Context: an optimization exercise on an open-source flow, tuned for small area, a short achievable clock period and few clock cycles per item. The choices shown serve that exercise and are no tape-out recipe.
The RTL was checked by simulation tests, not by an equivalence proof against the original design.
The series may have gaps, and a smaller design here may also do less where the tests do not look.
Power is estimated from default activity; no workload was simulated.

--- flow/design.v: outline only ---
// module select_unit: 13 lines
// module add_unit: 10 lines
// module CLP: 6047 lines
// module tnn_conv: 30 lines
module tnn_conv(
    input               clk,
    input               rst_n,
    input               in_valid,
    output              in_ready,
    input  [1599:0]     feature_in,      
    input  [99:0]       weight_in,       
    input  [31:0]       scaler_in,
    input  [31:0]       bias_in,
    output              out_valid,
    output [31:0]       feature_out
    );
  // ...
==> flow/run.sh <==
#!/bin/bash
# synth_recipe.tcl (not shown) runs the flow's synth.tcl, then flattens the netlist and writes it again
# the make line also repeats each setting of config.mk as NAME=value (left out here)
make -C /OpenROAD-flow-scripts/flow DESIGN_CONFIG=/design/flow/config.mk WORK_HOME=/design/flow/orfs CLKGATE_MAP_FILE= SYNTH_SCRIPT=/design/flow/synth_recipe.tcl finish
==> flow/config.mk <==
export PLATFORM = sky130hd
export DESIGN_NAME = tnn_conv
export DESIGN_NICKNAME = tnn_conv
export VERILOG_FILES = /design/flow/design.v
export SDC_FILE = /design/flow/constraint.sdc
export NUM_CORES = 4
export LEC_CHECK = 0
export ABC_CLOCK_PERIOD_IN_PS = 3300
export CAP_MARGIN = 20
export CORE_AREA = 4 4 506 506
export DIE_AREA = 0 0 510 510
export SETUP_SLACK_MARGIN = 5
export SLEW_MARGIN = 20
export SYNTH_HIERARCHICAL = 1
export SYNTH_MINIMUM_KEEP_SIZE = 0
==> flow/constraint.sdc <==
create_clock -name core_clock -period 8.5 [get_ports {clk}]
set_input_delay 1.7000 -clock core_clock [delete_from_list [all_inputs] [get_ports {clk}]]
set_output_delay 1.7000 -clock core_clock [all_outputs]
set_load 0.01 [all_outputs]
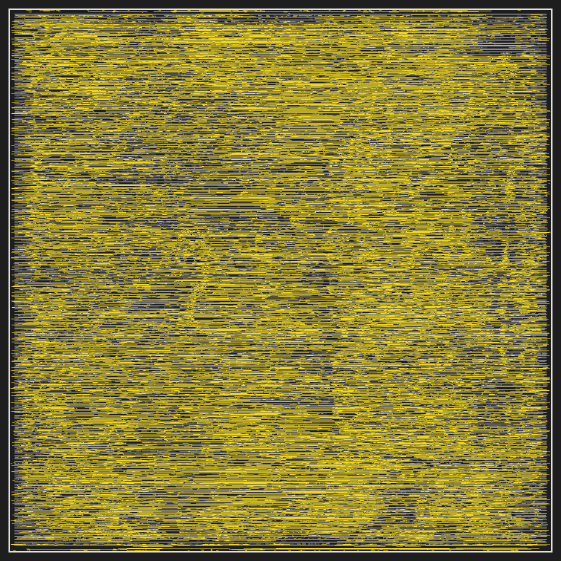
Figure 1: run 1, M1 wires.
Supply wires on this layer in gray.
main direction = horizontal
nets with wire on the layer = 11899
share of all routed wire = 31%
wire length on this layer = 245 mm
Vias: 82900
GR Util met1: 60.2%
DRT Wirelength: 796 mm

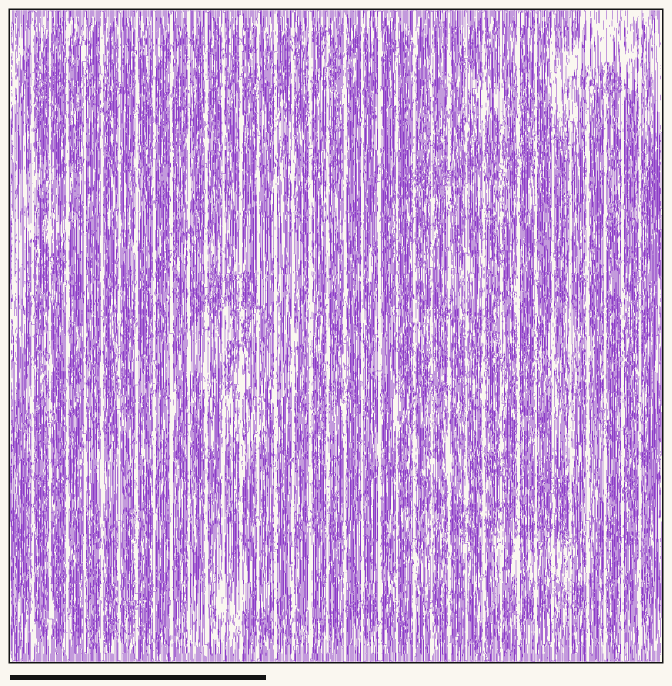
Figure 2: run 1, the metal 2 layer.
Bar = 200 um.
wire length on this layer = 312 mm
main direction = vertical
nets with wire on the layer = 12022
longest straight run = 263 um

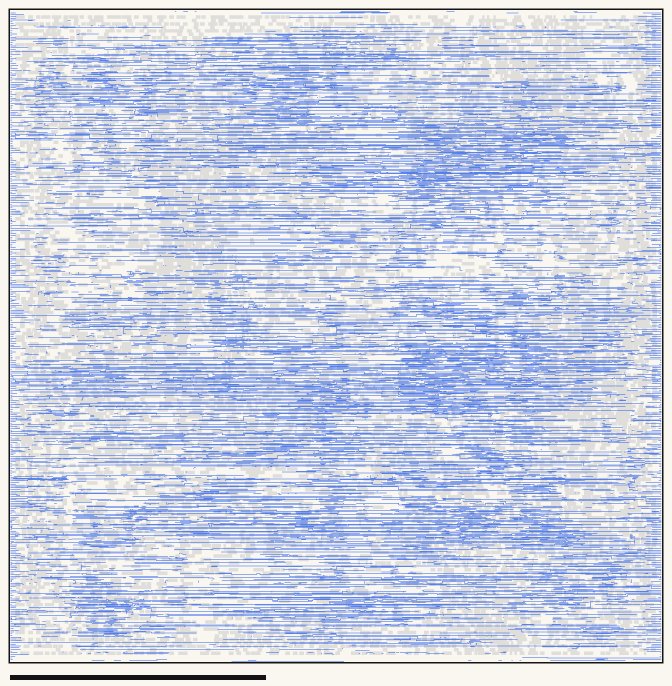
Figure 3: run 1, signal wires on met3.
Bar = 200 um.
wire length on this layer = 130 mm
share of all routed wire = 16%
longest straight run = 443 um
main direction = horizontal

==> impl_metrics.tcl, run 1 <==
set metrics [dict create \
    r2r_cells 5 \
    slowest_stage "fa_2" \
    drt_iter0_markers 11900 \
    die_x_um 510 \
    fmax_mhz 265 \
    initial_utilization_pct 37.2 \
    numCtsBuffers 118 \
    vias_per_cell 6.45 \
    grt_max_degree 35 \
    clk_path_buf_depth 3 \
    holdPathStages 1 \
    synth_enable_flop_cells 0 \
    die-area_mm2 0.260 \
    finalMaxSlewViolations 0 \
    path_class "in2reg" \
    finalWorstSetupSlack_ps 4730 \
    row_count 184 \
    avgSynthCellArea_um2 13.3 \
    drive_gt1_share_pct 32.0 \
    cp_common_cell "fa_2" \
    path_cells "buf_8 -> nor2b_4 -> buf_12 -> buf_16 -> mux2i_4 -> fa_2 -> fa_2 -> fa_2" \
    wl_per_cell_um 62.0 \
    cts_tree "built" \
    yosys.area.top_type_share_pct 40.8 \
    io_buffers 1799 \
    stdcell_count 12800 \
    worst_setup_path_end_kind "flop" \
    gr-usage-all-layers_pct 59.2 \
    r2r_slack_ps 4960 \
    dp.cells 11800 \
    p_per_area_mw_per_mm2 419 \
    rsz0062_at_grt "true" \
    path_delay_family "adder cells" \
    fin_crit_ps 3770 \
    cp.depth 8 \
    cap_violations 0 \
    first_pass_iters 9 \
    leakagePower_nw 50.4 \
    syn2layout_area_growth_pct 48.9 \
    ys_warn_count 8 \
    yosys.area.top_type "fa_1" \
    numClockSinks 1011 \
    setup_viol 0 \
    syn_nets 10900 \
    hold_buffers 0 \
    ys_seq_area_share_pct 21.7 \
    synthArstFlopShare_pct 0.593 \
    hp-class "reg2reg" \
    status "finished clean" \
    critPathMaxStageDelay_ps 830 \
]
Testbench counts for the RTL of run 1, summed over its fixed seeds: cycles 6,592, items 6,400.
## run 1: metrics by stage
stage	hold slack (ps)	power, W	util (%)	area, um^2
after detailed placement	342	0.0486	46.3	116000
after global placement	336	0.0484	46.3	116000
after floorplan	329	0.0318	-	97200
final	357	0.0582	55.4	139000
after global routing	360	0.0606	55.3	139000
after CTS	358	0.0560	54.1	136000
## run 1: repair_timing
action,CTS,global route
buffers inserted,405,85
resized for setup,1823,396
pin swaps,392,290
gates cloned,154,18
setup endpoints to repair,544,202
## run 1: cells by family after synthesis
logic type,count (synthesis),share of synthesized area (%)
AO/OA/AOI/OAI,652,5.04
XOR/XNOR,643,6.03
adder cells (fa/ha/maj),2068,43.0
buffers and inverters,762,5.48
flip-flops,1011,21.7
multiplexers,1602,17.2
other,1,0.00401
AND/OR/NAND/NOR,290,1.61
## run 1: cells in the final DEF, fill, tap and decap left out, types with 45 or more instances in the layout
cell	n
buf_16	221
mux2i_2	459
o21ai_0	49
xnor2_1	566
buf_2	45
fa_1	1060
ha_1	159
clkbuf_16	134
clkdlybuf4s50_1	1615
dfxtp_1	944
buf_6	59
fa_2	846
buf_4	307
a22oi_1	441
nor2b_4	50
mux2i_1	833
a21oi_1	47
diode_2	181
buf_12	192
xor2_1	72
dfxtp_2	59
nand2_1	54
inv_1	153
mux2i_4	310
## run 1: power breakdown
part | total, W | leakage, nW | internal (W) | switching, W
Sequential | 0.0106 | 8.52 | 0.00797 | 0.00259
Combinational | 0.0418 | 39.8 | 0.0179 | 0.0240
Clock | 0.00586 | 2.08 | 0.00333 | 0.00253
Total | 0.0582 | 50.4 | 0.0291 | 0.0291
## run 1: area by class of cell
class	instances	area [um^2]
inverter	209	1290
timing repair inverter	9	91.3
clock buffer	152	3300
tap	3348	4190
clock inverter	66	961
fill	20600	112000
multi-input combinational	5257	76600
timing repair buffer	2611	31800
sequential	1011	20400
antenna	181	453
## run 1: routing by layer
metal,GRT usage (%),up-vias,share of wire (%),routed length (um)
li1,-,28200,-,-
met1,60.2,43000,31,245000
met2,80.5,8503,39,312000
met3,37.2,3111,16,130000
met4,59.7,90,13,107000
met5,2.98,-,0.24,1930
==> run 1 -> run 2 <==
==> flow/flow/run.sh (new file) <==
#!/bin/bash
# The standard layout, with the port buffers made from the smallest buffer
# cell (buf_1) instead of the delay-buffer cell buffer_ports picks by default.
# Synthesis is the standard one (standard.sh synth runs as part of finish).
set -euo pipefail
export BUFFER_PORTS_ARGS="-buffer_cell sky130_fd_sc_hd__buf_1"
bash standard.sh > standard_flow.log 2>&1
==> flow/standard.sh (new file) <==
#!/bin/bash
# synth_recipe.tcl (not shown) runs the flow's synth.tcl, then flattens the netlist and writes it again
# the make line also repeats each setting of config.mk as NAME=value (left out here)
make -C /OpenROAD-flow-scripts/flow DESIGN_CONFIG=/design/flow/config.mk WORK_HOME=/design/flow/orfs CLKGATE_MAP_FILE= SYNTH_SCRIPT=/design/flow/synth_recipe.tcl "${@:-finish}"
removed: flow/run.sh
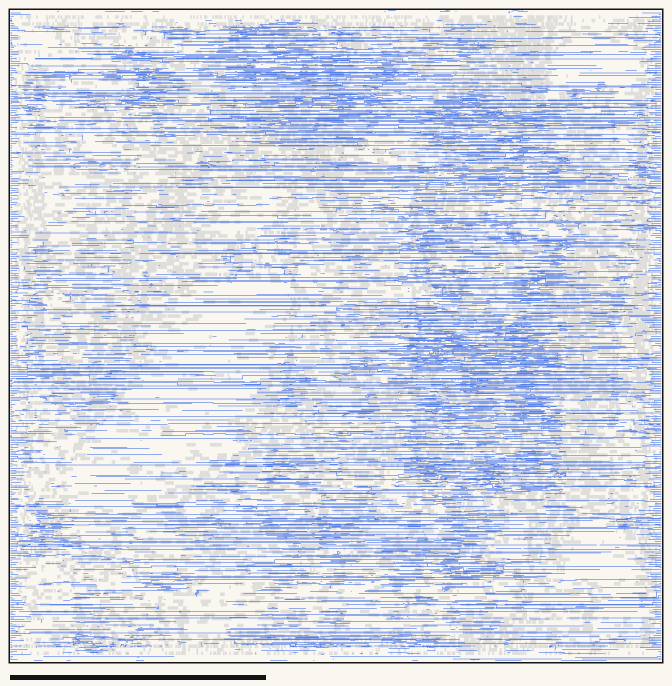
Figure 4: run 2, signal wires on met3.
Bar = 200 um.
longest straight run = 436 um
main direction = horizontal
wire length on this layer = 110 mm
nets with wire on the layer = 2587

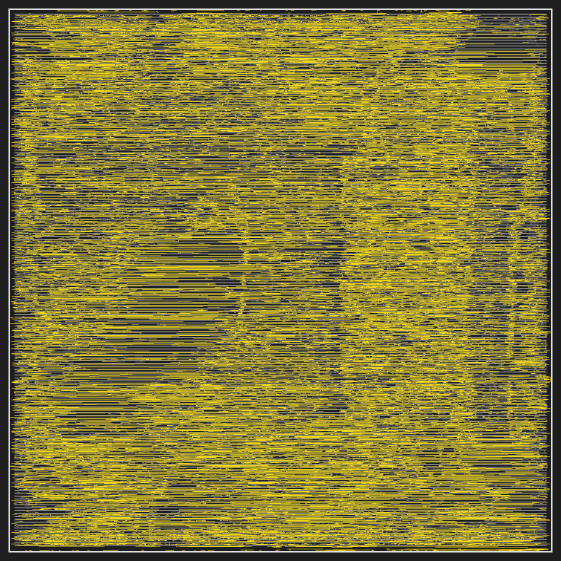
Figure 5: run 2, M1 wires.
Supply wires on this layer in gray.
wire length on this layer = 236 mm
nets with wire on the layer = 11504

==> run 2 against run 1 <==
- via count down 4.8%
- worst hold slack about the same
- synthesized cell count stayed put
- area after synthesis is the same
- design area shrank 14%
- still clean
==> impl_metrics.tcl, run 2 <==
set metrics [dict create \
    status "finished clean" \
    leakagePower_nw 42.7 \
    synth_enable_flop_cells 0 \
    numClockSinks 1011 \
    rsz0062_at_grt "true" \
    finish.instance_area_mm2 0.119 \
    initial_utilization_pct 37.2 \
    slowest_stage "fa_2" \
    drive_gt1_share_pct 26.0 \
    hp-class "reg2reg" \
    first_pass_iters 7 \
    synthArstFlopShare_pct 0.593 \
    layout_common_cells "buf_1, fa_1, mux2i_1" \
    fill_cells 22600 \
    fmax_mhz 263 \
    syn2layout_area_growth_pct 27.5 \
    holdPathStages 1 \
    fin_crit_ps 3800 \
    hold-worst-slack_ps 357 \
    r2r_slack_ps 5030 \
    path_cells "buf_1 -> nor2b_4 -> buf_12 -> mux2i_1 -> fa_2 -> fa_2 -> fa_2" \
    worst_setup_path_end_kind "flop" \
    avgSynthCellArea_um2 13.3 \
    cp_common_cell "fa_2" \
    path_class "in2reg" \
    setup_viol 0 \
    drt_iter0_markers 11800 \
    r2r_cells 9 \
    die_x_um 510 \
    cp.depth 7 \
    place_area_mm2 0.105 \
    cts_tree "built" \
    ys_warn_count 8 \
    row_count 184 \
    finalMaxSlewViolations 0 \
    cap_violations 0 \
    yosys.area.top_type "fa_1" \
    io_buffers 1799 \
    ys_seq_area_share_pct 21.7 \
    numCtsBuffers 121 \
    clk_path_buf_depth 3 \
    critPathMaxStageDelay_ps 620 \
]
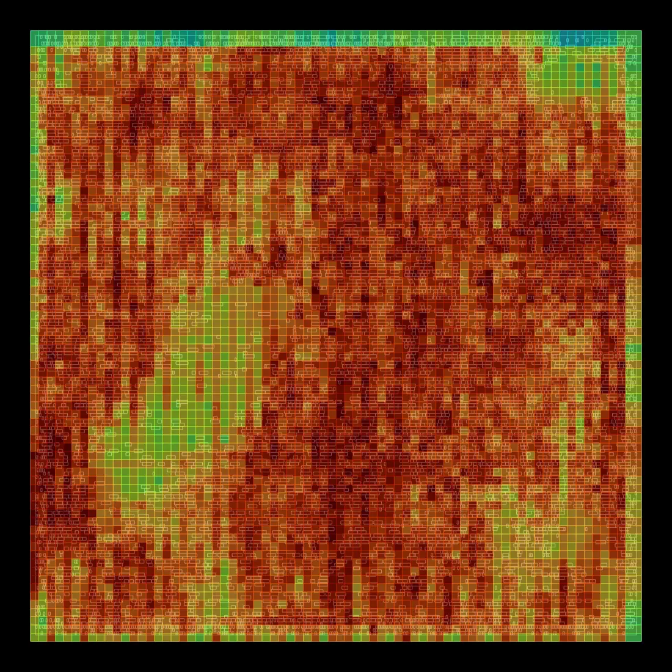
Figure 6: run 2, track usage over the die.
most crowded layer after global routing: met2
global routing usage on met2: 72.9%
met3 global-route usage: 26.3%
WL per Instance: 57.6 um

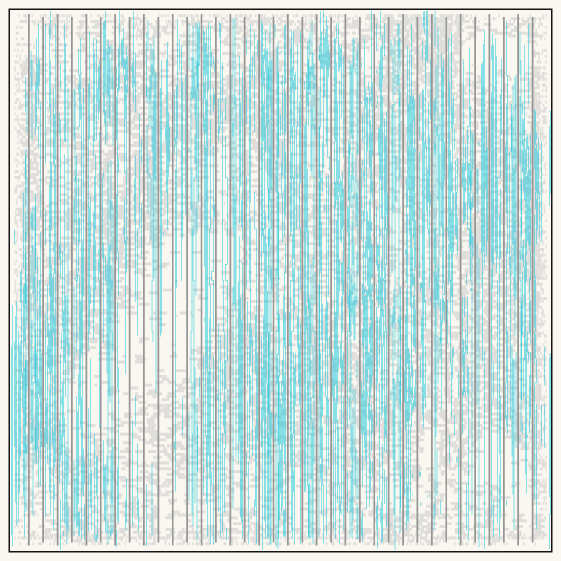
Figure 7: run 2, metal 4.
Supply wires on this layer in gray.
main direction = vertical
longest straight run = 428 um
share of all routed wire = 11%
DRT Wirelength: 719 mm
Vias: 78900

-- run 2: cell count changes in the layout (fill, tap and decap cells not counted), moves of 54 or more --
| cell | previous run | this run |
|---|---|---|
| buf_1 | 0 | 1731 |
| buf_16 | 221 | 80 |
| buf_4 | 307 | 214 |
| clkdlybuf4s50_1 | 1615 | 0 |
| diode_2 | 181 | 106 |
| fa_1 | 1060 | 1114 |
| fa_2 | 846 | 792 |
| mux2i_1 | 833 | 1077 |
| mux2i_4 | 310 | 91 |
-- run 2: through the flow --
stage	util, %	power [W]	setup slack [ps]	cells
final	47.4	0.0559	4700	12500
after global routing	47.4	0.0588	4870	12400
after CTS	45.7	0.0541	4910	12200
after global placement	41.8	0.0475	2890	11800
after detailed placement	41.8	0.0478	3060	11800
after floorplan	-	0.0318	4840	7029
-- run 2: report_power, final --
group / total [W] / internal, W / switching [W] / leakage [nW]
Combinational: 0.0395 / 0.0167 / 0.0228 / 32.1
Clock: 0.00567 / 0.00322 / 0.00245 / 2.03
Sequential: 0.0107 / 0.00797 / 0.00271 / 8.52
-- run 2: area by class of cell --
type | count | area [um^2] | area share, %
sequential | 1011 | 20400 | 17.1
multi-input combinational | 5258 | 73600 | 61.8
timing repair inverter | 2 | 20.0 | 0.0168
clock inverter | 59 | 703 | 0.590
tap | 3348 | 4190 | 3.52
inverter | 209 | 1200 | 1.01
clock buffer | 167 | 3500 | 2.94
antenna | 106 | 265 | 0.223
timing repair buffer | 2314 | 15300 | 12.9
-- run 2: cell families (layout without fill, tap and decap cells) --
family	Yosys count	after routing	synth area share, %
other cells	1	107	0.00401
flops	1011	1011	21.7
compound gates	652	652	5.04
xor+xnor	643	643	6.03
simple gates	290	292	1.61
mux	1602	1602	17.2
fa+ha+maj	2068	2068	43.0
buf+inv	762	2751	5.48
-- run 2: timing repair --
| item | CTS | global route |
|---|---|---|
| hold endpoints to repair | 0 | 0 |
| hold buffers | 0 | 0 |
| resized for setup | 671 | 374 |
| endpoints found under the setup margin | 516 | 175 |
| cloned | 42 | 42 |
| pin swaps | 86 | 168 |
| buffers inserted | 140 | 150 |
-- run 2: metal layers --
metal | routed length [um] | GRT usage [%] | up-vias
li1 | - | - | 27500
met1 | 236000 | 57.6 | 41400
met2 | 290000 | 72.9 | 7670
met3 | 110000 | 26.3 | 2312
met4 | 82300 | 40.3 | 64
met5 | 640 | 0.603 | -
==> run 2 -> run 3 <==
--- a/flow/config.mk
+++ b/flow/config.mk
@@ -8,6 +8,6 @@
 export ABC_CLOCK_PERIOD_IN_PS = 3300
 export CAP_MARGIN = 20
-export CORE_AREA = 4 4 506 506
-export DIE_AREA = 0 0 510 510
+export CORE_MARGIN = 2
+export CORE_UTILIZATION = 40
 export SETUP_SLACK_MARGIN = 5
 export SLEW_MARGIN = 20
==> run 3 against run 2 <==
- the run now fails in I/O pin placement (3_2_place_iop)
- area after synthesis stayed put
- synthesized cell count unchanged
==> impl_metrics.tcl, run 3 <==
set metrics [dict create \
    status "stopped before the end" \
    haltStage "I/O pin placement (3_2_place_iop)" \
    error "[ERROR PPL-0024] Number of IO pins (1801) exceeds maximum number of available positions (1764). Increase the die perimeter from 1949.44um to 2449.36um." \
    ys_warn_count 8 \
    synthTopCellsByCount "fa_1, mux2i_1, dfxtp_1" \
    synthFlopType "dfxtp_1" \
    synthArstFlopShare_pct 0.593 \
    yosys.area.top_type "fa_1" \
    initial_utilization_pct 40.2 \
    yosysMostFrequentCell "fa_1" \
    syn_inst 7029 \
    avgSynthCellArea_um2 13.3 \
    synth_enable_flop_cells 0 \
    synth.distinct_cells 67 \
    mappedNetlistArea_mm2 0.0935 \
    syn_nets 10900 \
    synth.area.top_cells "fa_1, dfxtp_1, mux2i_1, xnor2_1, buf_6" \
    synth-seq-cells 1011 \
    fp.dieH_um 487 \
    row_count 177 \
    ys_seq_area_share_pct 21.7 \
    die_x_um 487 \
    yosys.area.top_type_share_pct 40.8 \
]
## run 3: cell counts after synthesis
No cell type changed its count.
## run 3: cells by family after synthesis
kind of cell	after synthesis	synth area share, %
xor+xnor	643	6.03
other cells	1	0.00401
mux	1602	17.2
flops	1011	21.7
compound gates	652	5.04
simple gates	290	1.61
fa+ha+maj	2068	43.0
buf+inv	762	5.48
--- run 4: outline of the changes from run 3 ---
flow/design.v: 6100 -> 6522 lines; modules unchanged: 3
  CLP: edited, 6047 -> 6469 lines
==> flow/flow/run.sh (replaced) <==
#!/bin/bash
set -euo pipefail
export BUFFER_PORTS_ARGS="-buffer_cell sky130_fd_sc_hd__buf_1"
export SETUP_SLACK_MARGIN=5.3
bash standard.sh > standard_flow.log 2>&1
--- a/flow/config.mk
+++ b/flow/config.mk
@@ -6,9 +6,8 @@
 export NUM_CORES = 4
 export LEC_CHECK = 0
-export ABC_CLOCK_PERIOD_IN_PS = 3300
+export ABC_CLOCK_PERIOD_IN_PS = 3500
 export CAP_MARGIN = 20
-export CORE_MARGIN = 2
-export CORE_UTILIZATION = 40
-export SETUP_SLACK_MARGIN = 5
+export CORE_AREA = 4 4 506 506
+export DIE_AREA = 0 0 510 510
 export SLEW_MARGIN = 20
 export SYNTH_HIERARCHICAL = 1
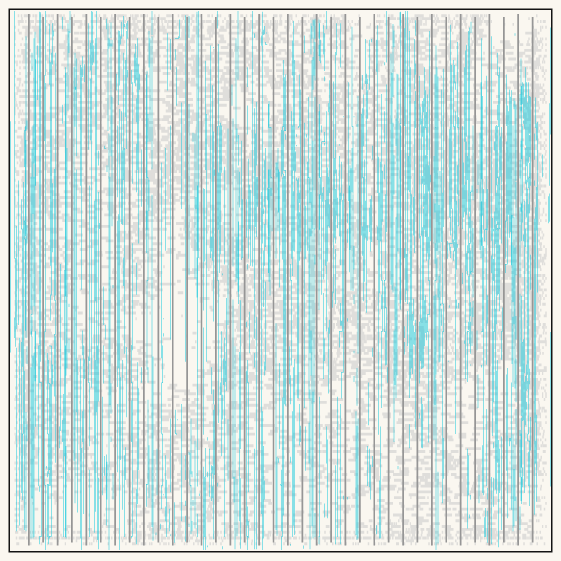
Figure 8: run 4, metal 4.
Supply wires on this layer in gray.
nets with wire on the layer = 643
longest straight run = 439 um
main direction = vertical
DRT Wirelength: 663 mm
Vias: 75700

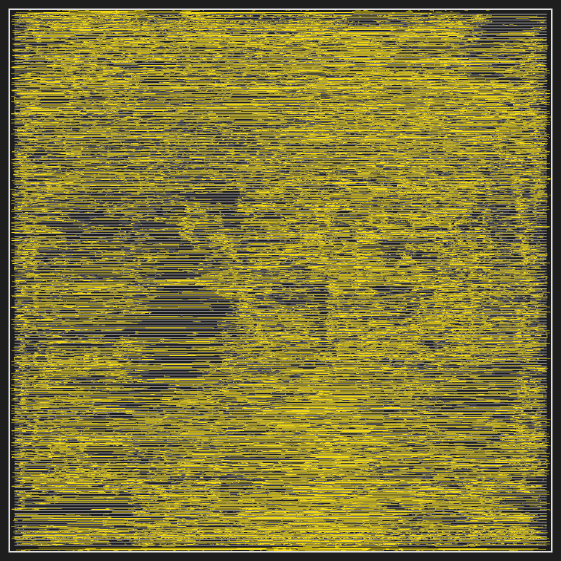
Figure 9: run 4, M1 wires.
Supply wires on this layer in gray.
share of all routed wire = 35%
longest straight run = 375 um
GR Util met1: 56.9%

==> run 4 against run 3 <==
- the run now finishes clean
- synthesized cell count grew 2.5%
- area after synthesis rose by 4.3%
==> impl_metrics.tcl, run 4 <==
set metrics [dict create \
    status "finished clean" \
    syn2layout_area_growth_pct 19.8 \
    synthArstFlopShare_pct 0.490 \
    synth_enable_flop_cells 0 \
    syn_nets 11000 \
    numClockSinks 1225 \
    critPathMaxStageDelay_ps 450 \
    yosysMostFrequentCell "fa_1" \
    vias_per_cell 6.04 \
    finalMaxSlewViolations 0 \
    hold_buffers 0 \
    clk_path_buf_depth 3 \
    row_count 184 \
    grt_max_degree 35 \
    synth-seq-cells 1225 \
    setup_viol 0 \
    cap_violations 0 \
    r2r_cells 15 \
    slowest_stage "fa_2" \
    hp-class "reg2reg" \
    numCtsBuffers 147 \
    initial_utilization_pct 38.8 \
    drt_iter0_markers 9878 \
    yosys.area.top_type "fa_1" \
    yosys.area.top_type_share_pct 39.1 \
    synthFlopType "dfxtp_1" \
    seqPwrFrac_pct 21.1 \
    leakagePower_nw 43.2 \
    worst_setup_path_end_kind "flop" \
    drive_gt1_share_pct 14.6 \
    path_class "reg2reg" \
    layout_commonest_cell "fa_1" \
    gr-usage-all-layers_pct 48.5 \
    ys_warn_count 8 \
    comb_power_share_pct 67.2 \
    synth.area.top_cells "fa_1, dfxtp_1, mux2i_1, xnor2_1, buf_6" \
]
Testbench counts for the RTL of run 4, summed over its fixed seeds: cycles 6,592, items 6,400.
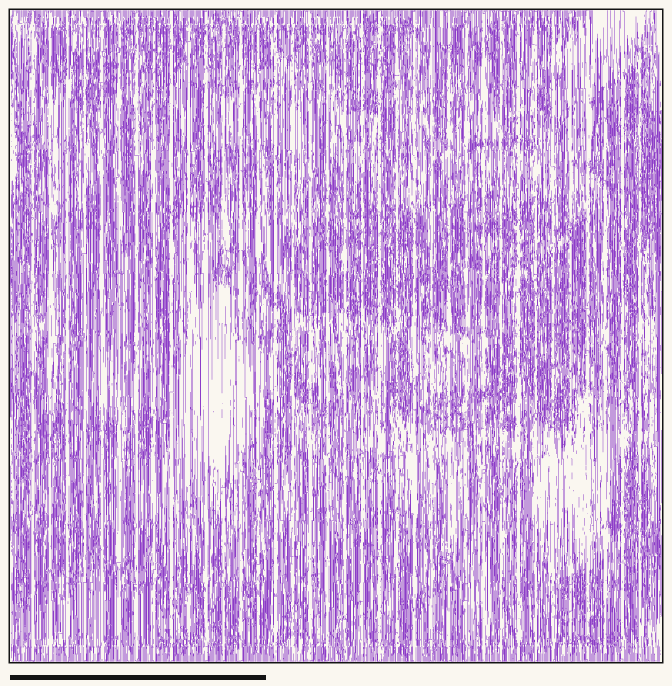
Figure 10: run 4, the metal 2 layer.
Bar = 200 um.
longest straight run = 259 um
nets with wire on the layer = 11632
share of all routed wire = 41%
main direction = vertical

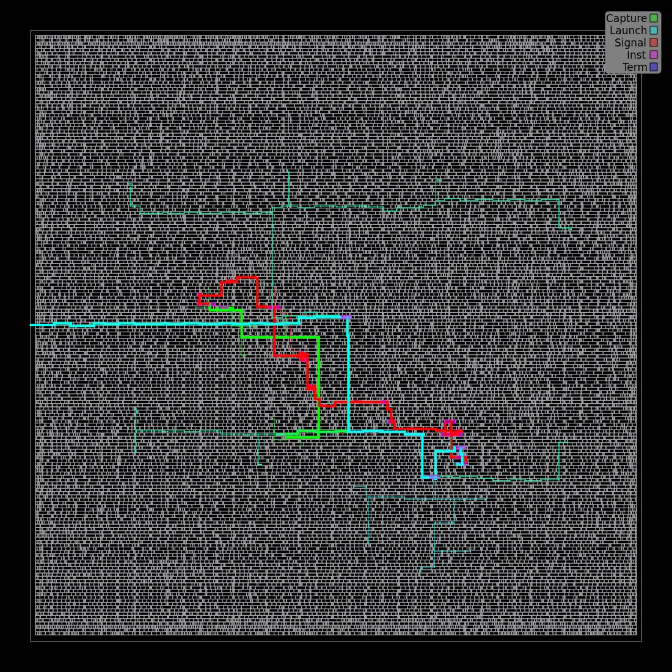
Figure 11: run 4, worst path highlighted.
fin cells: 12500
final setup TNS: 0 ps

[run 4: logic make-up after synthesis]
| family | Yosys count | share of synthesized area (%) |
|---|---|---|
| AO/OA/AOI/OAI | 638 | 4.67 |
| XOR/XNOR | 651 | 5.85 |
| adder cells (fa/ha/maj) | 2065 | 41.2 |
| buffers and inverters | 753 | 5.24 |
| flip-flops | 1225 | 25.2 |
| multiplexers | 1600 | 16.4 |
| other | 1 | 0.00385 |
| AND/OR/NAND/NOR | 272 | 1.45 |
[run 4: timing repair]
| item | 4_1_cts | 5_1_grt |
|---|---|---|
| gates cloned | 9 | 19 |
| resized for setup | 457 | 199 |
| pin swaps | 62 | 45 |
| setup buffers | 80 | 77 |
| endpoints found under the setup margin | 766 | 245 |
[run 4: per-stage QoR]
stage          cell area, um^2  hold WS [ps]  total power, W  worst slack, ps  utilization (%)
2_1_floorplan            98900           329          0.0332             5170                -
3_3_place_gp            107000           334          0.0477             3050             42.5
3_5_place_dp            107000           337          0.0481             3080             42.5
4_1_cts                 115000           349          0.0575             4930             45.6
5_1_grt                 117000           351          0.0624             4860             46.5
6_report                117000           349          0.0590             4980             46.5
[run 4: final cells by class]
cell class / instances / area, um^2
flip-flops and latches: 1225 / 24800
repair buffers: 2115 / 11000
clock inverters: 79 / 1030
fillers: 23100 / 134000
multi-input cells: 5231 / 70400
well taps: 3348 / 4190
clock buffers: 191 / 4120
repair inverters: 2 / 20.0
inverters: 203 / 1040
diodes: 135 / 338
[run 4: power by group through the flow]
| stage | logic (W) | clock network [W] | registers [W] |
|---|---|---|---|
| finish | 0.0397 | 0.00689 | 0.0125 |
| global route | 0.0428 | 0.00711 | 0.0124 |
| CTS | 0.0384 | 0.00688 | 0.0122 |
| detailed placement | 0.0358 | 0 | 0.0123 |
| global placement | 0.0354 | 0 | 0.0123 |
| floorplan | 0.0232 | 0 | 0.00996 |
[run 4: critical path, delay by kind of cell (launching register included)]
family                   cells  cell delay [ps]
adder cells (fa/ha/maj)      4             1440
AO/OA/AOI/OAI                6              890
buffers and inverters        3              440
flip-flops                   1              320
AND/OR/NAND/NOR              1              190
XOR/XNOR                     1              130
[run 4: per-layer routing]
metal	global-route usage, %	vias to the layer above	routed length, um
met3	23.2	1825	93000
li1	-	27600	-
met4	36.0	102	67200
met2	68.6	6239	272000
met1	56.9	39900	230000
met5	0	-	668
## Run 5: large edit since run 4, in outline
flow/design.v: 6522 -> 6952 lines; modules unchanged: 2
  select_unit: edited, 13 -> 13 lines
  weight_decode: new, 8 lines
  CLP: edited, 6469 -> 6891 lines
==> module select_unit as of run 5 <==
module select_unit #(parameter W = 8) (
    input  [W-1:0] select_in,
    input          pos,
    input          neg,
    output [W-1:0] select_n
    );
genvar i;
generate
    for (i = 0; i < W; i = i + 1) begin : bit_i
        assign select_n[i] = ~(select_in[i] ? pos : neg);
    end
endgenerate
endmodule
==> module weight_decode as of run 5 <==
module weight_decode(
    input  [1:0] kernel,
    output       pos,
    output       neg
    );
assign pos = kernel[0] & ~kernel[1];
assign neg = kernel[0] &  kernel[1];
endmodule
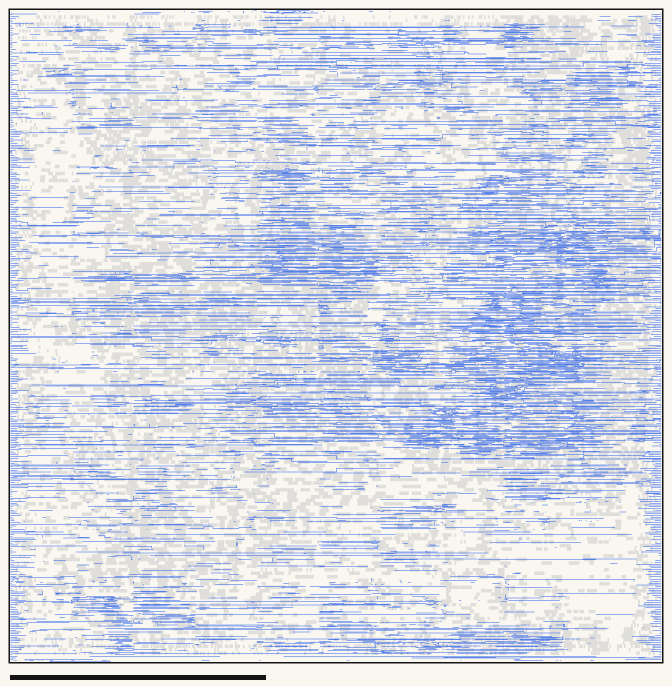
Figure 12: run 5, signal wires on met3.
Bar = 200 um.
wire length on this layer = 91.9 mm
nets with wire on the layer = 2486
DRT Wirelength: 654 mm
Vias: 78400
met3 global-route usage: 21.9%

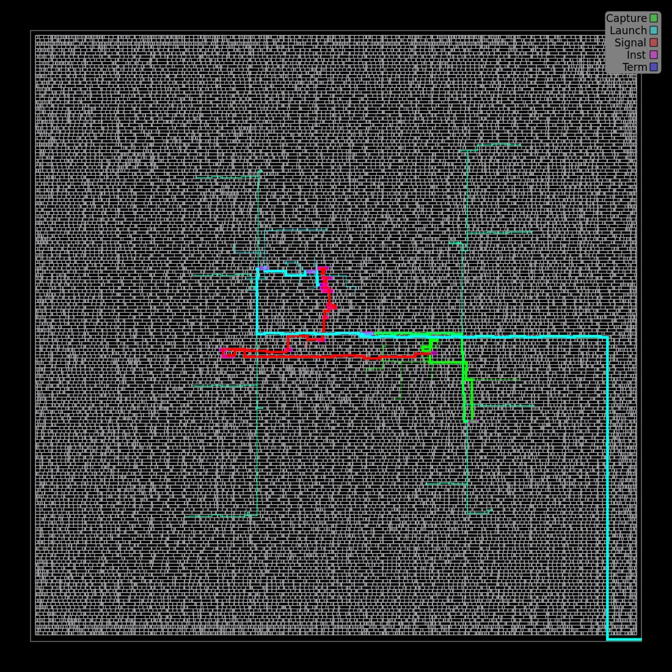
Figure 13: run 5, worst path highlighted.
Final WS setup: 4880 ps
Final min period: 3620 ps
fin util: 48.1%
fin cells: 12800

==> run 5 against run 4 <==
- still clean
- worst hold slack improved by 10 ps
- via count rose by 3.6%
- first-iteration DRC count rose by 16%
- combinational power rose by 13%
- sequential share of layout area fell by 1.8 points
- global-route usage rose by 0.097 points
- utilization rose by 1.6 points
- total power rose by 6.0%
==> impl_metrics.tcl, run 5 <==
set metrics [dict create \
    syn_nets 11200 \
    r2r_cells 11 \
    synthFlopType "dfxtp_1" \
    cap_violations 0 \
    rsz0062_at_grt "true" \
    seq_area_mm2 0.0234 \
    yosysMostFrequentCell "fa_1" \
    clk_path_buf_depth 3 \
    fmax_mhz 276 \
    tns_ps 0 \
    avgSynthCellArea_um2 13.1 \
    numClockSinks 1161 \
    drt_iter0_markers 11500 \
    hold-worst-slack_ps 359 \
    grt_max_degree 35 \
    cp.depth 11 \
    r2r_slack_ps 4880 \
    status "finished clean" \
    path_cells "fa_2 -> ha_4 -> fa_1 -> ha_4 -> o211a_1 -> o31ai_4 -> a31oi_2 -> a22o_4 -> a22o_4 -> o41ai_4 -> xor2_2" \
    yosys.area.top_type_share_pct 39.5 \
    syn_inst 7357 \
    numCtsBuffers 141 \
    setup_viol 0 \
    total_power_w 0.0626 \
    cts_tree "built" \
    yosys.area.top_type "fa_1" \
    layout_common_cells "buf_1, fa_1, dfxtp_1" \
    row_count 184 \
    path_class "reg2reg" \
    drive_gt1_share_pct 27.7 \
    fill_cells 22700 \
    holdPathStages 0 \
    path_delay_family "adder cells" \
    first_pass_iters 8 \
    die_x_um 510 \
    dp.cells 12100 \
    mappedNetlistArea_mm2 0.0967 \
    vias_per_cell 6.12 \
    synth_enable_flop_cells 0 \
    synthTopCellsByCount "fa_1, mux2i_1, dfxtp_1" \
    layout_commonest_cell "buf_1" \
    worst_setup_path_end_kind "flop" \
    finish.instance_area_mm2 0.121 \
    finalMaxSlewViolations 0 \
    fp.dieH_um 510 \
    syn2layout_area_growth_pct 24.9 \
    place_area_mm2 0.110 \
]
Testbench counts for the RTL of run 5, summed over its fixed seeds: cycles 6,592, items 6,400.
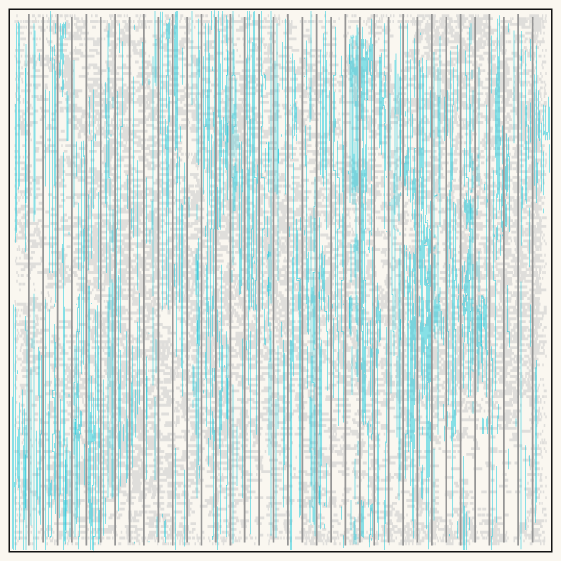
Figure 14: run 5, metal 4.
Supply wires on this layer in gray.
nets with wire on the layer = 602
longest straight run = 375 um
share of all routed wire = 8.3%

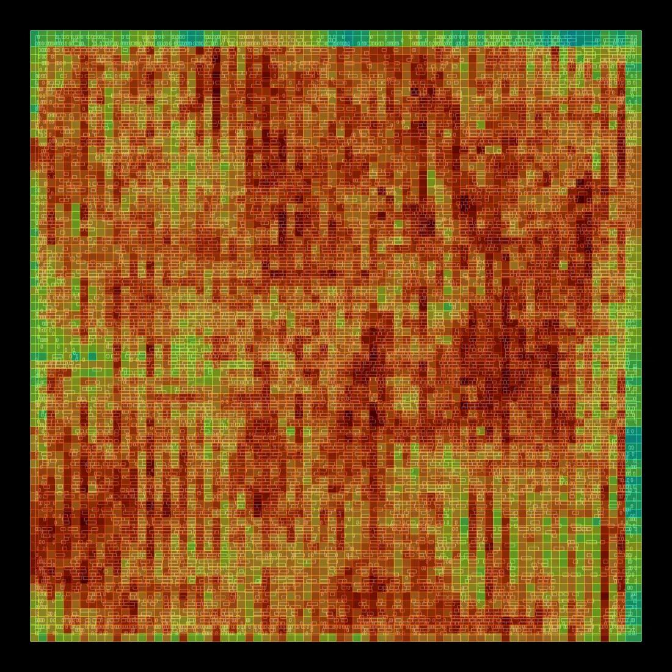
Figure 15: run 5, track usage over the die.
GR Util met1: 61.1%
Total GRT Usage: 48.6%
WL per Instance: 51.0 um
global routing usage on met2: 67.2%

-- run 5: cell count changes after synthesis, moves of 7 or more --
cell      before   now
buf_6        301     0
and2_2         0   200
and2b_2        0   200
clkbuf_2       1   200
dfxtp_1     1219  1155
nor2b_1       61     6
inv_1        203   161
clkbuf_1     200   191
nor2_1        23    32
a21o_1        17    25
o21ai_0       50    57
xnor2_1      579   572
xor2_1        72    79
-- run 5: area by class of cell --
type,instances,share of cell area (%)
multi-input combinational,5588,63.7
tap,3348,3.47
clock inverter,73,0.785
antenna,271,0.561
clock buffer,185,3.29
timing repair buffer,2031,8.35
sequential,1161,19.4
inverter,161,0.500
-- run 5: kinds of logic (layout without fill, tap and decap cells) --
group	after synthesis	in the layout	share of synthesized area (%)
compound gates	650	650	4.84
xor+xnor	651	651	5.90
fa+ha+maj	2065	2065	41.5
buf+inv	608	2450	2.63
flops	1161	1161	24.1
mux	1600	1600	16.6
other cells	1	272	0.00388
simple gates	621	621	4.48
-- run 5: metrics by stage --
| stage | setup WS, ps | utilization [%] |
|---|---|---|
| finish | 4880 | 48.1 |
| global route | 4930 | 47.9 |
| CTS | 5020 | 46.9 |
| detailed placement | 3680 | 44.0 |
| global placement | 3480 | 44.0 |
| floorplan | 4970 | - |
-- run 5: where the power goes --
part	switching, W	total, W	leakage [nW]	internal [W]
clock	0.00278	0.00660	2.40	0.00382
sequential	0.00252	0.0112	9.79	0.00865
combinational	0.0255	0.0448	30.5	0.0193
total	0.0308	0.0626	42.7	0.0317
-- run 5: metal layers --
metal  global-route usage (%)  up-vias  routed length (um)
met5                    0.183        -                 751
met4                     31.6       79               54300
met3                     21.9     1707               91900
met2                     67.2     7008              266000
met1                     61.1    41200              241000
li1                         -    28500                   -
-- run 5: timing repair --
item | CTS | global route
hold buffers | 0 | 0
gates cloned | 2 | 10
setup buffers | 50 | 89
endpoints found under the setup margin | 635 | 149
gates resized for setup | 526 | 379
pin swaps | 79 | 195
==> run 6: too many edits to list; what changed since run 5 <==
flow/design.v: 6952 -> 7015 lines; modules unchanged: 1
  select_unit: edited, 13 -> 13 lines
  weight_decode: edited, 8 -> 8 lines
  CLP: edited, 6891 -> 6954 lines
  tnn_conv: edited, 30 -> 30 lines
==> module tnn_conv as of run 6 <==
module tnn_conv(
    input               clk,
    input               rst_n,
    input               in_valid,
    output              in_ready,
    input  [1599:0]     feature_in,      
    input  [99:0]       weight_in,       
    input  [31:0]       scaler_in,
    input  [31:0]       bias_in,
    output              out_valid,
    output [31:0]       feature_out
    );
localparam LATENCY = 7;
reg [LATENCY - 1 : 0] valid_pipe;
always@(posedge clk or negedge rst_n)
    if(!rst_n)
        valid_pipe <= 0;
    else
        valid_pipe <= {valid_pipe[LATENCY - 2 : 0], in_valid};
assign in_ready  = 1'b1;
assign out_valid = valid_pipe[LATENCY - 1];
CLP CLP0(
        .clk(clk),
        .feature_in(feature_in),
        .weight_in(weight_in),
        .weight_scaler(scaler_in),
        .bias_in(bias_in),
        .feature_out(feature_out)
    );
endmodule
==> module select_unit as of run 6 <==
module select_unit #(parameter W = 8) (
    input  [W-1:0] select_in,
    input          pos_n,
    input          neg_n,
    output [W-1:0] select_out
    );
genvar i;
generate
    for (i = 0; i < W; i = i + 1) begin : bit_i
        assign select_out[i] = ~(select_in[i] ? pos_n : neg_n);
    end
endgenerate
endmodule
==> module weight_decode as of run 6 <==
module weight_decode(
    input  [1:0] kernel,
    output       pos_n,
    output       neg_n
    );
assign pos_n = ~(kernel[0] & ~kernel[1]);
assign neg_n = ~(kernel[0] &  kernel[1]);
endmodule
==> flow/flow/run.sh (replaced) <==
#!/bin/bash
set -euo pipefail
export BUFFER_PORTS_ARGS="-buffer_cell sky130_fd_sc_hd__buf_1"
export SETUP_SLACK_MARGIN=5.25
bash standard.sh > standard_flow.log 2>&1
--- a/flow/config.mk
+++ b/flow/config.mk
@@ -6,7 +6,9 @@
 export NUM_CORES = 4
 export LEC_CHECK = 0
-export ABC_CLOCK_PERIOD_IN_PS = 3500
+export ABC_CLOCK_PERIOD_IN_PS = 3300
 export CAP_MARGIN = 20
 export CORE_AREA = 4 4 506 506
+export CTS_CLUSTER_DIAMETER = 70
+export CTS_CLUSTER_SIZE = 20
 export DIE_AREA = 0 0 510 510
 export SLEW_MARGIN = 20
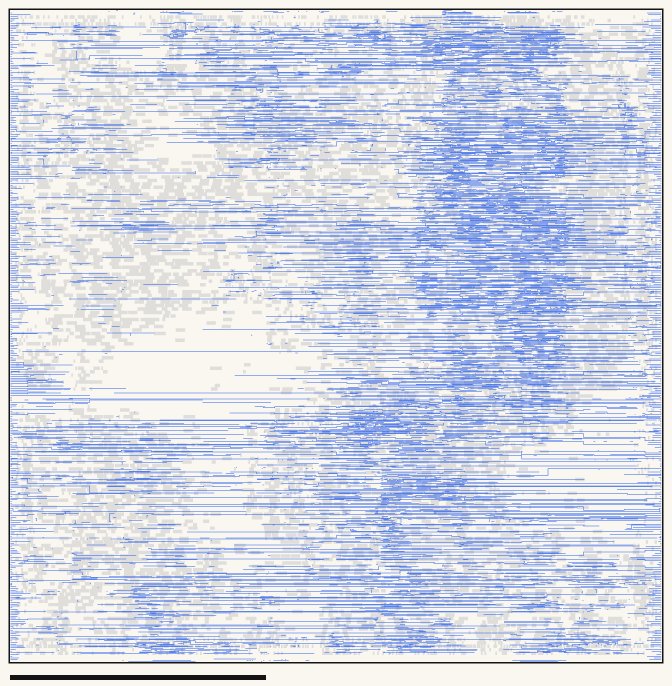
Figure 16: run 6, signal wires on met3.
Bar = 200 um.
share of all routed wire = 16%
wire length on this layer = 105 mm
longest straight run = 317 um

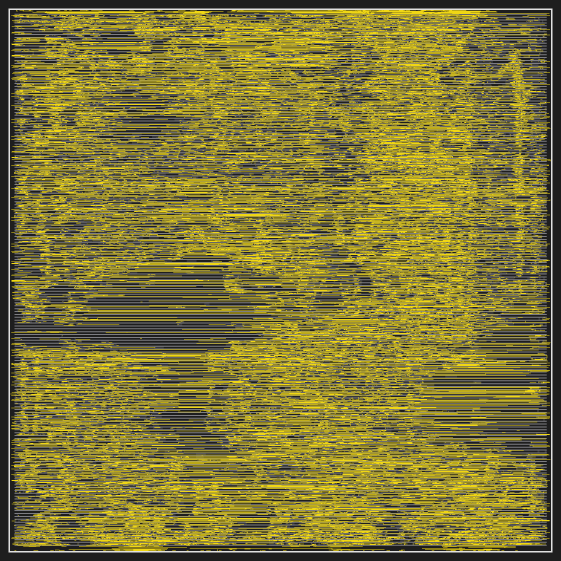
Figure 17: run 6, M1 wires.
Supply wires on this layer in gray.
longest straight run = 207 um
share of all routed wire = 34%
DRT Wirelength: 645 mm
Vias: 77400
GR Util met1: 54.6%

==> run 6 against run 5 <==
- clock skew up 32 ps
- critical path type is now in2reg
- worst hold slack worse by 26 ps
- non-clock buffer count down 108
- design area down 4.2%
- synthesized cell count down 0.98%
- highest routed layer unchanged
- clock-buffer cell count down 67
- sequential power up 6%
- area after synthesis down 0.63%
- die area unchanged
==> impl_metrics.tcl, run 6 <==
set metrics [dict create \
    p_int_w 0.0255 \
    holdPathStages 0 \
    mappedNetlistArea_mm2 0.0961 \
    first_pass_iters 7 \
    total_power_w 0.0493 \
    clock_power_share_pct 11.6 \
    status "finished clean" \
    grt_max_degree 35 \
    ys_warn_count 8 \
    syn2layout_area_growth_pct 20.4 \
    worst_setup_path_end_kind "flop" \
    synth.distinct_cells 59 \
    leakagePower_nw 46.8 \
    finish.instance_area_mm2 0.116 \
    r2r_slack_ps 5200 \
    clk_path_buf_depth 3 \
    yosysMostFrequentCell "fa_1" \
    gr-usage-all-layers_pct 48.3 \
    initial_utilization_pct 38.3 \
    die-area_mm2 0.260 \
    place_area_mm2 0.108 \
    yosys.area.top_type_share_pct 39.7 \
    cts_tree "built" \
    rsz0062_at_grt "true" \
    p_per_area_mw_per_mm2 426 \
    fmax_mhz 293 \
    swShare_pct 48.2 \
    row_count 184 \
    r2r_cells 5 \
    numClockSinks 1225 \
    synth-seq-cells 1225 \
    die_x_um 510 \
    p_switching_w 0.0238 \
    comb_power_share_pct 64.2 \
    numCtsBuffers 109 \
    fp.dieH_um 510 \
    io_buffers 1799 \
    layout_commonest_cell "buf_1" \
    setup_viol 0 \
    synth_enable_flop_cells 0 \
    cap_violations 0 \
    layout_common_cells "buf_1, mux2i_1, fa_1" \
    synthArstFlopShare_pct 0.571 \
    ys_seq_area_share_pct 25.6 \
    synthFlopType "dfxtp_1" \
    vias_per_cell 6.20 \
    drive_gt1_share_pct 18.0 \
    finalMaxSlewViolations 0 \
    drt_iter0_markers 10800 \
    hold_buffers 0 \
    seqPwrFrac_pct 24.2 \
    yosys.area.top_type "fa_1" \
    synthTopCellsByCount "fa_1, mux2i_1, dfxtp_1" \
    avgSynthCellArea_um2 13.2 \
]
Testbench counts for the RTL of run 6, summed over its fixed seeds: cycles 6,624, items 6,400.
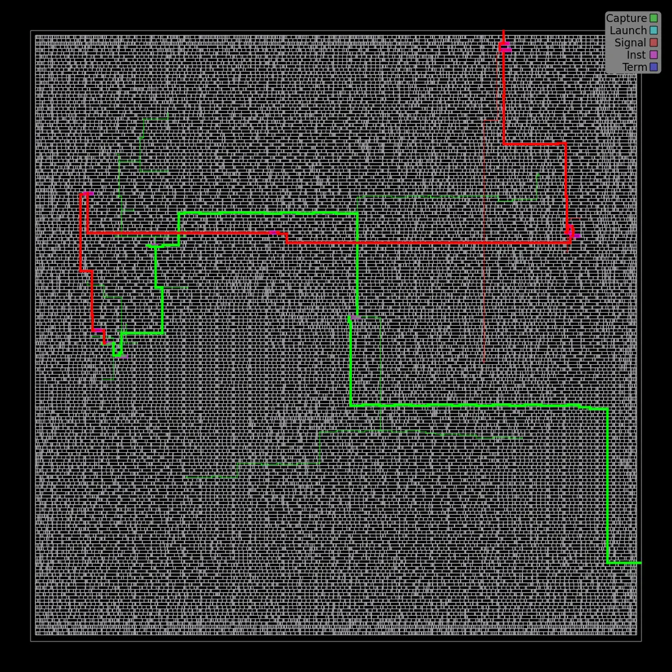
Figure 18: run 6, worst path highlighted.
fin util: 46.1%
Final min period: 3410 ps
fin cells: 12500
Final WS setup: 5090 ps

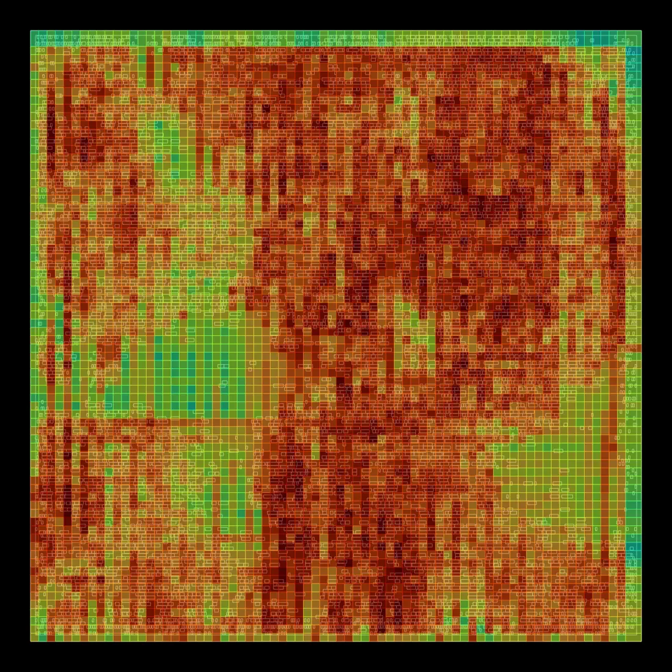
Figure 19: run 6, track usage over the die.
WL per Instance: 51.7 um
global routing usage on met2: 66.3%

## run 6: cell types whose count changed in the layout (fill, tap and decap cells not counted), sizes merged, moves of 29 or more
cell,delta
nand2b,+202
and2b,-200
nand2,+156
and2,-151
buf,-122
inv,-101
diode,-79
dfxtp,+63
clkbuf,-53
ha,-29
## run 6: metal layers
metal	vias to the layer above	routed length, um	global-route usage, %	part of all wire, %
li1	28000	-	-	-
met1	40100	221000	54.6	34
met2	7106	259000	66.3	40
met3	2016	105000	30.4	16
met4	156	58800	33.3	9.1
met5	-	1670	1.39	0.26
## run 6: logic make-up after synthesis
| kind of cell | synth area share (%) |
|---|---|
| adder cells (fa/ha/maj) | 41.4 |
| multiplexers | 16.7 |
| flip-flops | 25.6 |
| XOR/XNOR | 5.97 |
| AO/OA/AOI/OAI | 4.88 |
| AND/OR/NAND/NOR | 3.38 |
| buffers and inverters | 2.15 |
| other | 0.00390 |
## run 6: cell type report
class / instances / area (um^2)
clock buffer: 118 / 2840
tap: 3348 / 4190
inverter: 25 / 93.8
clock inverter: 79 / 1160
sequential: 1225 / 24700
timing repair buffer: 1923 / 8690
antenna: 192 / 480
fill: 23000 / 135000
multi-input combinational: 5579 / 73500
## run 6: per-stage QoR
stage	hold WS (ps)	utilization [%]	setup slack, ps
final	333	46.1	5090
after global routing	339	45.9	5160
after CTS	332	45.2	5070
after detailed placement	313	43.0	3700
after global placement	314	43.0	3630
after floorplan	310	-	5060
## run 6: what timing repair did
item | in CTS | in global routing
cloned | 1 | 5
setup buffers | 1 | 34
resized for setup | 486 | 318
pin swaps | 20 | 45
setup endpoints to repair | 602 | 202
## run 6: power groups by stage
stage | clock network (W) | registers [W] | logic (W)
3_3_place_gp | 0 | 0.0119 | 0.0301
2_1_floorplan | 0 | 0.0101 | 0.0190
5_1_grt | 0.00591 | 0.0120 | 0.0342
3_5_place_dp | 0 | 0.0119 | 0.0306
6_report | 0.00571 | 0.0119 | 0.0317
4_1_cts | 0.00571 | 0.0117 | 0.0308
## run 6: critical path, cell delays in order
cell and delay, ps:
buf_12 130, buf_16 150, nand2b_4 160, buf_4 160, mux2i_4 480, fa_2 490
fa_2 340, fa_2 460
==> run 7: too many edits to list; what changed since run 6 <==
flow/design.v: 7015 -> 7289 lines; modules unchanged: 4
  CLP: edited, 6954 -> 7228 lines
==> flow/flow/run.sh (replaced) <==
#!/bin/bash
set -euo pipefail
export BUFFER_PORTS_ARGS="-buffer_cell sky130_fd_sc_hd__buf_1"
export SETUP_SLACK_MARGIN=5.3
bash standard.sh > standard_flow.log 2>&1
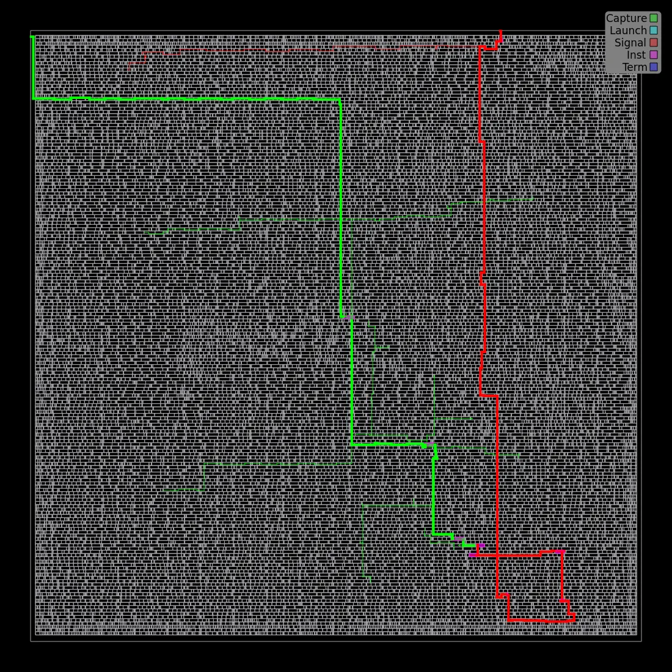
Figure 20: run 7, worst path highlighted.
Final min period: 3350 ps
fin util: 46.2%
fin cells: 12600

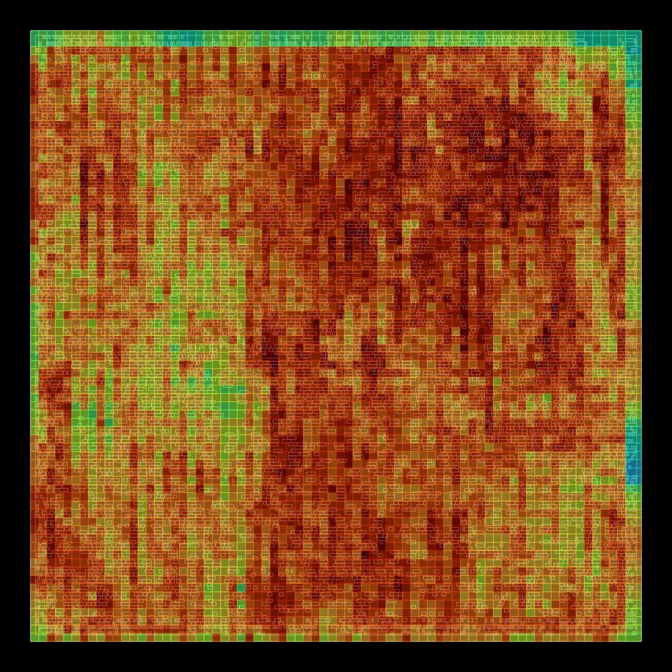
Figure 21: run 7, track usage over the die.
WL per Instance: 52.9 um
GR Util met1: 61.1%

==> run 7 against run 6 <==
- now fails the layout checks on antenna rules
- die area did not move
- register-to-register slack improved by 80 ps
- combinational power is 7.3% lower
- non-clock buffer count decreased by 25
- first-iteration DRC count increased by 10%
- critical path depth fell by 3
==> impl_metrics.tcl, run 7 <==
set metrics [dict create \
    numCtsBuffers 121 \
    r2r_slack_ps 5280 \
    synthFlopType "dfxtp_1" \
    first_pass_iters 9 \
    hp-class "reg2reg" \
    syn_inst 7455 \
    grt_antenna_before_repair 246 \
    die-area_mm2 0.260 \
    yosys.area.top_type "fa_1" \
    syn_nets 11300 \
    cts_tree "built" \
    ys_seq_area_share_pct 27.5 \
    yosys.area.top_type_share_pct 38.6 \
    p_per_area_mw_per_mm2 419 \
    grt_pass1_wl_mm 837 \
    cp_common_cell "fa_1" \
    yosysMostFrequentCell "fa_1" \
    syn2layout_area_growth_pct 17.2 \
    synthTopCellsByCount "fa_1, mux2i_1, dfxtp_1" \
    synth.distinct_cells 62 \
    grt_pass1_vias 80100 \
    synth_enable_flop_cells 0 \
    cap_violations 0 \
    status "complete, but fails checks" \
    globalRoute.totalOverflow 0 \
    setup_viol 0 \
    ant_nets 1 \
    finalWorstSetupSlack_ps 5150 \
    layout_common_cells "fa_1, buf_1, mux2i_1" \
    leakagePower_nw 48.4 \
    mappedNetlistArea_mm2 0.0990 \
    fill_cells 23100 \
    layout_commonest_cell "fa_1" \
    synth.area.top_cells "fa_1, dfxtp_1, mux2i_1, xnor2_1, a22oi_1" \
    drive_gt1_share_pct 9.23 \
    clk_path_buf_depth 3 \
    dp_slack_ps 3750 \
    path_cells "clkbuf_4 -> nand2_1 -> mux2i_1 -> fa_1 -> fa_1" \
    failed_checks "antenna rules" \
    tns_ps 0 \
    synth-seq-cells 1359 \
    initial_utilization_pct 39.4 \
    drt_iter0_markers 11900 \
    worst_setup_path_end_kind "flop" \
    finalMaxSlewViolations 0 \
    fp.dieH_um 510 \
    hold_buffers 0 \
    row_count 184 \
    avgSynthCellArea_um2 13.3 \
    numClockSinks 1359 \
    synthArstFlopShare_pct 0.515 \
    multi_input_area_mm2 0.0715 \
    gr-usage-all-layers_pct 50.5 \
    vias_per_cell 6.24 \
    path_class "in2reg" \
    grt_max_degree 35 \
    holdPathStages 0 \
    die_x_um 510 \
    critPathMaxStageDelay_ps 570 \
    ys_warn_count 8 \
]
Testbench counts for the RTL of run 7, summed over its fixed seeds: cycles 6,624, items 6,400.
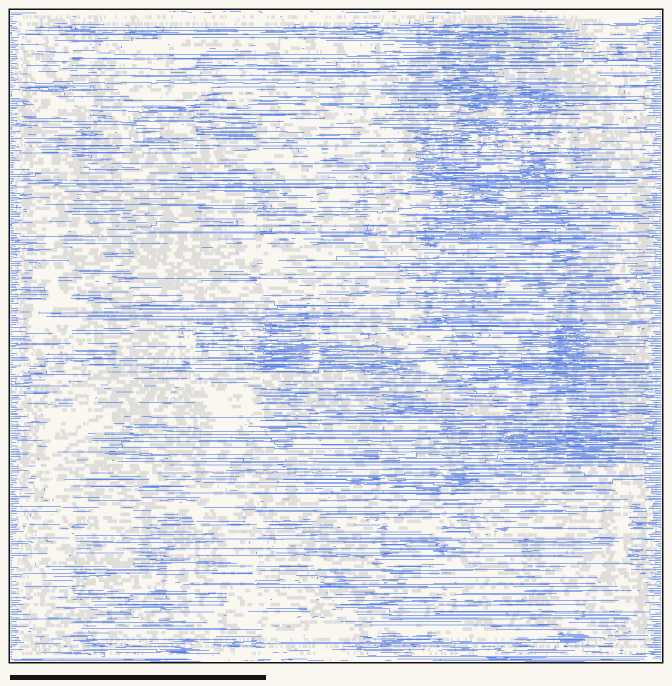
Figure 22: run 7, signal wires on met3.
Bar = 200 um.
wire length on this layer = 90.7 mm
nets with wire on the layer = 2509
main direction = horizontal

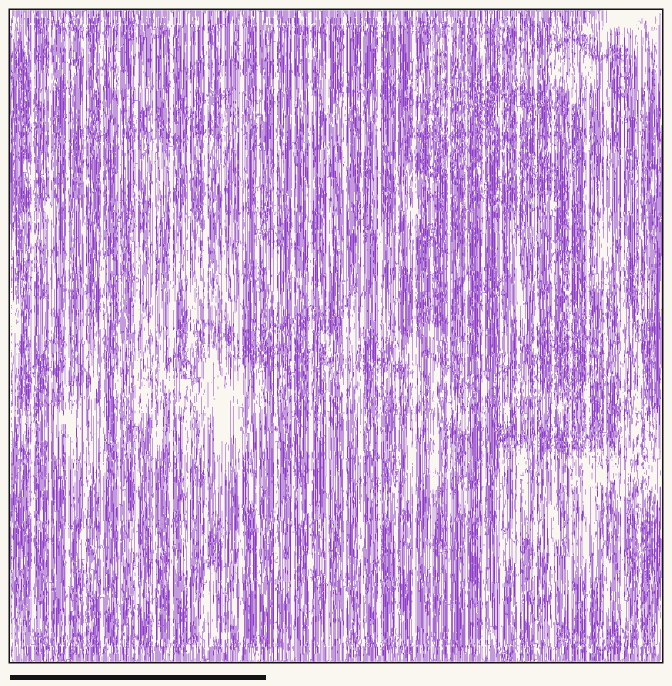
Figure 23: run 7, the metal 2 layer.
Bar = 200 um.
longest straight run = 198 um
wire length on this layer = 279 mm
global routing usage on met2: 71.5%
DRT Wirelength: 669 mm
Vias: 78900

==> run 7: cell types whose count changed after synthesis, moves of 6 or more <==
cell,change
a211oi_1,+8
a21oi_1,+12
o21ai_0,+6
o21a_1,-7
nand2_1,+20
dfxtp_1,+134
and2_1,+6
nor2_1,-10
a21o_1,-9
==> run 7: cells by family after synthesis <==
logic type,after synthesis,synth area share (%)
AO/OA/AOI/OAI,673,4.83
XOR/XNOR,651,5.76
adder cells (fa/ha/maj),2037,40.2
buffers and inverters,483,2.10
flip-flops,1359,27.5
multiplexers,1600,16.2
other,1,0.00379
AND/OR/NAND/NOR,651,3.38
==> run 7: layout make-up <==
class                   instances  area share [%]
multi-input cells            5613            61.6
diodes                        170           0.367
clock buffers                 130            2.71
well taps                    3348            3.61
inverters                      30          0.0971
clock inverters                96            1.02
repair buffers               1898            6.94
flip-flops and latches       1359            23.6
==> run 7: per-layer routing <==
layer	share of wire, %	vias up	track usage [%]
met5	0.086	-	0
met4	8.6	74	34.8
met3	14	1807	22.9
met2	42	6807	71.5
met1	36	41700	61.1
li1	-	28500	-
==> run 7: power by group <==
part | switching [W] | total, W | internal [W]
clock network | 0.00329 | 0.00621 | 0.00292
registers | 0.00324 | 0.0130 | 0.00974
logic | 0.0170 | 0.0294 | 0.0124
total | 0.0235 | 0.0486 | 0.0250
==> run 7: metrics by stage <==
step | instances | util [%] | area [um^2] | total power, W | hold slack (ps)
floorplan | 7455 | - | 99700 | 0.0282 | 310
CTS | 12500 | 45.8 | 115000 | 0.0478 | 336
finish | 12600 | 46.2 | 116000 | 0.0486 | 337
detailed placement | 12200 | 43.4 | 109000 | 0.0414 | 319
global placement | 12200 | 43.4 | 109000 | 0.0410 | 313
global route | 12600 | 46.1 | 116000 | 0.0513 | 345
==> run 7: what timing repair did <==
item / CTS / global route
endpoints found under the setup margin: 671 / 254
setup buffers: 0 / 10
pin swaps: 2 / 11
resized for setup: 407 / 143
==> run 7: worst max-delay path, delay by kind of cell <==
kind	cells	cell delay, ps
simple gates	1	390
fa+ha+maj	2	1070
buf+inv	1	480
mux	1	360
==> run 7 -> run 8 <==
==> flow/flow/run.sh (replaced) <==
#!/bin/bash
# The standard layout (standard synthesis included), with these changes:
#  - port buffers made from the smallest buffer cell (buf_1) instead of the
#    delay-buffer cell buffer_ports picks by default;
#  - more antenna-repair iterations after global and detailed routing.
set -euo pipefail
export BUFFER_PORTS_ARGS="-buffer_cell sky130_fd_sc_hd__buf_1"
export SETUP_SLACK_MARGIN=5.3
export MAX_REPAIR_ANTENNAS_ITER_GRT=10
export MAX_REPAIR_ANTENNAS_ITER_DRT=15
bash standard.sh > standard_flow.log 2>&1
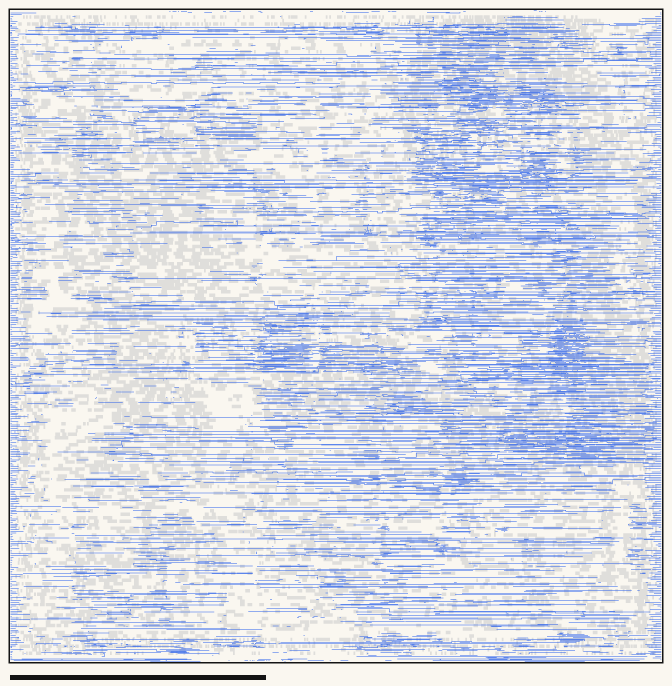
Figure 24: run 8, signal wires on met3.
Bar = 200 um.
nets with wire on the layer = 2510
wire length on this layer = 90.5 mm
share of all routed wire = 14%

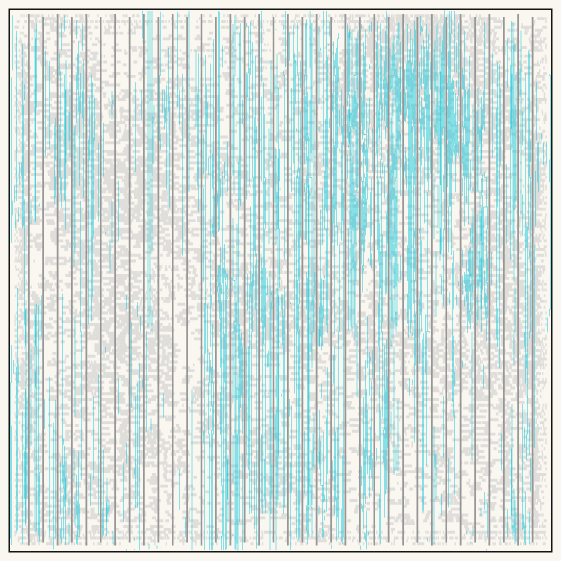
Figure 25: run 8, metal 4.
Supply wires on this layer in gray.
nets with wire on the layer = 582
longest straight run = 341 um
wire length on this layer = 57.3 mm
share of all routed wire = 8.6%
main direction = vertical
Vias: 78900
DRT Wirelength: 669 mm

==> run 8 against run 7 <==
- worst hold slack about the same
- die area unchanged
- utilization about the same
- first-iteration DRC count unchanged
- total power about the same
- register-to-register slack about the same
- non-clock buffer count unchanged
- critical path depth unchanged
- now clean on timing, DRC and antenna
- setup slack about the same
- maximum frequency about the same
==> impl_metrics.tcl, run 8 <==
set metrics [dict create \
    tns_ps 0 \
    finalMaxSlewViolations 0 \
    numCtsBuffers 121 \
    fill_cells 23100 \
    grt_max_degree 35 \
    synth.distinct_cells 62 \
    syn_nets 11300 \
    hp-class "reg2reg" \
    drive_gt1_share_pct 9.23 \
    syn_inst 7455 \
    cts_tree "built" \
    grt_antenna_before_repair 246 \
    first_pass_iters 9 \
    die-area_mm2 0.260 \
    cp_common_cell "fa_1" \
    syn2layout_area_growth_pct 17.2 \
    ys_warn_count 8 \
    comb_power_share_pct 60.5 \
    globalRoute.totalOverflow 0 \
    wl_per_cell_um 52.9 \
    drt_iter0_markers 11900 \
    mappedNetlistArea_mm2 0.0990 \
    status "finished clean" \
    place_area_mm2 0.109 \
    numClockSinks 1359 \
    hold_buffers 0 \
    path_class "in2reg" \
    yosysMostFrequentCell "fa_1" \
    holdPathStages 0 \
    layout_common_cells "fa_1, buf_1, mux2i_1" \
    ys_seq_area_share_pct 27.5 \
    grt_pass1_vias 80100 \
    cp.depth 5 \
    ant_nets 0 \
    yosys.area.top_type_share_pct 38.6 \
    setup_viol 0 \
    cap_violations 0 \
    avgSynthCellArea_um2 13.3 \
    swShare_pct 48.4 \
    clk_path_buf_depth 3 \
    rsz0062_at_grt "true" \
    yosys.area.top_type "fa_1" \
    total_power_w 0.0486 \
    io_buffers 1799 \
    r2r_slack_ps 5280 \
    layout_commonest_cell "fa_1" \
    synthFlopType "dfxtp_1" \
    finish.instance_area_mm2 0.116 \
    synth.area.top_cells "fa_1, dfxtp_1, mux2i_1, xnor2_1, a22oi_1" \
    fmax_mhz 299 \
    synth-seq-cells 1359 \
    path_cells "clkbuf_4 -> nand2_1 -> mux2i_1 -> fa_1 -> fa_1" \
    initial_utilization_pct 39.4 \
    synthTopCellsByCount "fa_1, mux2i_1, dfxtp_1" \
    dp.cells 12200 \
    row_count 184 \
]
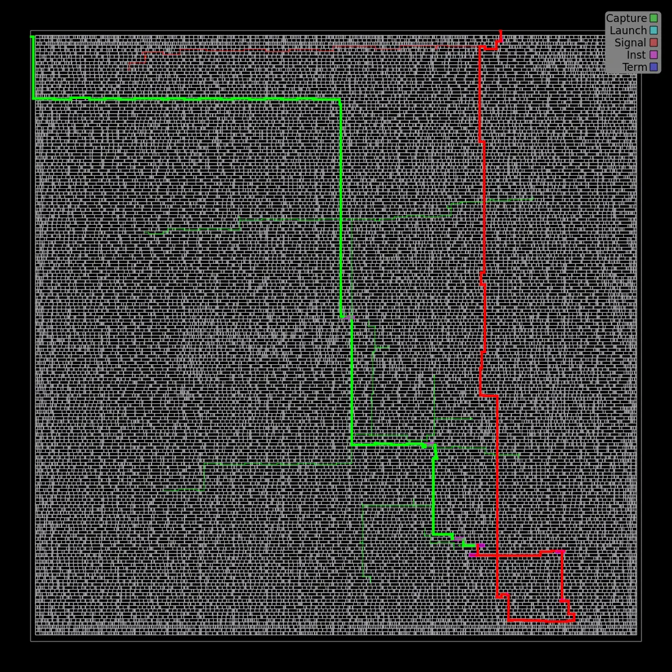
Figure 26: run 8, worst path highlighted.
Final min period: 3350 ps
fin cells: 12600
fin util: 46.2%

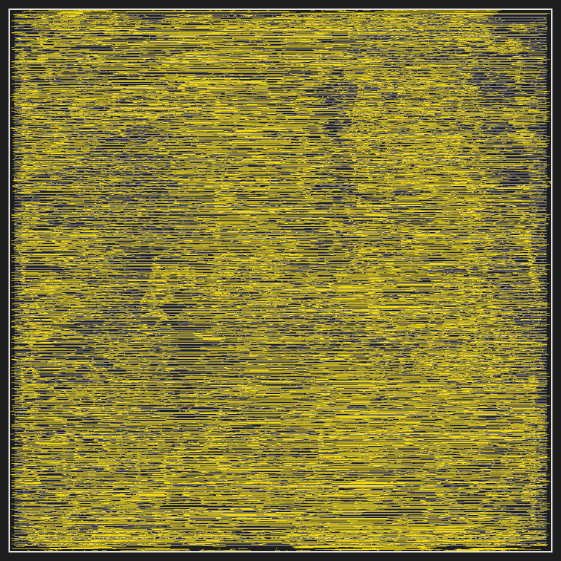
Figure 27: run 8, M1 wires.
Supply wires on this layer in gray.
nets with wire on the layer = 11745
longest straight run = 281 um
main direction = horizontal
wire length on this layer = 242 mm
share of all routed wire = 36%

run 8: cell counts after synthesis:
Identical to the previous run, type by type.
run 8: cells by family after synthesis:
family	share of synthesized area, %
compound gates	4.83
simple gates	3.38
mux	16.2
xor+xnor	5.76
other cells	0.00379
flops	27.5
fa+ha+maj	40.2
buf+inv	2.10
run 8: worst reg2reg max path: cells and delay by family, from the launching register on:
family	cells	cell delay, ps
adder cells (fa/ha/maj)	3	1550
flip-flops	1	980
AO/OA/AOI/OAI	1	330
XOR/XNOR	1	260
run 8: repair_timing:
action / in CTS / in global routing
gates resized for setup: 407 / 143
setup endpoints to repair: 671 / 254
pin swaps: 2 / 11
setup buffers: 0 / 10
gates cloned: 0 / 0
endpoints found under the hold margin: 0 / 0
run 8: area by class of cell:
cell class                      count  area, um^2  share of cell area [%]
Sequential cell                  1359       27400                    23.6
Clock buffer                      130        3140                    2.71
Inverter                           30         113                  0.0971
Antenna cell                      171         428                   0.369
Clock inverter                     96        1180                    1.02
Tap cell                         3348        4190                    3.61
Timing Repair Buffer             1898        8050                    6.94
Multi-Input combinational cell   5613       71500                    61.6
run 8: power groups by stage:
| stage | logic (W) | clock network (W) | registers, W |
|---|---|---|---|
| 2_1_floorplan | 0.0173 | 0 | 0.0109 |
| 6_report | 0.0294 | 0.00621 | 0.0130 |
| 3_5_place_dp | 0.0284 | 0 | 0.0129 |
| 5_1_grt | 0.0318 | 0.00643 | 0.0130 |
| 4_1_cts | 0.0288 | 0.00621 | 0.0128 |
| 3_3_place_gp | 0.0280 | 0 | 0.0129 |
run 8: metrics by stage:
stage / hold WS (ps) / setup slack (ps) / utilization (%)
floorplan: 310 / 5170 / -
global placement: 313 / 3760 / 43.4
detailed placement: 319 / 3750 / 43.4
CTS: 336 / 5250 / 45.8
global route: 345 / 5250 / 46.1
finish: 337 / 5150 / 46.2
run 8: layer usage:
metal | wire length [um] | up-vias | track usage (%)
li1 | - | 28500 | -
met1 | 242000 | 41700 | 61.1
met2 | 279000 | 6805 | 71.5
met3 | 90500 | 1811 | 22.9
met4 | 57300 | 76 | 34.8
met5 | 805 | - | 0
==> run 8 -> run 9 <==
--- a/flow/flow/run.sh
+++ b/flow/flow/run.sh
@@ -6,5 +6,5 @@
 set -euo pipefail
 export BUFFER_PORTS_ARGS="-buffer_cell sky130_fd_sc_hd__buf_1"
-export SETUP_SLACK_MARGIN=5.3
+export SETUP_SLACK_MARGIN=5.2
 export MAX_REPAIR_ANTENNAS_ITER_GRT=10
 export MAX_REPAIR_ANTENNAS_ITER_DRT=15
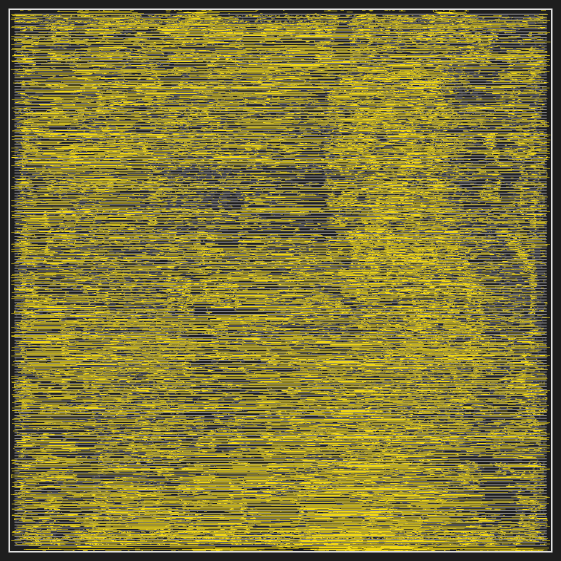
Figure 28: run 9, M1 wires.
Supply wires on this layer in gray.
nets with wire on the layer = 11620
share of all routed wire = 35%
wire length on this layer = 229 mm

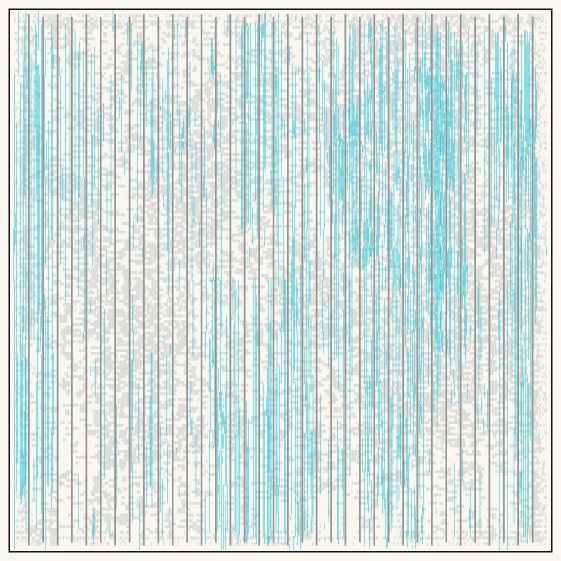
Figure 29: run 9, metal 4.
Supply wires on this layer in gray.
share of all routed wire = 8.3%
main direction = vertical
nets with wire on the layer = 516
DRT Wirelength: 653 mm
Vias: 76900

==> run 9 against run 8 <==
- critical path depth is the same
- sequential share of layout area is 0.27 points higher
- cell count is 0.14% higher
- die area stayed put
- clock skew up 8.2 ps
- utilization down 0.58 points
- critical endpoint is now CLP0.a1_15_21$_DFF_P_
==> impl_metrics.tcl, run 9 <==
set metrics [dict create \
    path_buf_inv 1 \
    multi_input_area_mm2 0.0705 \
    yosysMostFrequentCell "fa_1" \
    numClockSinks 1359 \
    row_count 184 \
    synth.distinct_cells 62 \
    synthXorXnorAreaFrac_pct 5.76 \
    ys_seq_area_share_pct 27.5 \
    avgSynthCellArea_um2 13.3 \
    path_cells "clkbuf_4 -> nand2b_1 -> mux2i_2 -> fa_1 -> fa_1" \
    grt_pass1_vias 79000 \
    layout_commonest_cell "fa_1" \
    syn_inst 7455 \
    status "finished clean" \
    synth-simple-area-share_pct 3.38 \
    io_buffers 1799 \
    fp.dieH_um 510 \
    path_class "in2reg" \
    p_per_area_mw_per_mm2 417 \
    synthTopCellsByCount "fa_1, mux2i_1, dfxtp_1" \
    path_delay_family "adder cells" \
    cp_common_cell "fa_1" \
    synth-seq-cells 1359 \
    synthAdderAreaFrac_pct 40.2 \
    cts_setup_buffers 0 \
    initial_utilization_pct 39.4 \
    grt_pass1_wl_mm 814 \
    hold_buffers 0 \
    grt_max_degree 35 \
    worst_setup_path_end_kind "flop" \
    rsz0062_at_grt "true" \
    synth_top_family_by_area "adder cells" \
    setup_viol 0 \
    ys_warn_count 8 \
    mappedNetlistArea_mm2 0.0990 \
    synth.area.top_cells "fa_1, dfxtp_1, mux2i_1, xnor2_1, a22oi_1" \
    tns_ps 0 \
    dp_slack_ps 3610 \
    r2r_slack_ps 5030 \
    holdPathStages 0 \
    yosys.area.top_type "fa_1" \
    syn2layout_area_growth_pct 15.7 \
    ant_nets 0 \
    hp-class "reg2reg" \
    fmax_mhz 289 \
    hold-worst-slack_ps 342 \
    slowest_stage "mux2i_2" \
]
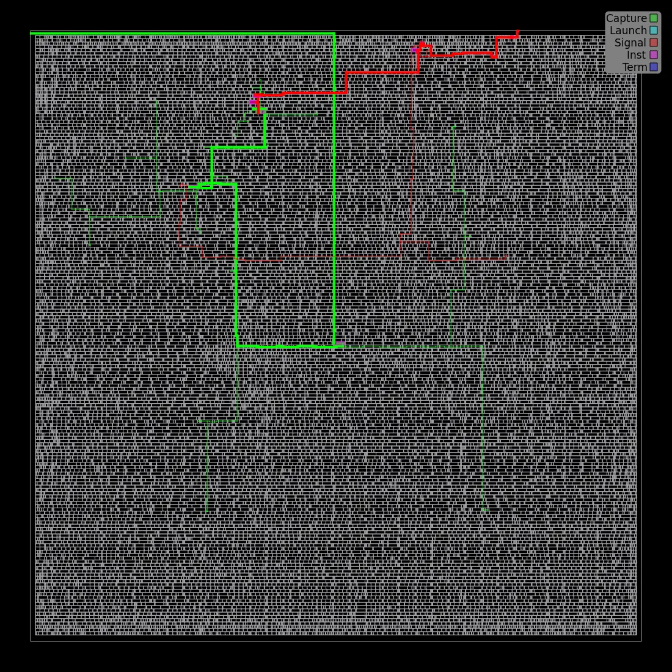
Figure 30: run 9, worst path highlighted.
Final WS setup: 5030 ps
fin cells: 12700
fin util: 45.6%
Final min period: 3470 ps

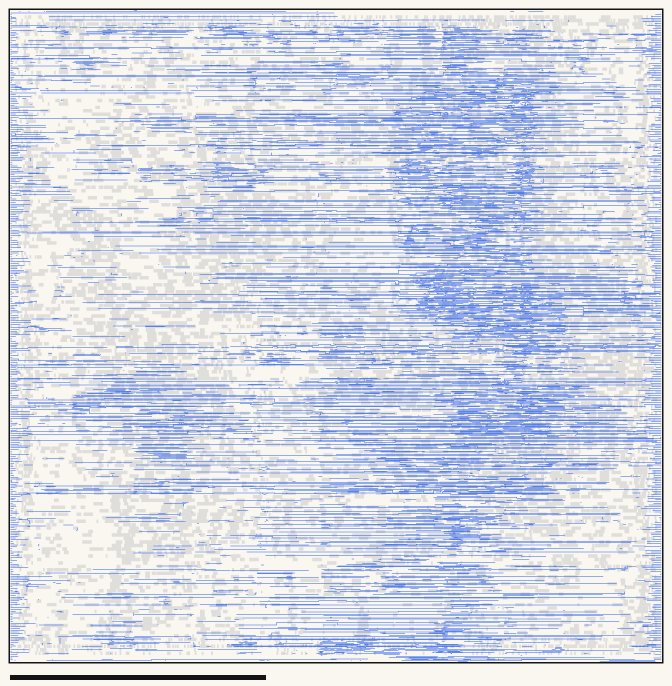
Figure 31: run 9, signal wires on met3.
Bar = 200 um.
wire length on this layer = 102 mm
main direction = horizontal
longest straight run = 388 um
share of all routed wire = 16%
met3 global-route usage: 28.6%

[run 9: kinds of logic (layout without fill, tap and decap cells)]
logic type                 Yosys count  after routing
AOI/OAI and AO/OA                  673            673
xor gates and xnor gates           651            651
adders and majority gates         2037           2037
buffers and inverters              483           2114
DFF                               1359           1359
muxes                             1600           1600
other                                1            230
and+or+nand+nor                    651            651
[run 9: final cells by class]
cell class,count,area share [%]
clock inverter,82,0.931
sequential,1359,23.9
clock buffer,125,2.60
antenna,229,0.501
multi-input combinational,5613,61.6
inverter,30,0.0984
tap,3348,3.66
timing repair buffer,1877,6.73
[run 9: timing repair]
item / CTS / global route
gates cloned: 0 / 0
pin swaps: 1 / 15
resized for setup: 233 / 142
setup endpoints to repair: 581 / 206
[run 9: worst reg2reg max path, cell delays in order (launching register included)]
cell     delay (ps)
dfxtp_2        1140
a22oi_1         270
xnor2_1         270
fa_1            480
fa_1            690
fa_1            510
[run 9: power breakdown]
| group | internal, W | switching (W) |
|---|---|---|
| Sequential | 0.00973 | 0.00304 |
| Clock | 0.00283 | 0.00311 |
| Combinational | 0.0123 | 0.0168 |
| Total | 0.0248 | 0.0229 |
[run 9: metrics by stage]
| stage | total power (W) | instances |
|---|---|---|
| 3_5_place_dp | 0.0408 | 12200 |
| 6_report | 0.0478 | 12700 |
| 5_1_grt | 0.0505 | 12500 |
| 2_1_floorplan | 0.0282 | 7455 |
| 4_1_cts | 0.0469 | 12400 |
| 3_3_place_gp | 0.0404 | 12200 |
[run 9: routing by layer]
layer	global-route usage, %	part of all wire (%)	up-vias
met1	56.6	35	40400
li1	-	-	28500
met3	28.6	16	1637
met5	2.34	0.28	-
met2	68.2	41	6248
met4	33.1	8.3	134
==> run 9 -> run 10 <==
--- a/flow/flow/run.sh
+++ b/flow/flow/run.sh
@@ -6,5 +6,5 @@
 set -euo pipefail
 export BUFFER_PORTS_ARGS="-buffer_cell sky130_fd_sc_hd__buf_1"
-export SETUP_SLACK_MARGIN=5.2
+export SETUP_SLACK_MARGIN=5.3
 export MAX_REPAIR_ANTENNAS_ITER_GRT=10
 export MAX_REPAIR_ANTENNAS_ITER_DRT=15
--- a/flow/config.mk
+++ b/flow/config.mk
@@ -9,6 +9,6 @@
 export CAP_MARGIN = 20
 export CORE_AREA = 4 4 506 506
-export CTS_CLUSTER_DIAMETER = 70
-export CTS_CLUSTER_SIZE = 20
+export CTS_CLUSTER_DIAMETER = 80
+export CTS_CLUSTER_SIZE = 25
 export DIE_AREA = 0 0 510 510
 export SLEW_MARGIN = 20
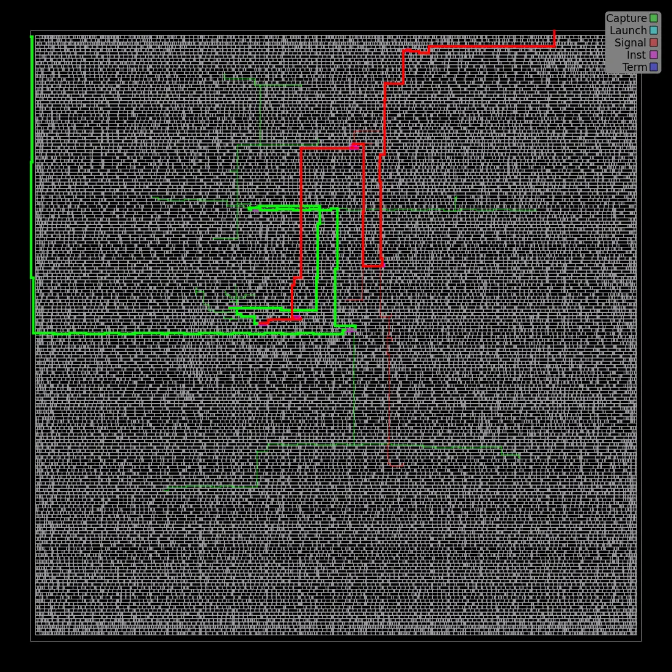
Figure 32: run 10, worst path highlighted.
Final min period: 3380 ps
fin util: 46.0%
Final WS setup: 5120 ps

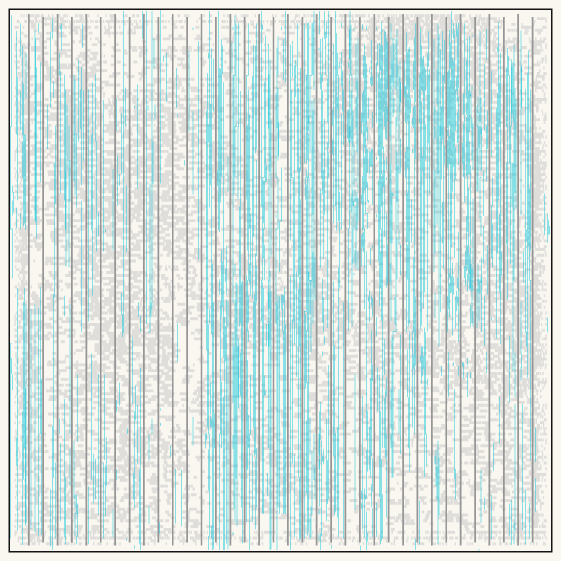
Figure 33: run 10, metal 4.
Supply wires on this layer in gray.
main direction = vertical
share of all routed wire = 8.6%
nets with wire on the layer = 557
Vias: 77500
DRT Wirelength: 668 mm

==> run 10 against run 9 <==
- area after synthesis stayed put
- worst hold slack lost 2.9 ps
- utilization up 0.44 points
- die area did not move
- first-iteration DRC count up 9.0%
- non-clock buffer count rose by 23
- synthesized cell count unchanged
- setup slack better by 85 ps
- largest power group unchanged
==> impl_metrics.tcl, run 10 <==
set metrics [dict create \
    status "finished clean" \
    cts_tree "built" \
    mappedNetlistArea_mm2 0.0990 \
    row_count 184 \
    grt_antenna_before_repair 239 \
    vias_per_cell 6.16 \
    synthFlopType "dfxtp_1" \
    synthArstFlopShare_pct 0.515 \
    cap_violations 0 \
    drive_gt1_share_pct 9.11 \
    wl_per_cell_um 53.1 \
    hp-class "reg2reg" \
    syn_nets 11300 \
    syn_inst 7455 \
    numCtsBuffers 101 \
    synth.area.top_cells "fa_1, dfxtp_1, mux2i_1, xnor2_1, a22oi_1" \
    globalRoute.totalOverflow 0 \
    yosys.area.top_type "fa_1" \
    r2r_cells 5 \
    p_per_area_mw_per_mm2 416 \
    gr-usage-all-layers_pct 50.4 \
    fp.dieH_um 510 \
    synth-seq-cells 1359 \
    rsz0062_at_grt "true" \
    syn2layout_area_growth_pct 16.8 \
    finish.instance_area_mm2 0.116 \
    synth_enable_flop_cells 0 \
    finalMaxSlewViolations 0 \
    first_pass_iters 8 \
    multi_input_area_mm2 0.0715 \
    layout_common_cells "fa_1, buf_1, mux2i_1" \
    grt_max_degree 35 \
    ant_nets 0 \
    synth.distinct_cells 62 \
    yosys.area.top_type_share_pct 38.6 \
    seq_area_mm2 0.0274 \
    drt_iter0_markers 11300 \
    avgSynthCellArea_um2 13.3 \
    fill_cells 23200 \
    layout_commonest_cell "fa_1" \
    io_buffers 1799 \
    grt_pass1_wl_mm 836 \
    grt_pass1_vias 79900 \
    setup_viol 0 \
    initial_utilization_pct 39.4 \
    yosysMostFrequentCell "fa_1" \
    clk_path_buf_depth 3 \
    fmax_mhz 296 \
]
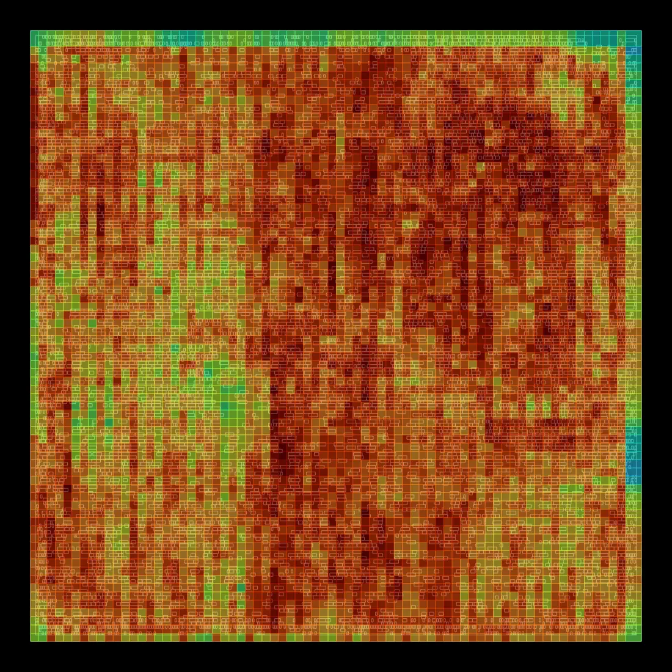
Figure 34: run 10, track usage over the die.
global routing usage on met2: 71.2%
GR Util met1: 60.9%

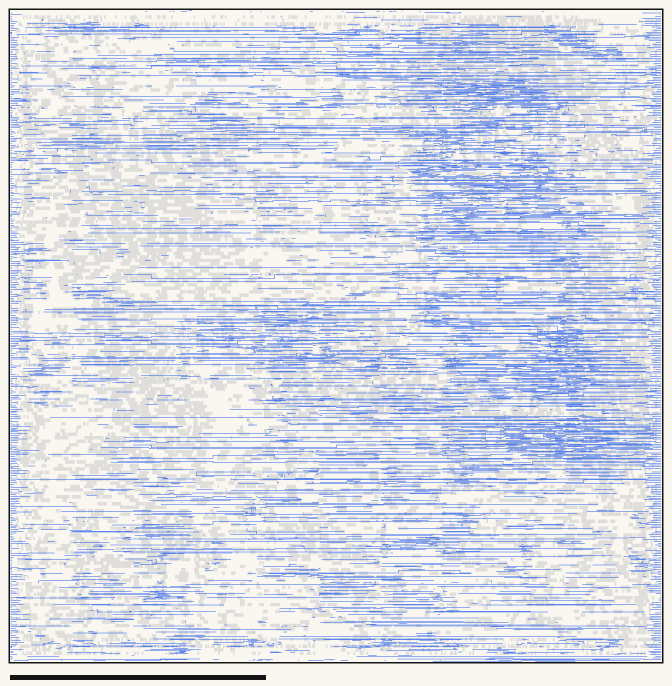
Figure 35: run 10, signal wires on met3.
Bar = 200 um.
share of all routed wire = 13%
longest straight run = 399 um
met3 global-route usage: 23.3%

==> run 10: kinds of logic (layout without fill, tap and decap cells) <==
kind of cell             count (synthesis)  after routing  share of synthesized area, %
flip-flops                            1359           1359                          27.5
buffers and inverters                  483           2118                          2.10
multiplexers                          1600           1600                          16.2
AND/OR/NAND/NOR                        651            651                          3.38
AO/OA/AOI/OAI                          673            673                          4.83
adder cells (fa/ha/maj)               2037           2037                          40.2
other                                    1            147                       0.00379
XOR/XNOR                               651            651                          5.76
==> run 10: layout make-up <==
cell class | count | share of cell area (%)
repair buffers | 1900 | 7.02
well taps | 3348 | 3.62
clock buffers | 108 | 2.26
diodes | 146 | 0.316
clock inverters | 80 | 1.09
inverters | 30 | 0.0974
flip-flops and latches | 1359 | 23.7
multi-input cells | 5613 | 61.9
==> run 10: metal layers <==
layer | part of all wire [%] | global-route usage [%] | up-vias | wire length, um
met3 | 13 | 23.3 | 1663 | 89900
met1 | 36 | 60.9 | 40900 | 242000
li1 | - | - | 28400 | -
met4 | 8.6 | 35.1 | 86 | 57500
met5 | 0.099 | 0 | - | 664
met2 | 42 | 71.2 | 6417 | 278000
==> run 10: through the flow <==
stage | cells | worst slack (ps)
final | 12600 | 5120
after global routing | 12500 | 5220
after CTS | 12400 | 5190
after detailed placement | 12200 | 3750
after global placement | 12200 | 3760
after floorplan | 7455 | 5170
==> run 10: worst max-delay path, stage by stage <==
cell,delay (ps)
buf_2,400
nand2b_2,410
mux2i_1,160
fa_1,830
fa_1,530
==> run 10: repair_timing <==
action / CTS / global route
pin swaps: 3 / 11
gates resized for setup: 419 / 158
setup endpoints to repair: 681 / 246
cloned: 0 / 1
buffers inserted: 0 / 11
==> run 10: power by group <==
group	internal, W	leakage, nW	switching (W)
Clock	0.00262	1.86	0.00323
Sequential	0.00974	11.4	0.00322
Combinational	0.0124	34.9	0.0169
Total	0.0247	48.2	0.0234
--- run 11: outline of the changes from run 10 ---
changed, not shown: flow/flow/run.sh
new, not shown: flow/flow/pins.tcl
--- a/flow/config.mk
+++ b/flow/config.mk
@@ -8,8 +8,8 @@
 export ABC_CLOCK_PERIOD_IN_PS = 3300
 export CAP_MARGIN = 20
-export CORE_AREA = 4 4 506 506
-export CTS_CLUSTER_DIAMETER = 80
-export CTS_CLUSTER_SIZE = 25
-export DIE_AREA = 0 0 510 510
+export CORE_AREA = 4 4 596 596
+export CTS_CLUSTER_DIAMETER = 70
+export CTS_CLUSTER_SIZE = 20
+export DIE_AREA = 0 0 600 600
 export SLEW_MARGIN = 20
 export SYNTH_HIERARCHICAL = 1
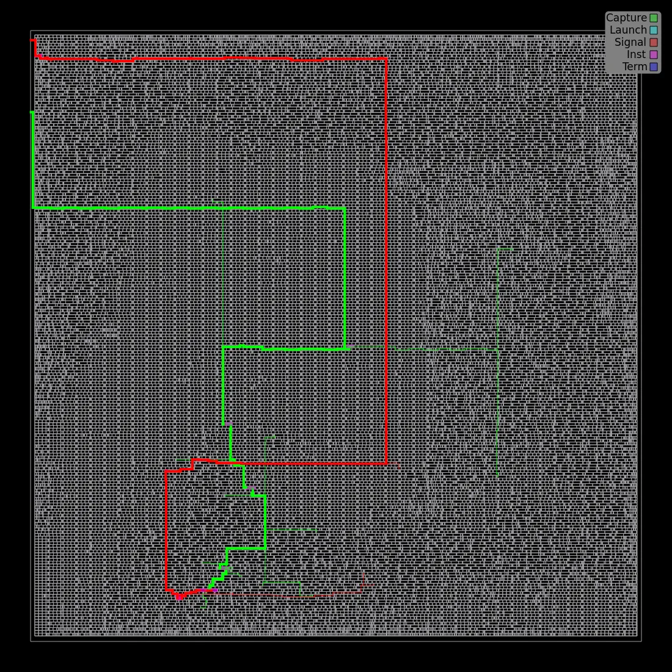
Figure 36: run 11, worst path highlighted.
fin cells: 13800
Final WS setup: 5100 ps
fin util: 33.7%

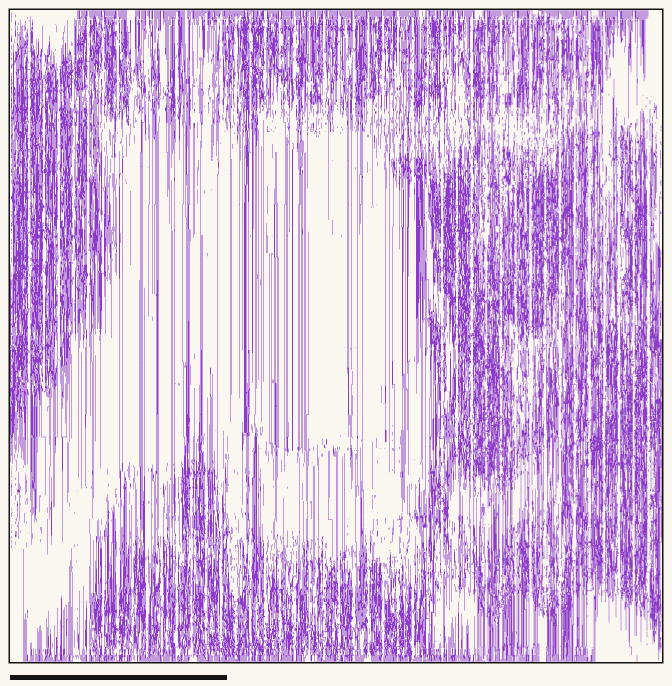
Figure 37: run 11, the metal 2 layer.
Bar = 200 um.
share of all routed wire = 43%
wire length on this layer = 262 mm
longest straight run = 389 um
nets with wire on the layer = 11446
main direction = vertical

==> run 11 against run 10 <==
- largest power group unchanged
- cell count up 9.7%
- synthesized cell count did not move
- sequential power shrank 8%
- still clean on timing, DRC and antenna
- combinational power grew 2%
- non-clock buffer count rose by 27
==> impl_metrics.tcl, run 11 <==
set metrics [dict create \
    cts_tree "built" \
    avgSynthCellArea_um2 13.3 \
    layout_common_cells "fa_1, buf_1, mux2i_1" \
    syn2layout_area_growth_pct 18.9 \
    tns_ps 0 \
    dp.cells 13500 \
    gr-usage-all-layers_pct 33.6 \
    via_count 76000 \
    syn_nets 11300 \
    holdPathStages 0 \
    worst_setup_path_end_kind "flop" \
    r2r_slack_ps 5300 \
    initial_utilization_pct 28.3 \
    ys_warn_count 8 \
    yosys.area.top_type_share_pct 38.6 \
    synth_enable_flop_cells 0 \
    setup_viol 0 \
    cap_violations 0 \
    hp-class "reg2reg" \
    grt_pass1_vias 79400 \
    wl_per_cell_um 44.7 \
    finalMaxSlewViolations 0 \
    ant_nets 0 \
    fp.dieH_um 600 \
    synth-seq-cells 1359 \
    drive_gt1_share_pct 9.98 \
    grt_max_degree 35 \
    io_buffers 1799 \
    grt_pass1_wl_mm 785 \
    rsz0062_at_grt "true" \
    globalRoute.totalOverflow 0 \
    leakagePower_nw 49.6 \
    first_pass_iters 8 \
    path_class "in2reg" \
    p_per_area_mw_per_mm2 409 \
    hold-worst-slack_ps 336 \
    drt_iter0_markers 9969 \
    yosysMostFrequentCell "fa_1" \
    hold_buffers 0 \
    synthFlopType "dfxtp_1" \
    mappedNetlistArea_mm2 0.0990 \
    numCtsBuffers 117 \
    layout_commonest_cell "fa_1" \
    fmax_mhz 294 \
    grt_antenna_before_repair 113 \
    row_count 217 \
    status "finished clean" \
    r2r_cells 5 \
]
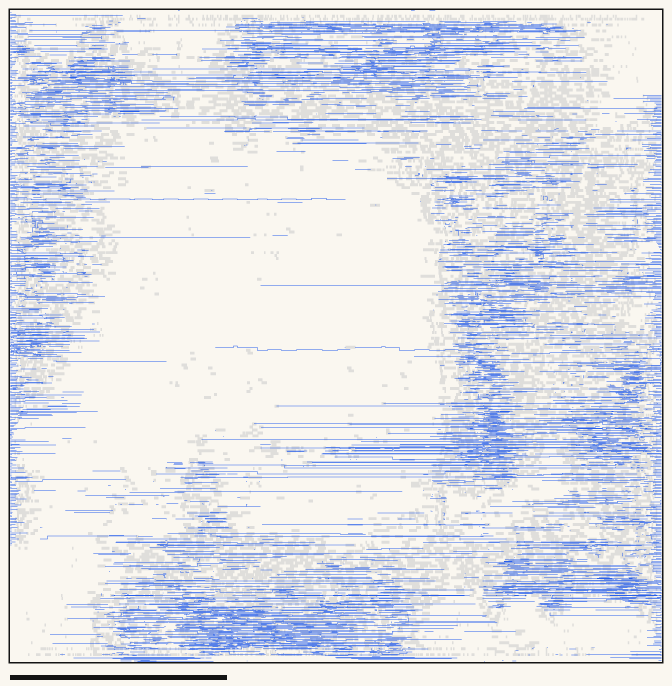
Figure 38: run 11, signal wires on met3.
Bar = 200 um.
share of all routed wire = 13%
main direction = horizontal
longest straight run = 327 um
wire length on this layer = 78.6 mm
nets with wire on the layer = 2124

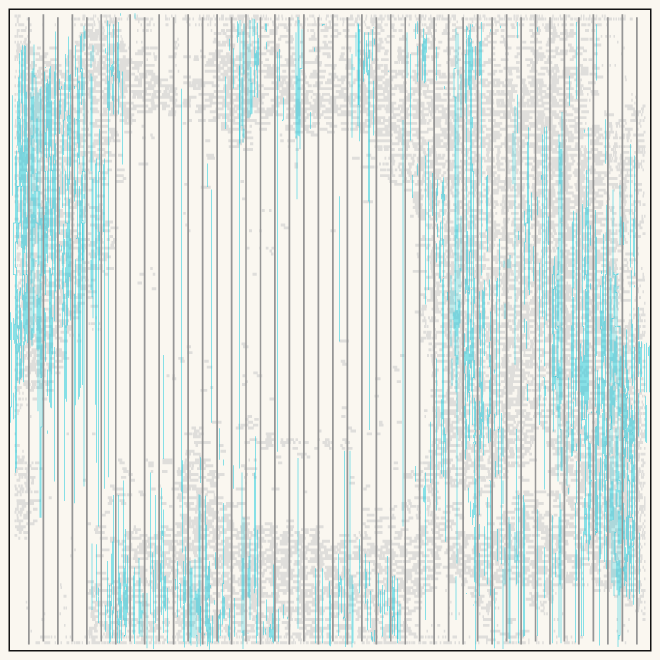
Figure 39: run 11, metal 4.
Supply wires on this layer in gray.
longest straight run = 381 um
share of all routed wire = 7.8%

==> run 11: layer usage <==
metal	wire length (um)	share of wire, %	global-route usage [%]
met1	227000	37	40.2
met2	262000	43	49.0
met3	78600	13	14.7
met4	48400	7.8	21.3
met5	763	0.12	0.334
==> run 11: what timing repair did <==
action | 4_1_cts | 5_1_grt
setup endpoints to repair | 741 | 390
buffers inserted | 0 | 16
resized for setup | 459 | 227
==> run 11: area by class of cell <==
class	instances	area [um^2]
antenna	77	193
timing repair buffer	1927	8270
tap	4599	5750
inverter	30	113
clock buffer	130	3100
sequential	1359	27400
fill	35000	231000
multi-input combinational	5613	71900
clock inverter	73	1060
==> run 11: where the power goes <==
part / switching (W) / internal [W]
combinational: 0.0174 / 0.0126
clock: 0.00307 / 0.00302
sequential: 0.00231 / 0.00974
==> run 11: critical path, cell delays in order <==
cell      delay, ps
clkbuf_2         80
buf_4           410
nand2_2         440
mux2i_1         310
fa_1            500
fa_1            480
==> run 11: cell families after synthesis <==
| logic type | Yosys count | share of synthesized area (%) |
|---|---|---|
| compound gates | 673 | 4.83 |
| mux | 1600 | 16.2 |
| buf+inv | 483 | 2.10 |
| fa+ha+maj | 2037 | 40.2 |
| other cells | 1 | 0.00379 |
| flops | 1359 | 27.5 |
| xor+xnor | 651 | 5.76 |
| simple gates | 651 | 3.38 |
==> run 11: through the flow <==
stage | instance area [um^2] | worst slack (ps) | power (W)
floorplan | 99700 | 5170 | 0.0282
global placement | 111000 | 3590 | 0.0410
detailed placement | 111000 | 3530 | 0.0413
CTS | 116000 | 5160 | 0.0476
global route | 118000 | 5180 | 0.0516
finish | 118000 | 5100 | 0.0481
--- run 12: outline of the changes from run 11 ---
flow/design.v: 7289 -> 7889 lines; modules unchanged: 4
  CLP: edited, 7228 -> 7828 lines
==> flow/flow/run.sh (replaced) <==
#!/bin/bash
# The standard layout (standard synthesis included), with these changes:
#  - port buffers made from the smallest buffer cell (buf_1) instead of the
#    delay-buffer cell buffer_ports picks by default;
#  - more antenna-repair iterations after global and detailed routing.
set -euo pipefail
export BUFFER_PORTS_ARGS="-buffer_cell sky130_fd_sc_hd__buf_1"
export SETUP_SLACK_MARGIN=5.3
export MAX_REPAIR_ANTENNAS_ITER_GRT=10
export MAX_REPAIR_ANTENNAS_ITER_DRT=15
bash standard.sh > standard_flow.log 2>&1
--- a/flow/config.mk
+++ b/flow/config.mk
@@ -8,8 +8,8 @@
 export ABC_CLOCK_PERIOD_IN_PS = 3300
 export CAP_MARGIN = 20
-export CORE_AREA = 4 4 596 596
+export CORE_AREA = 4 4 506 506
 export CTS_CLUSTER_DIAMETER = 70
 export CTS_CLUSTER_SIZE = 20
-export DIE_AREA = 0 0 600 600
+export DIE_AREA = 0 0 510 510
 export SLEW_MARGIN = 20
 export SYNTH_HIERARCHICAL = 1
removed: flow/flow/pins.tcl
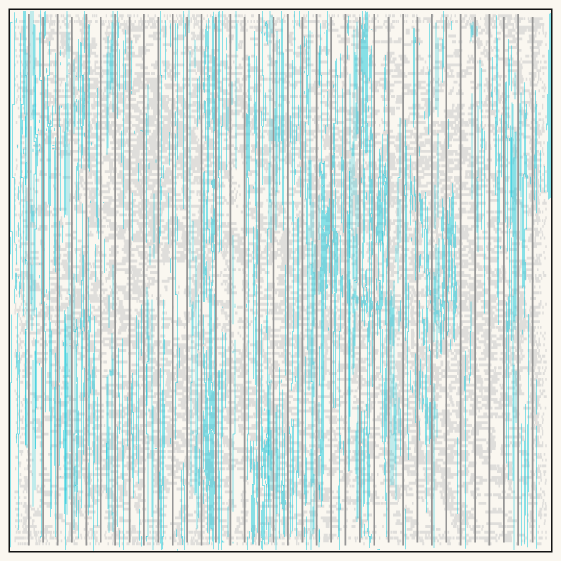
Figure 40: run 12, metal 4.
Supply wires on this layer in gray.
wire length on this layer = 54.2 mm
longest straight run = 316 um
Vias: 79200
DRT Wirelength: 637 mm

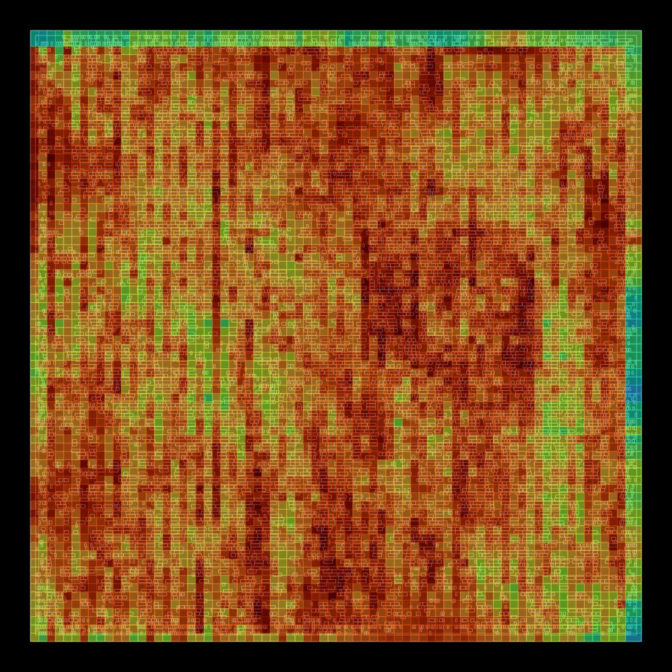
Figure 41: run 12, track usage over the die.
fin util: 46.4%
Total GRT Usage: 48.1%
WL per Instance: 48.7 um

==> run 12 against run 11 <==
- still clean on timing, DRC and antenna
- critical path depth unchanged
- register-to-register slack got worse by 40 ps
- first-iteration DRC count increased by 13%
- die area decreased by 28%
- global-route usage increased by 15 points
- non-clock buffer count increased by 6
- maximum frequency increased by 0.54%
- sequential share of layout area increased by 0.24 points
- worst hold slack improved by 5.5 ps
- highest routed layer unchanged
- sequential cell count unchanged
- design area decreased by 1.1%
- critical path type unchanged
==> impl_metrics.tcl, run 12 <==
set metrics [dict create \
    status "finished clean" \
    path_delay_family "adder cells" \
    leakagePower_nw 49.0 \
    synthTopCellsByCount "fa_1, mux2i_1, dfxtp_1" \
    grt_pass1_vias 81400 \
    layout_commonest_cell "fa_1" \
    finalWorstSetupSlack_ps 5120 \
    synth_mux_area_share_pct 16.0 \
    synthAdderAreaFrac_pct 39.8 \
    rsz0062_at_grt "true" \
    grt_pass1_wl_mm 803 \
    p_per_area_mw_per_mm2 419 \
    synth-simple-area-share_pct 5.36 \
    fmax_mhz 296 \
    r2r_slack_ps 5260 \
    die-area_mm2 0.260 \
    synth.area.top_cells "fa_1, dfxtp_1, mux2i_1, xnor2_1, a22oi_1" \
    synth_compound_area_share_pct 4.78 \
    die_x_um 510 \
    drive_gt1_share_pct 6.22 \
    vias_per_cell 6.05 \
    initial_utilization_pct 39.8 \
    path_buf_inv 2 \
    ant_nets 0 \
    clk_path_buf_depth 3 \
    finish.instance_area_mm2 0.116 \
    holdPathStages 0 \
    hold-worst-slack_ps 342 \
    fill_cells 23400 \
    critPathMaxStageDelay_ps 640 \
    cap_violations 0 \
    syn_inst 7656 \
    synth_top_family_by_area "adder cells" \
    grt_antenna_before_repair 322 \
    layout_common_cells "fa_1, buf_1, mux2i_1" \
    hold_buffers 0 \
    first_pass_iters 9 \
    path_cells "clkbuf_2 -> buf_8 -> nand2b_1 -> mux2i_1 -> fa_1 -> fa_1" \
    io_buffers 1799 \
    avgSynthCellArea_um2 13.1 \
    synthArstFlopShare_pct 0.515 \
    mappedNetlistArea_mm2 0.100 \
    yosys.area.top_type_share_pct 38.2 \
    synth_enable_flop_cells 0 \
    dp_slack_ps 4090 \
    synth.distinct_cells 61 \
    slowest_stage "fa_1" \
    tns_ps 0 \
    cts_tree "built" \
    synthFlopType "dfxtp_1" \
    numClockSinks 1359 \
    worst_setup_path_end_kind "flop" \
    fin_crit_ps 3380 \
]
Testbench counts for the RTL of run 12, summed over its fixed seeds: cycles 6,624, items 6,400.
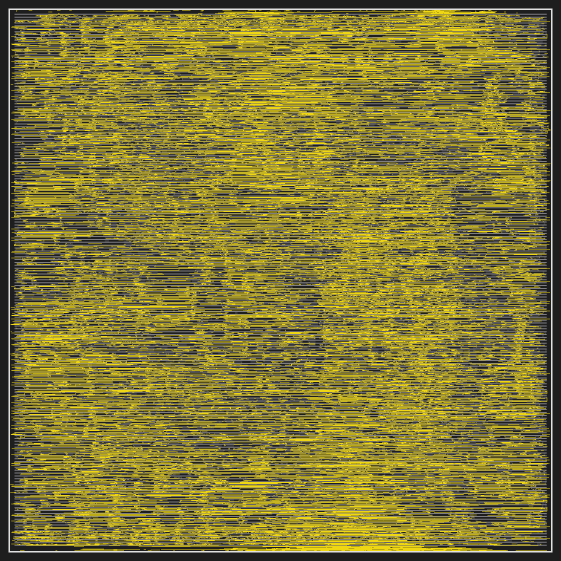
Figure 42: run 12, M1 wires.
Supply wires on this layer in gray.
wire length on this layer = 226 mm
nets with wire on the layer = 12042
GR Util met1: 56.3%

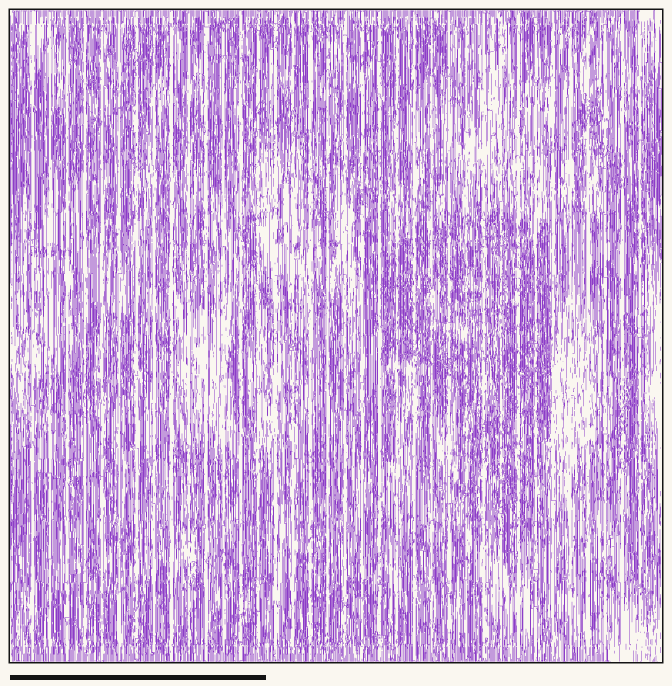
Figure 43: run 12, the metal 2 layer.
Bar = 200 um.
nets with wire on the layer = 12122
main direction = vertical

run 12: kinds of logic after synthesis:
| group | after synthesis |
|---|---|
| xor+xnor | 651 |
| mux | 1600 |
| other cells | 1 |
| compound gates | 673 |
| flops | 1359 |
| fa+ha+maj | 2037 |
| buf+inv | 282 |
| simple gates | 1053 |
run 12: metrics by stage:
| step | cells | utilization (%) |
|---|---|---|
| floorplan | 7656 | - |
| global route | 13000 | 46.3 |
| global placement | 12700 | 44.3 |
| CTS | 12900 | 46.0 |
| detailed placement | 12700 | 44.3 |
| finish | 13100 | 46.4 |
run 12: final cells by class:
cell class              instances  area (um^2)  area share (%)
diodes                        205          513           0.440
clock buffers                 120         2900            2.49
clock inverters                84         1130           0.972
inverters                      27          101          0.0870
multi-input cells            6015        72000            61.8
flip-flops and latches       1359        27300            23.5
well taps                    3348         4190            3.60
repair buffers               1933         8300            7.12
run 12: per-layer routing:
layer	up-vias	routed length [um]	track usage (%)
li1	29800	-	-
met1	41000	226000	56.3
met2	6462	268000	69.1
met3	1793	87900	23.1
met4	130	54200	33.5
met5	-	1060	0.768
run 12: power by group:
part / switching (W) / internal (W)
Sequential: 0.00286 / 0.00972
Clock: 0.00306 / 0.00284
Combinational: 0.0176 / 0.0127
run 12: timing repair:
action | 4_1_cts | 5_1_grt
setup endpoints to repair | 366 | 210
setup buffers | 1 | 0
resized for setup | 111 | 116
pin swaps | 1 | 3

[afterwards: timing with drivers on the ports]
The results above use ideal ports. As a check the final layouts listed here were re-extracted and re-timed, cells and wires unchanged.
Step 1 sets driving cells, clkbuf_16 on the clock port and buf_2 on the other inputs (assumed; they add their load-dependent delay and slew).
Step 2 adds t to the input delays and takes it off the output delays; t is the mean of the earliest and latest rising clock arrival at the registers after step 1. Input paths then give back, and output paths get back, about the clock's delay inside the block.
a / b / c = ideal / step 1 / step 2; a / b = the first two.
| run | t (ns) | setup WS [ns] | hold slack, ns |
|---|---|---|---|
| run 1 | 0.926 | 4.731 / 4.562 / 3.636 | 0.357 / 0.357 / 0.357 |
| run 2 | 0.945 | 4.698 / 4.788 / 3.843 | 0.357 / 0.357 / 0.357 |
| run 4 | 0.907 | 4.980 / 4.980 / 4.186 | 0.349 / 0.349 / 0.349 |
| run 5 | 0.939 | 4.882 / 4.882 / 4.203 | 0.359 / 0.359 / 0.359 |
| run 6 | 0.908 | 5.090 / 4.843 / 3.935 | 0.333 / 0.333 / 0.333 |
| run 7 | 0.940 | 5.152 / 5.090 / 4.150 | 0.337 / 0.337 / 0.337 |
| run 8 | 0.940 | 5.152 / 5.090 / 4.150 | 0.337 / 0.337 / 0.337 |
| run 9 | 0.921 | 5.035 / 4.998 / 4.076 | 0.342 / 0.342 / 0.342 |
| run 10 | 0.929 | 5.120 / 5.062 / 4.133 | 0.339 / 0.339 / 0.339 |
| run 11 | 0.979 | 5.104 / 5.176 / 4.198 | 0.336 / 0.336 / 0.336 |
| run 12 | 0.927 | 5.122 / 5.208 / 4.281 | 0.342 / 0.342 / 0.342 |
For run 6, which loses most, drivers alone change the setup slack by -0.247 ns; drivers and shift together by -1.155 ns.
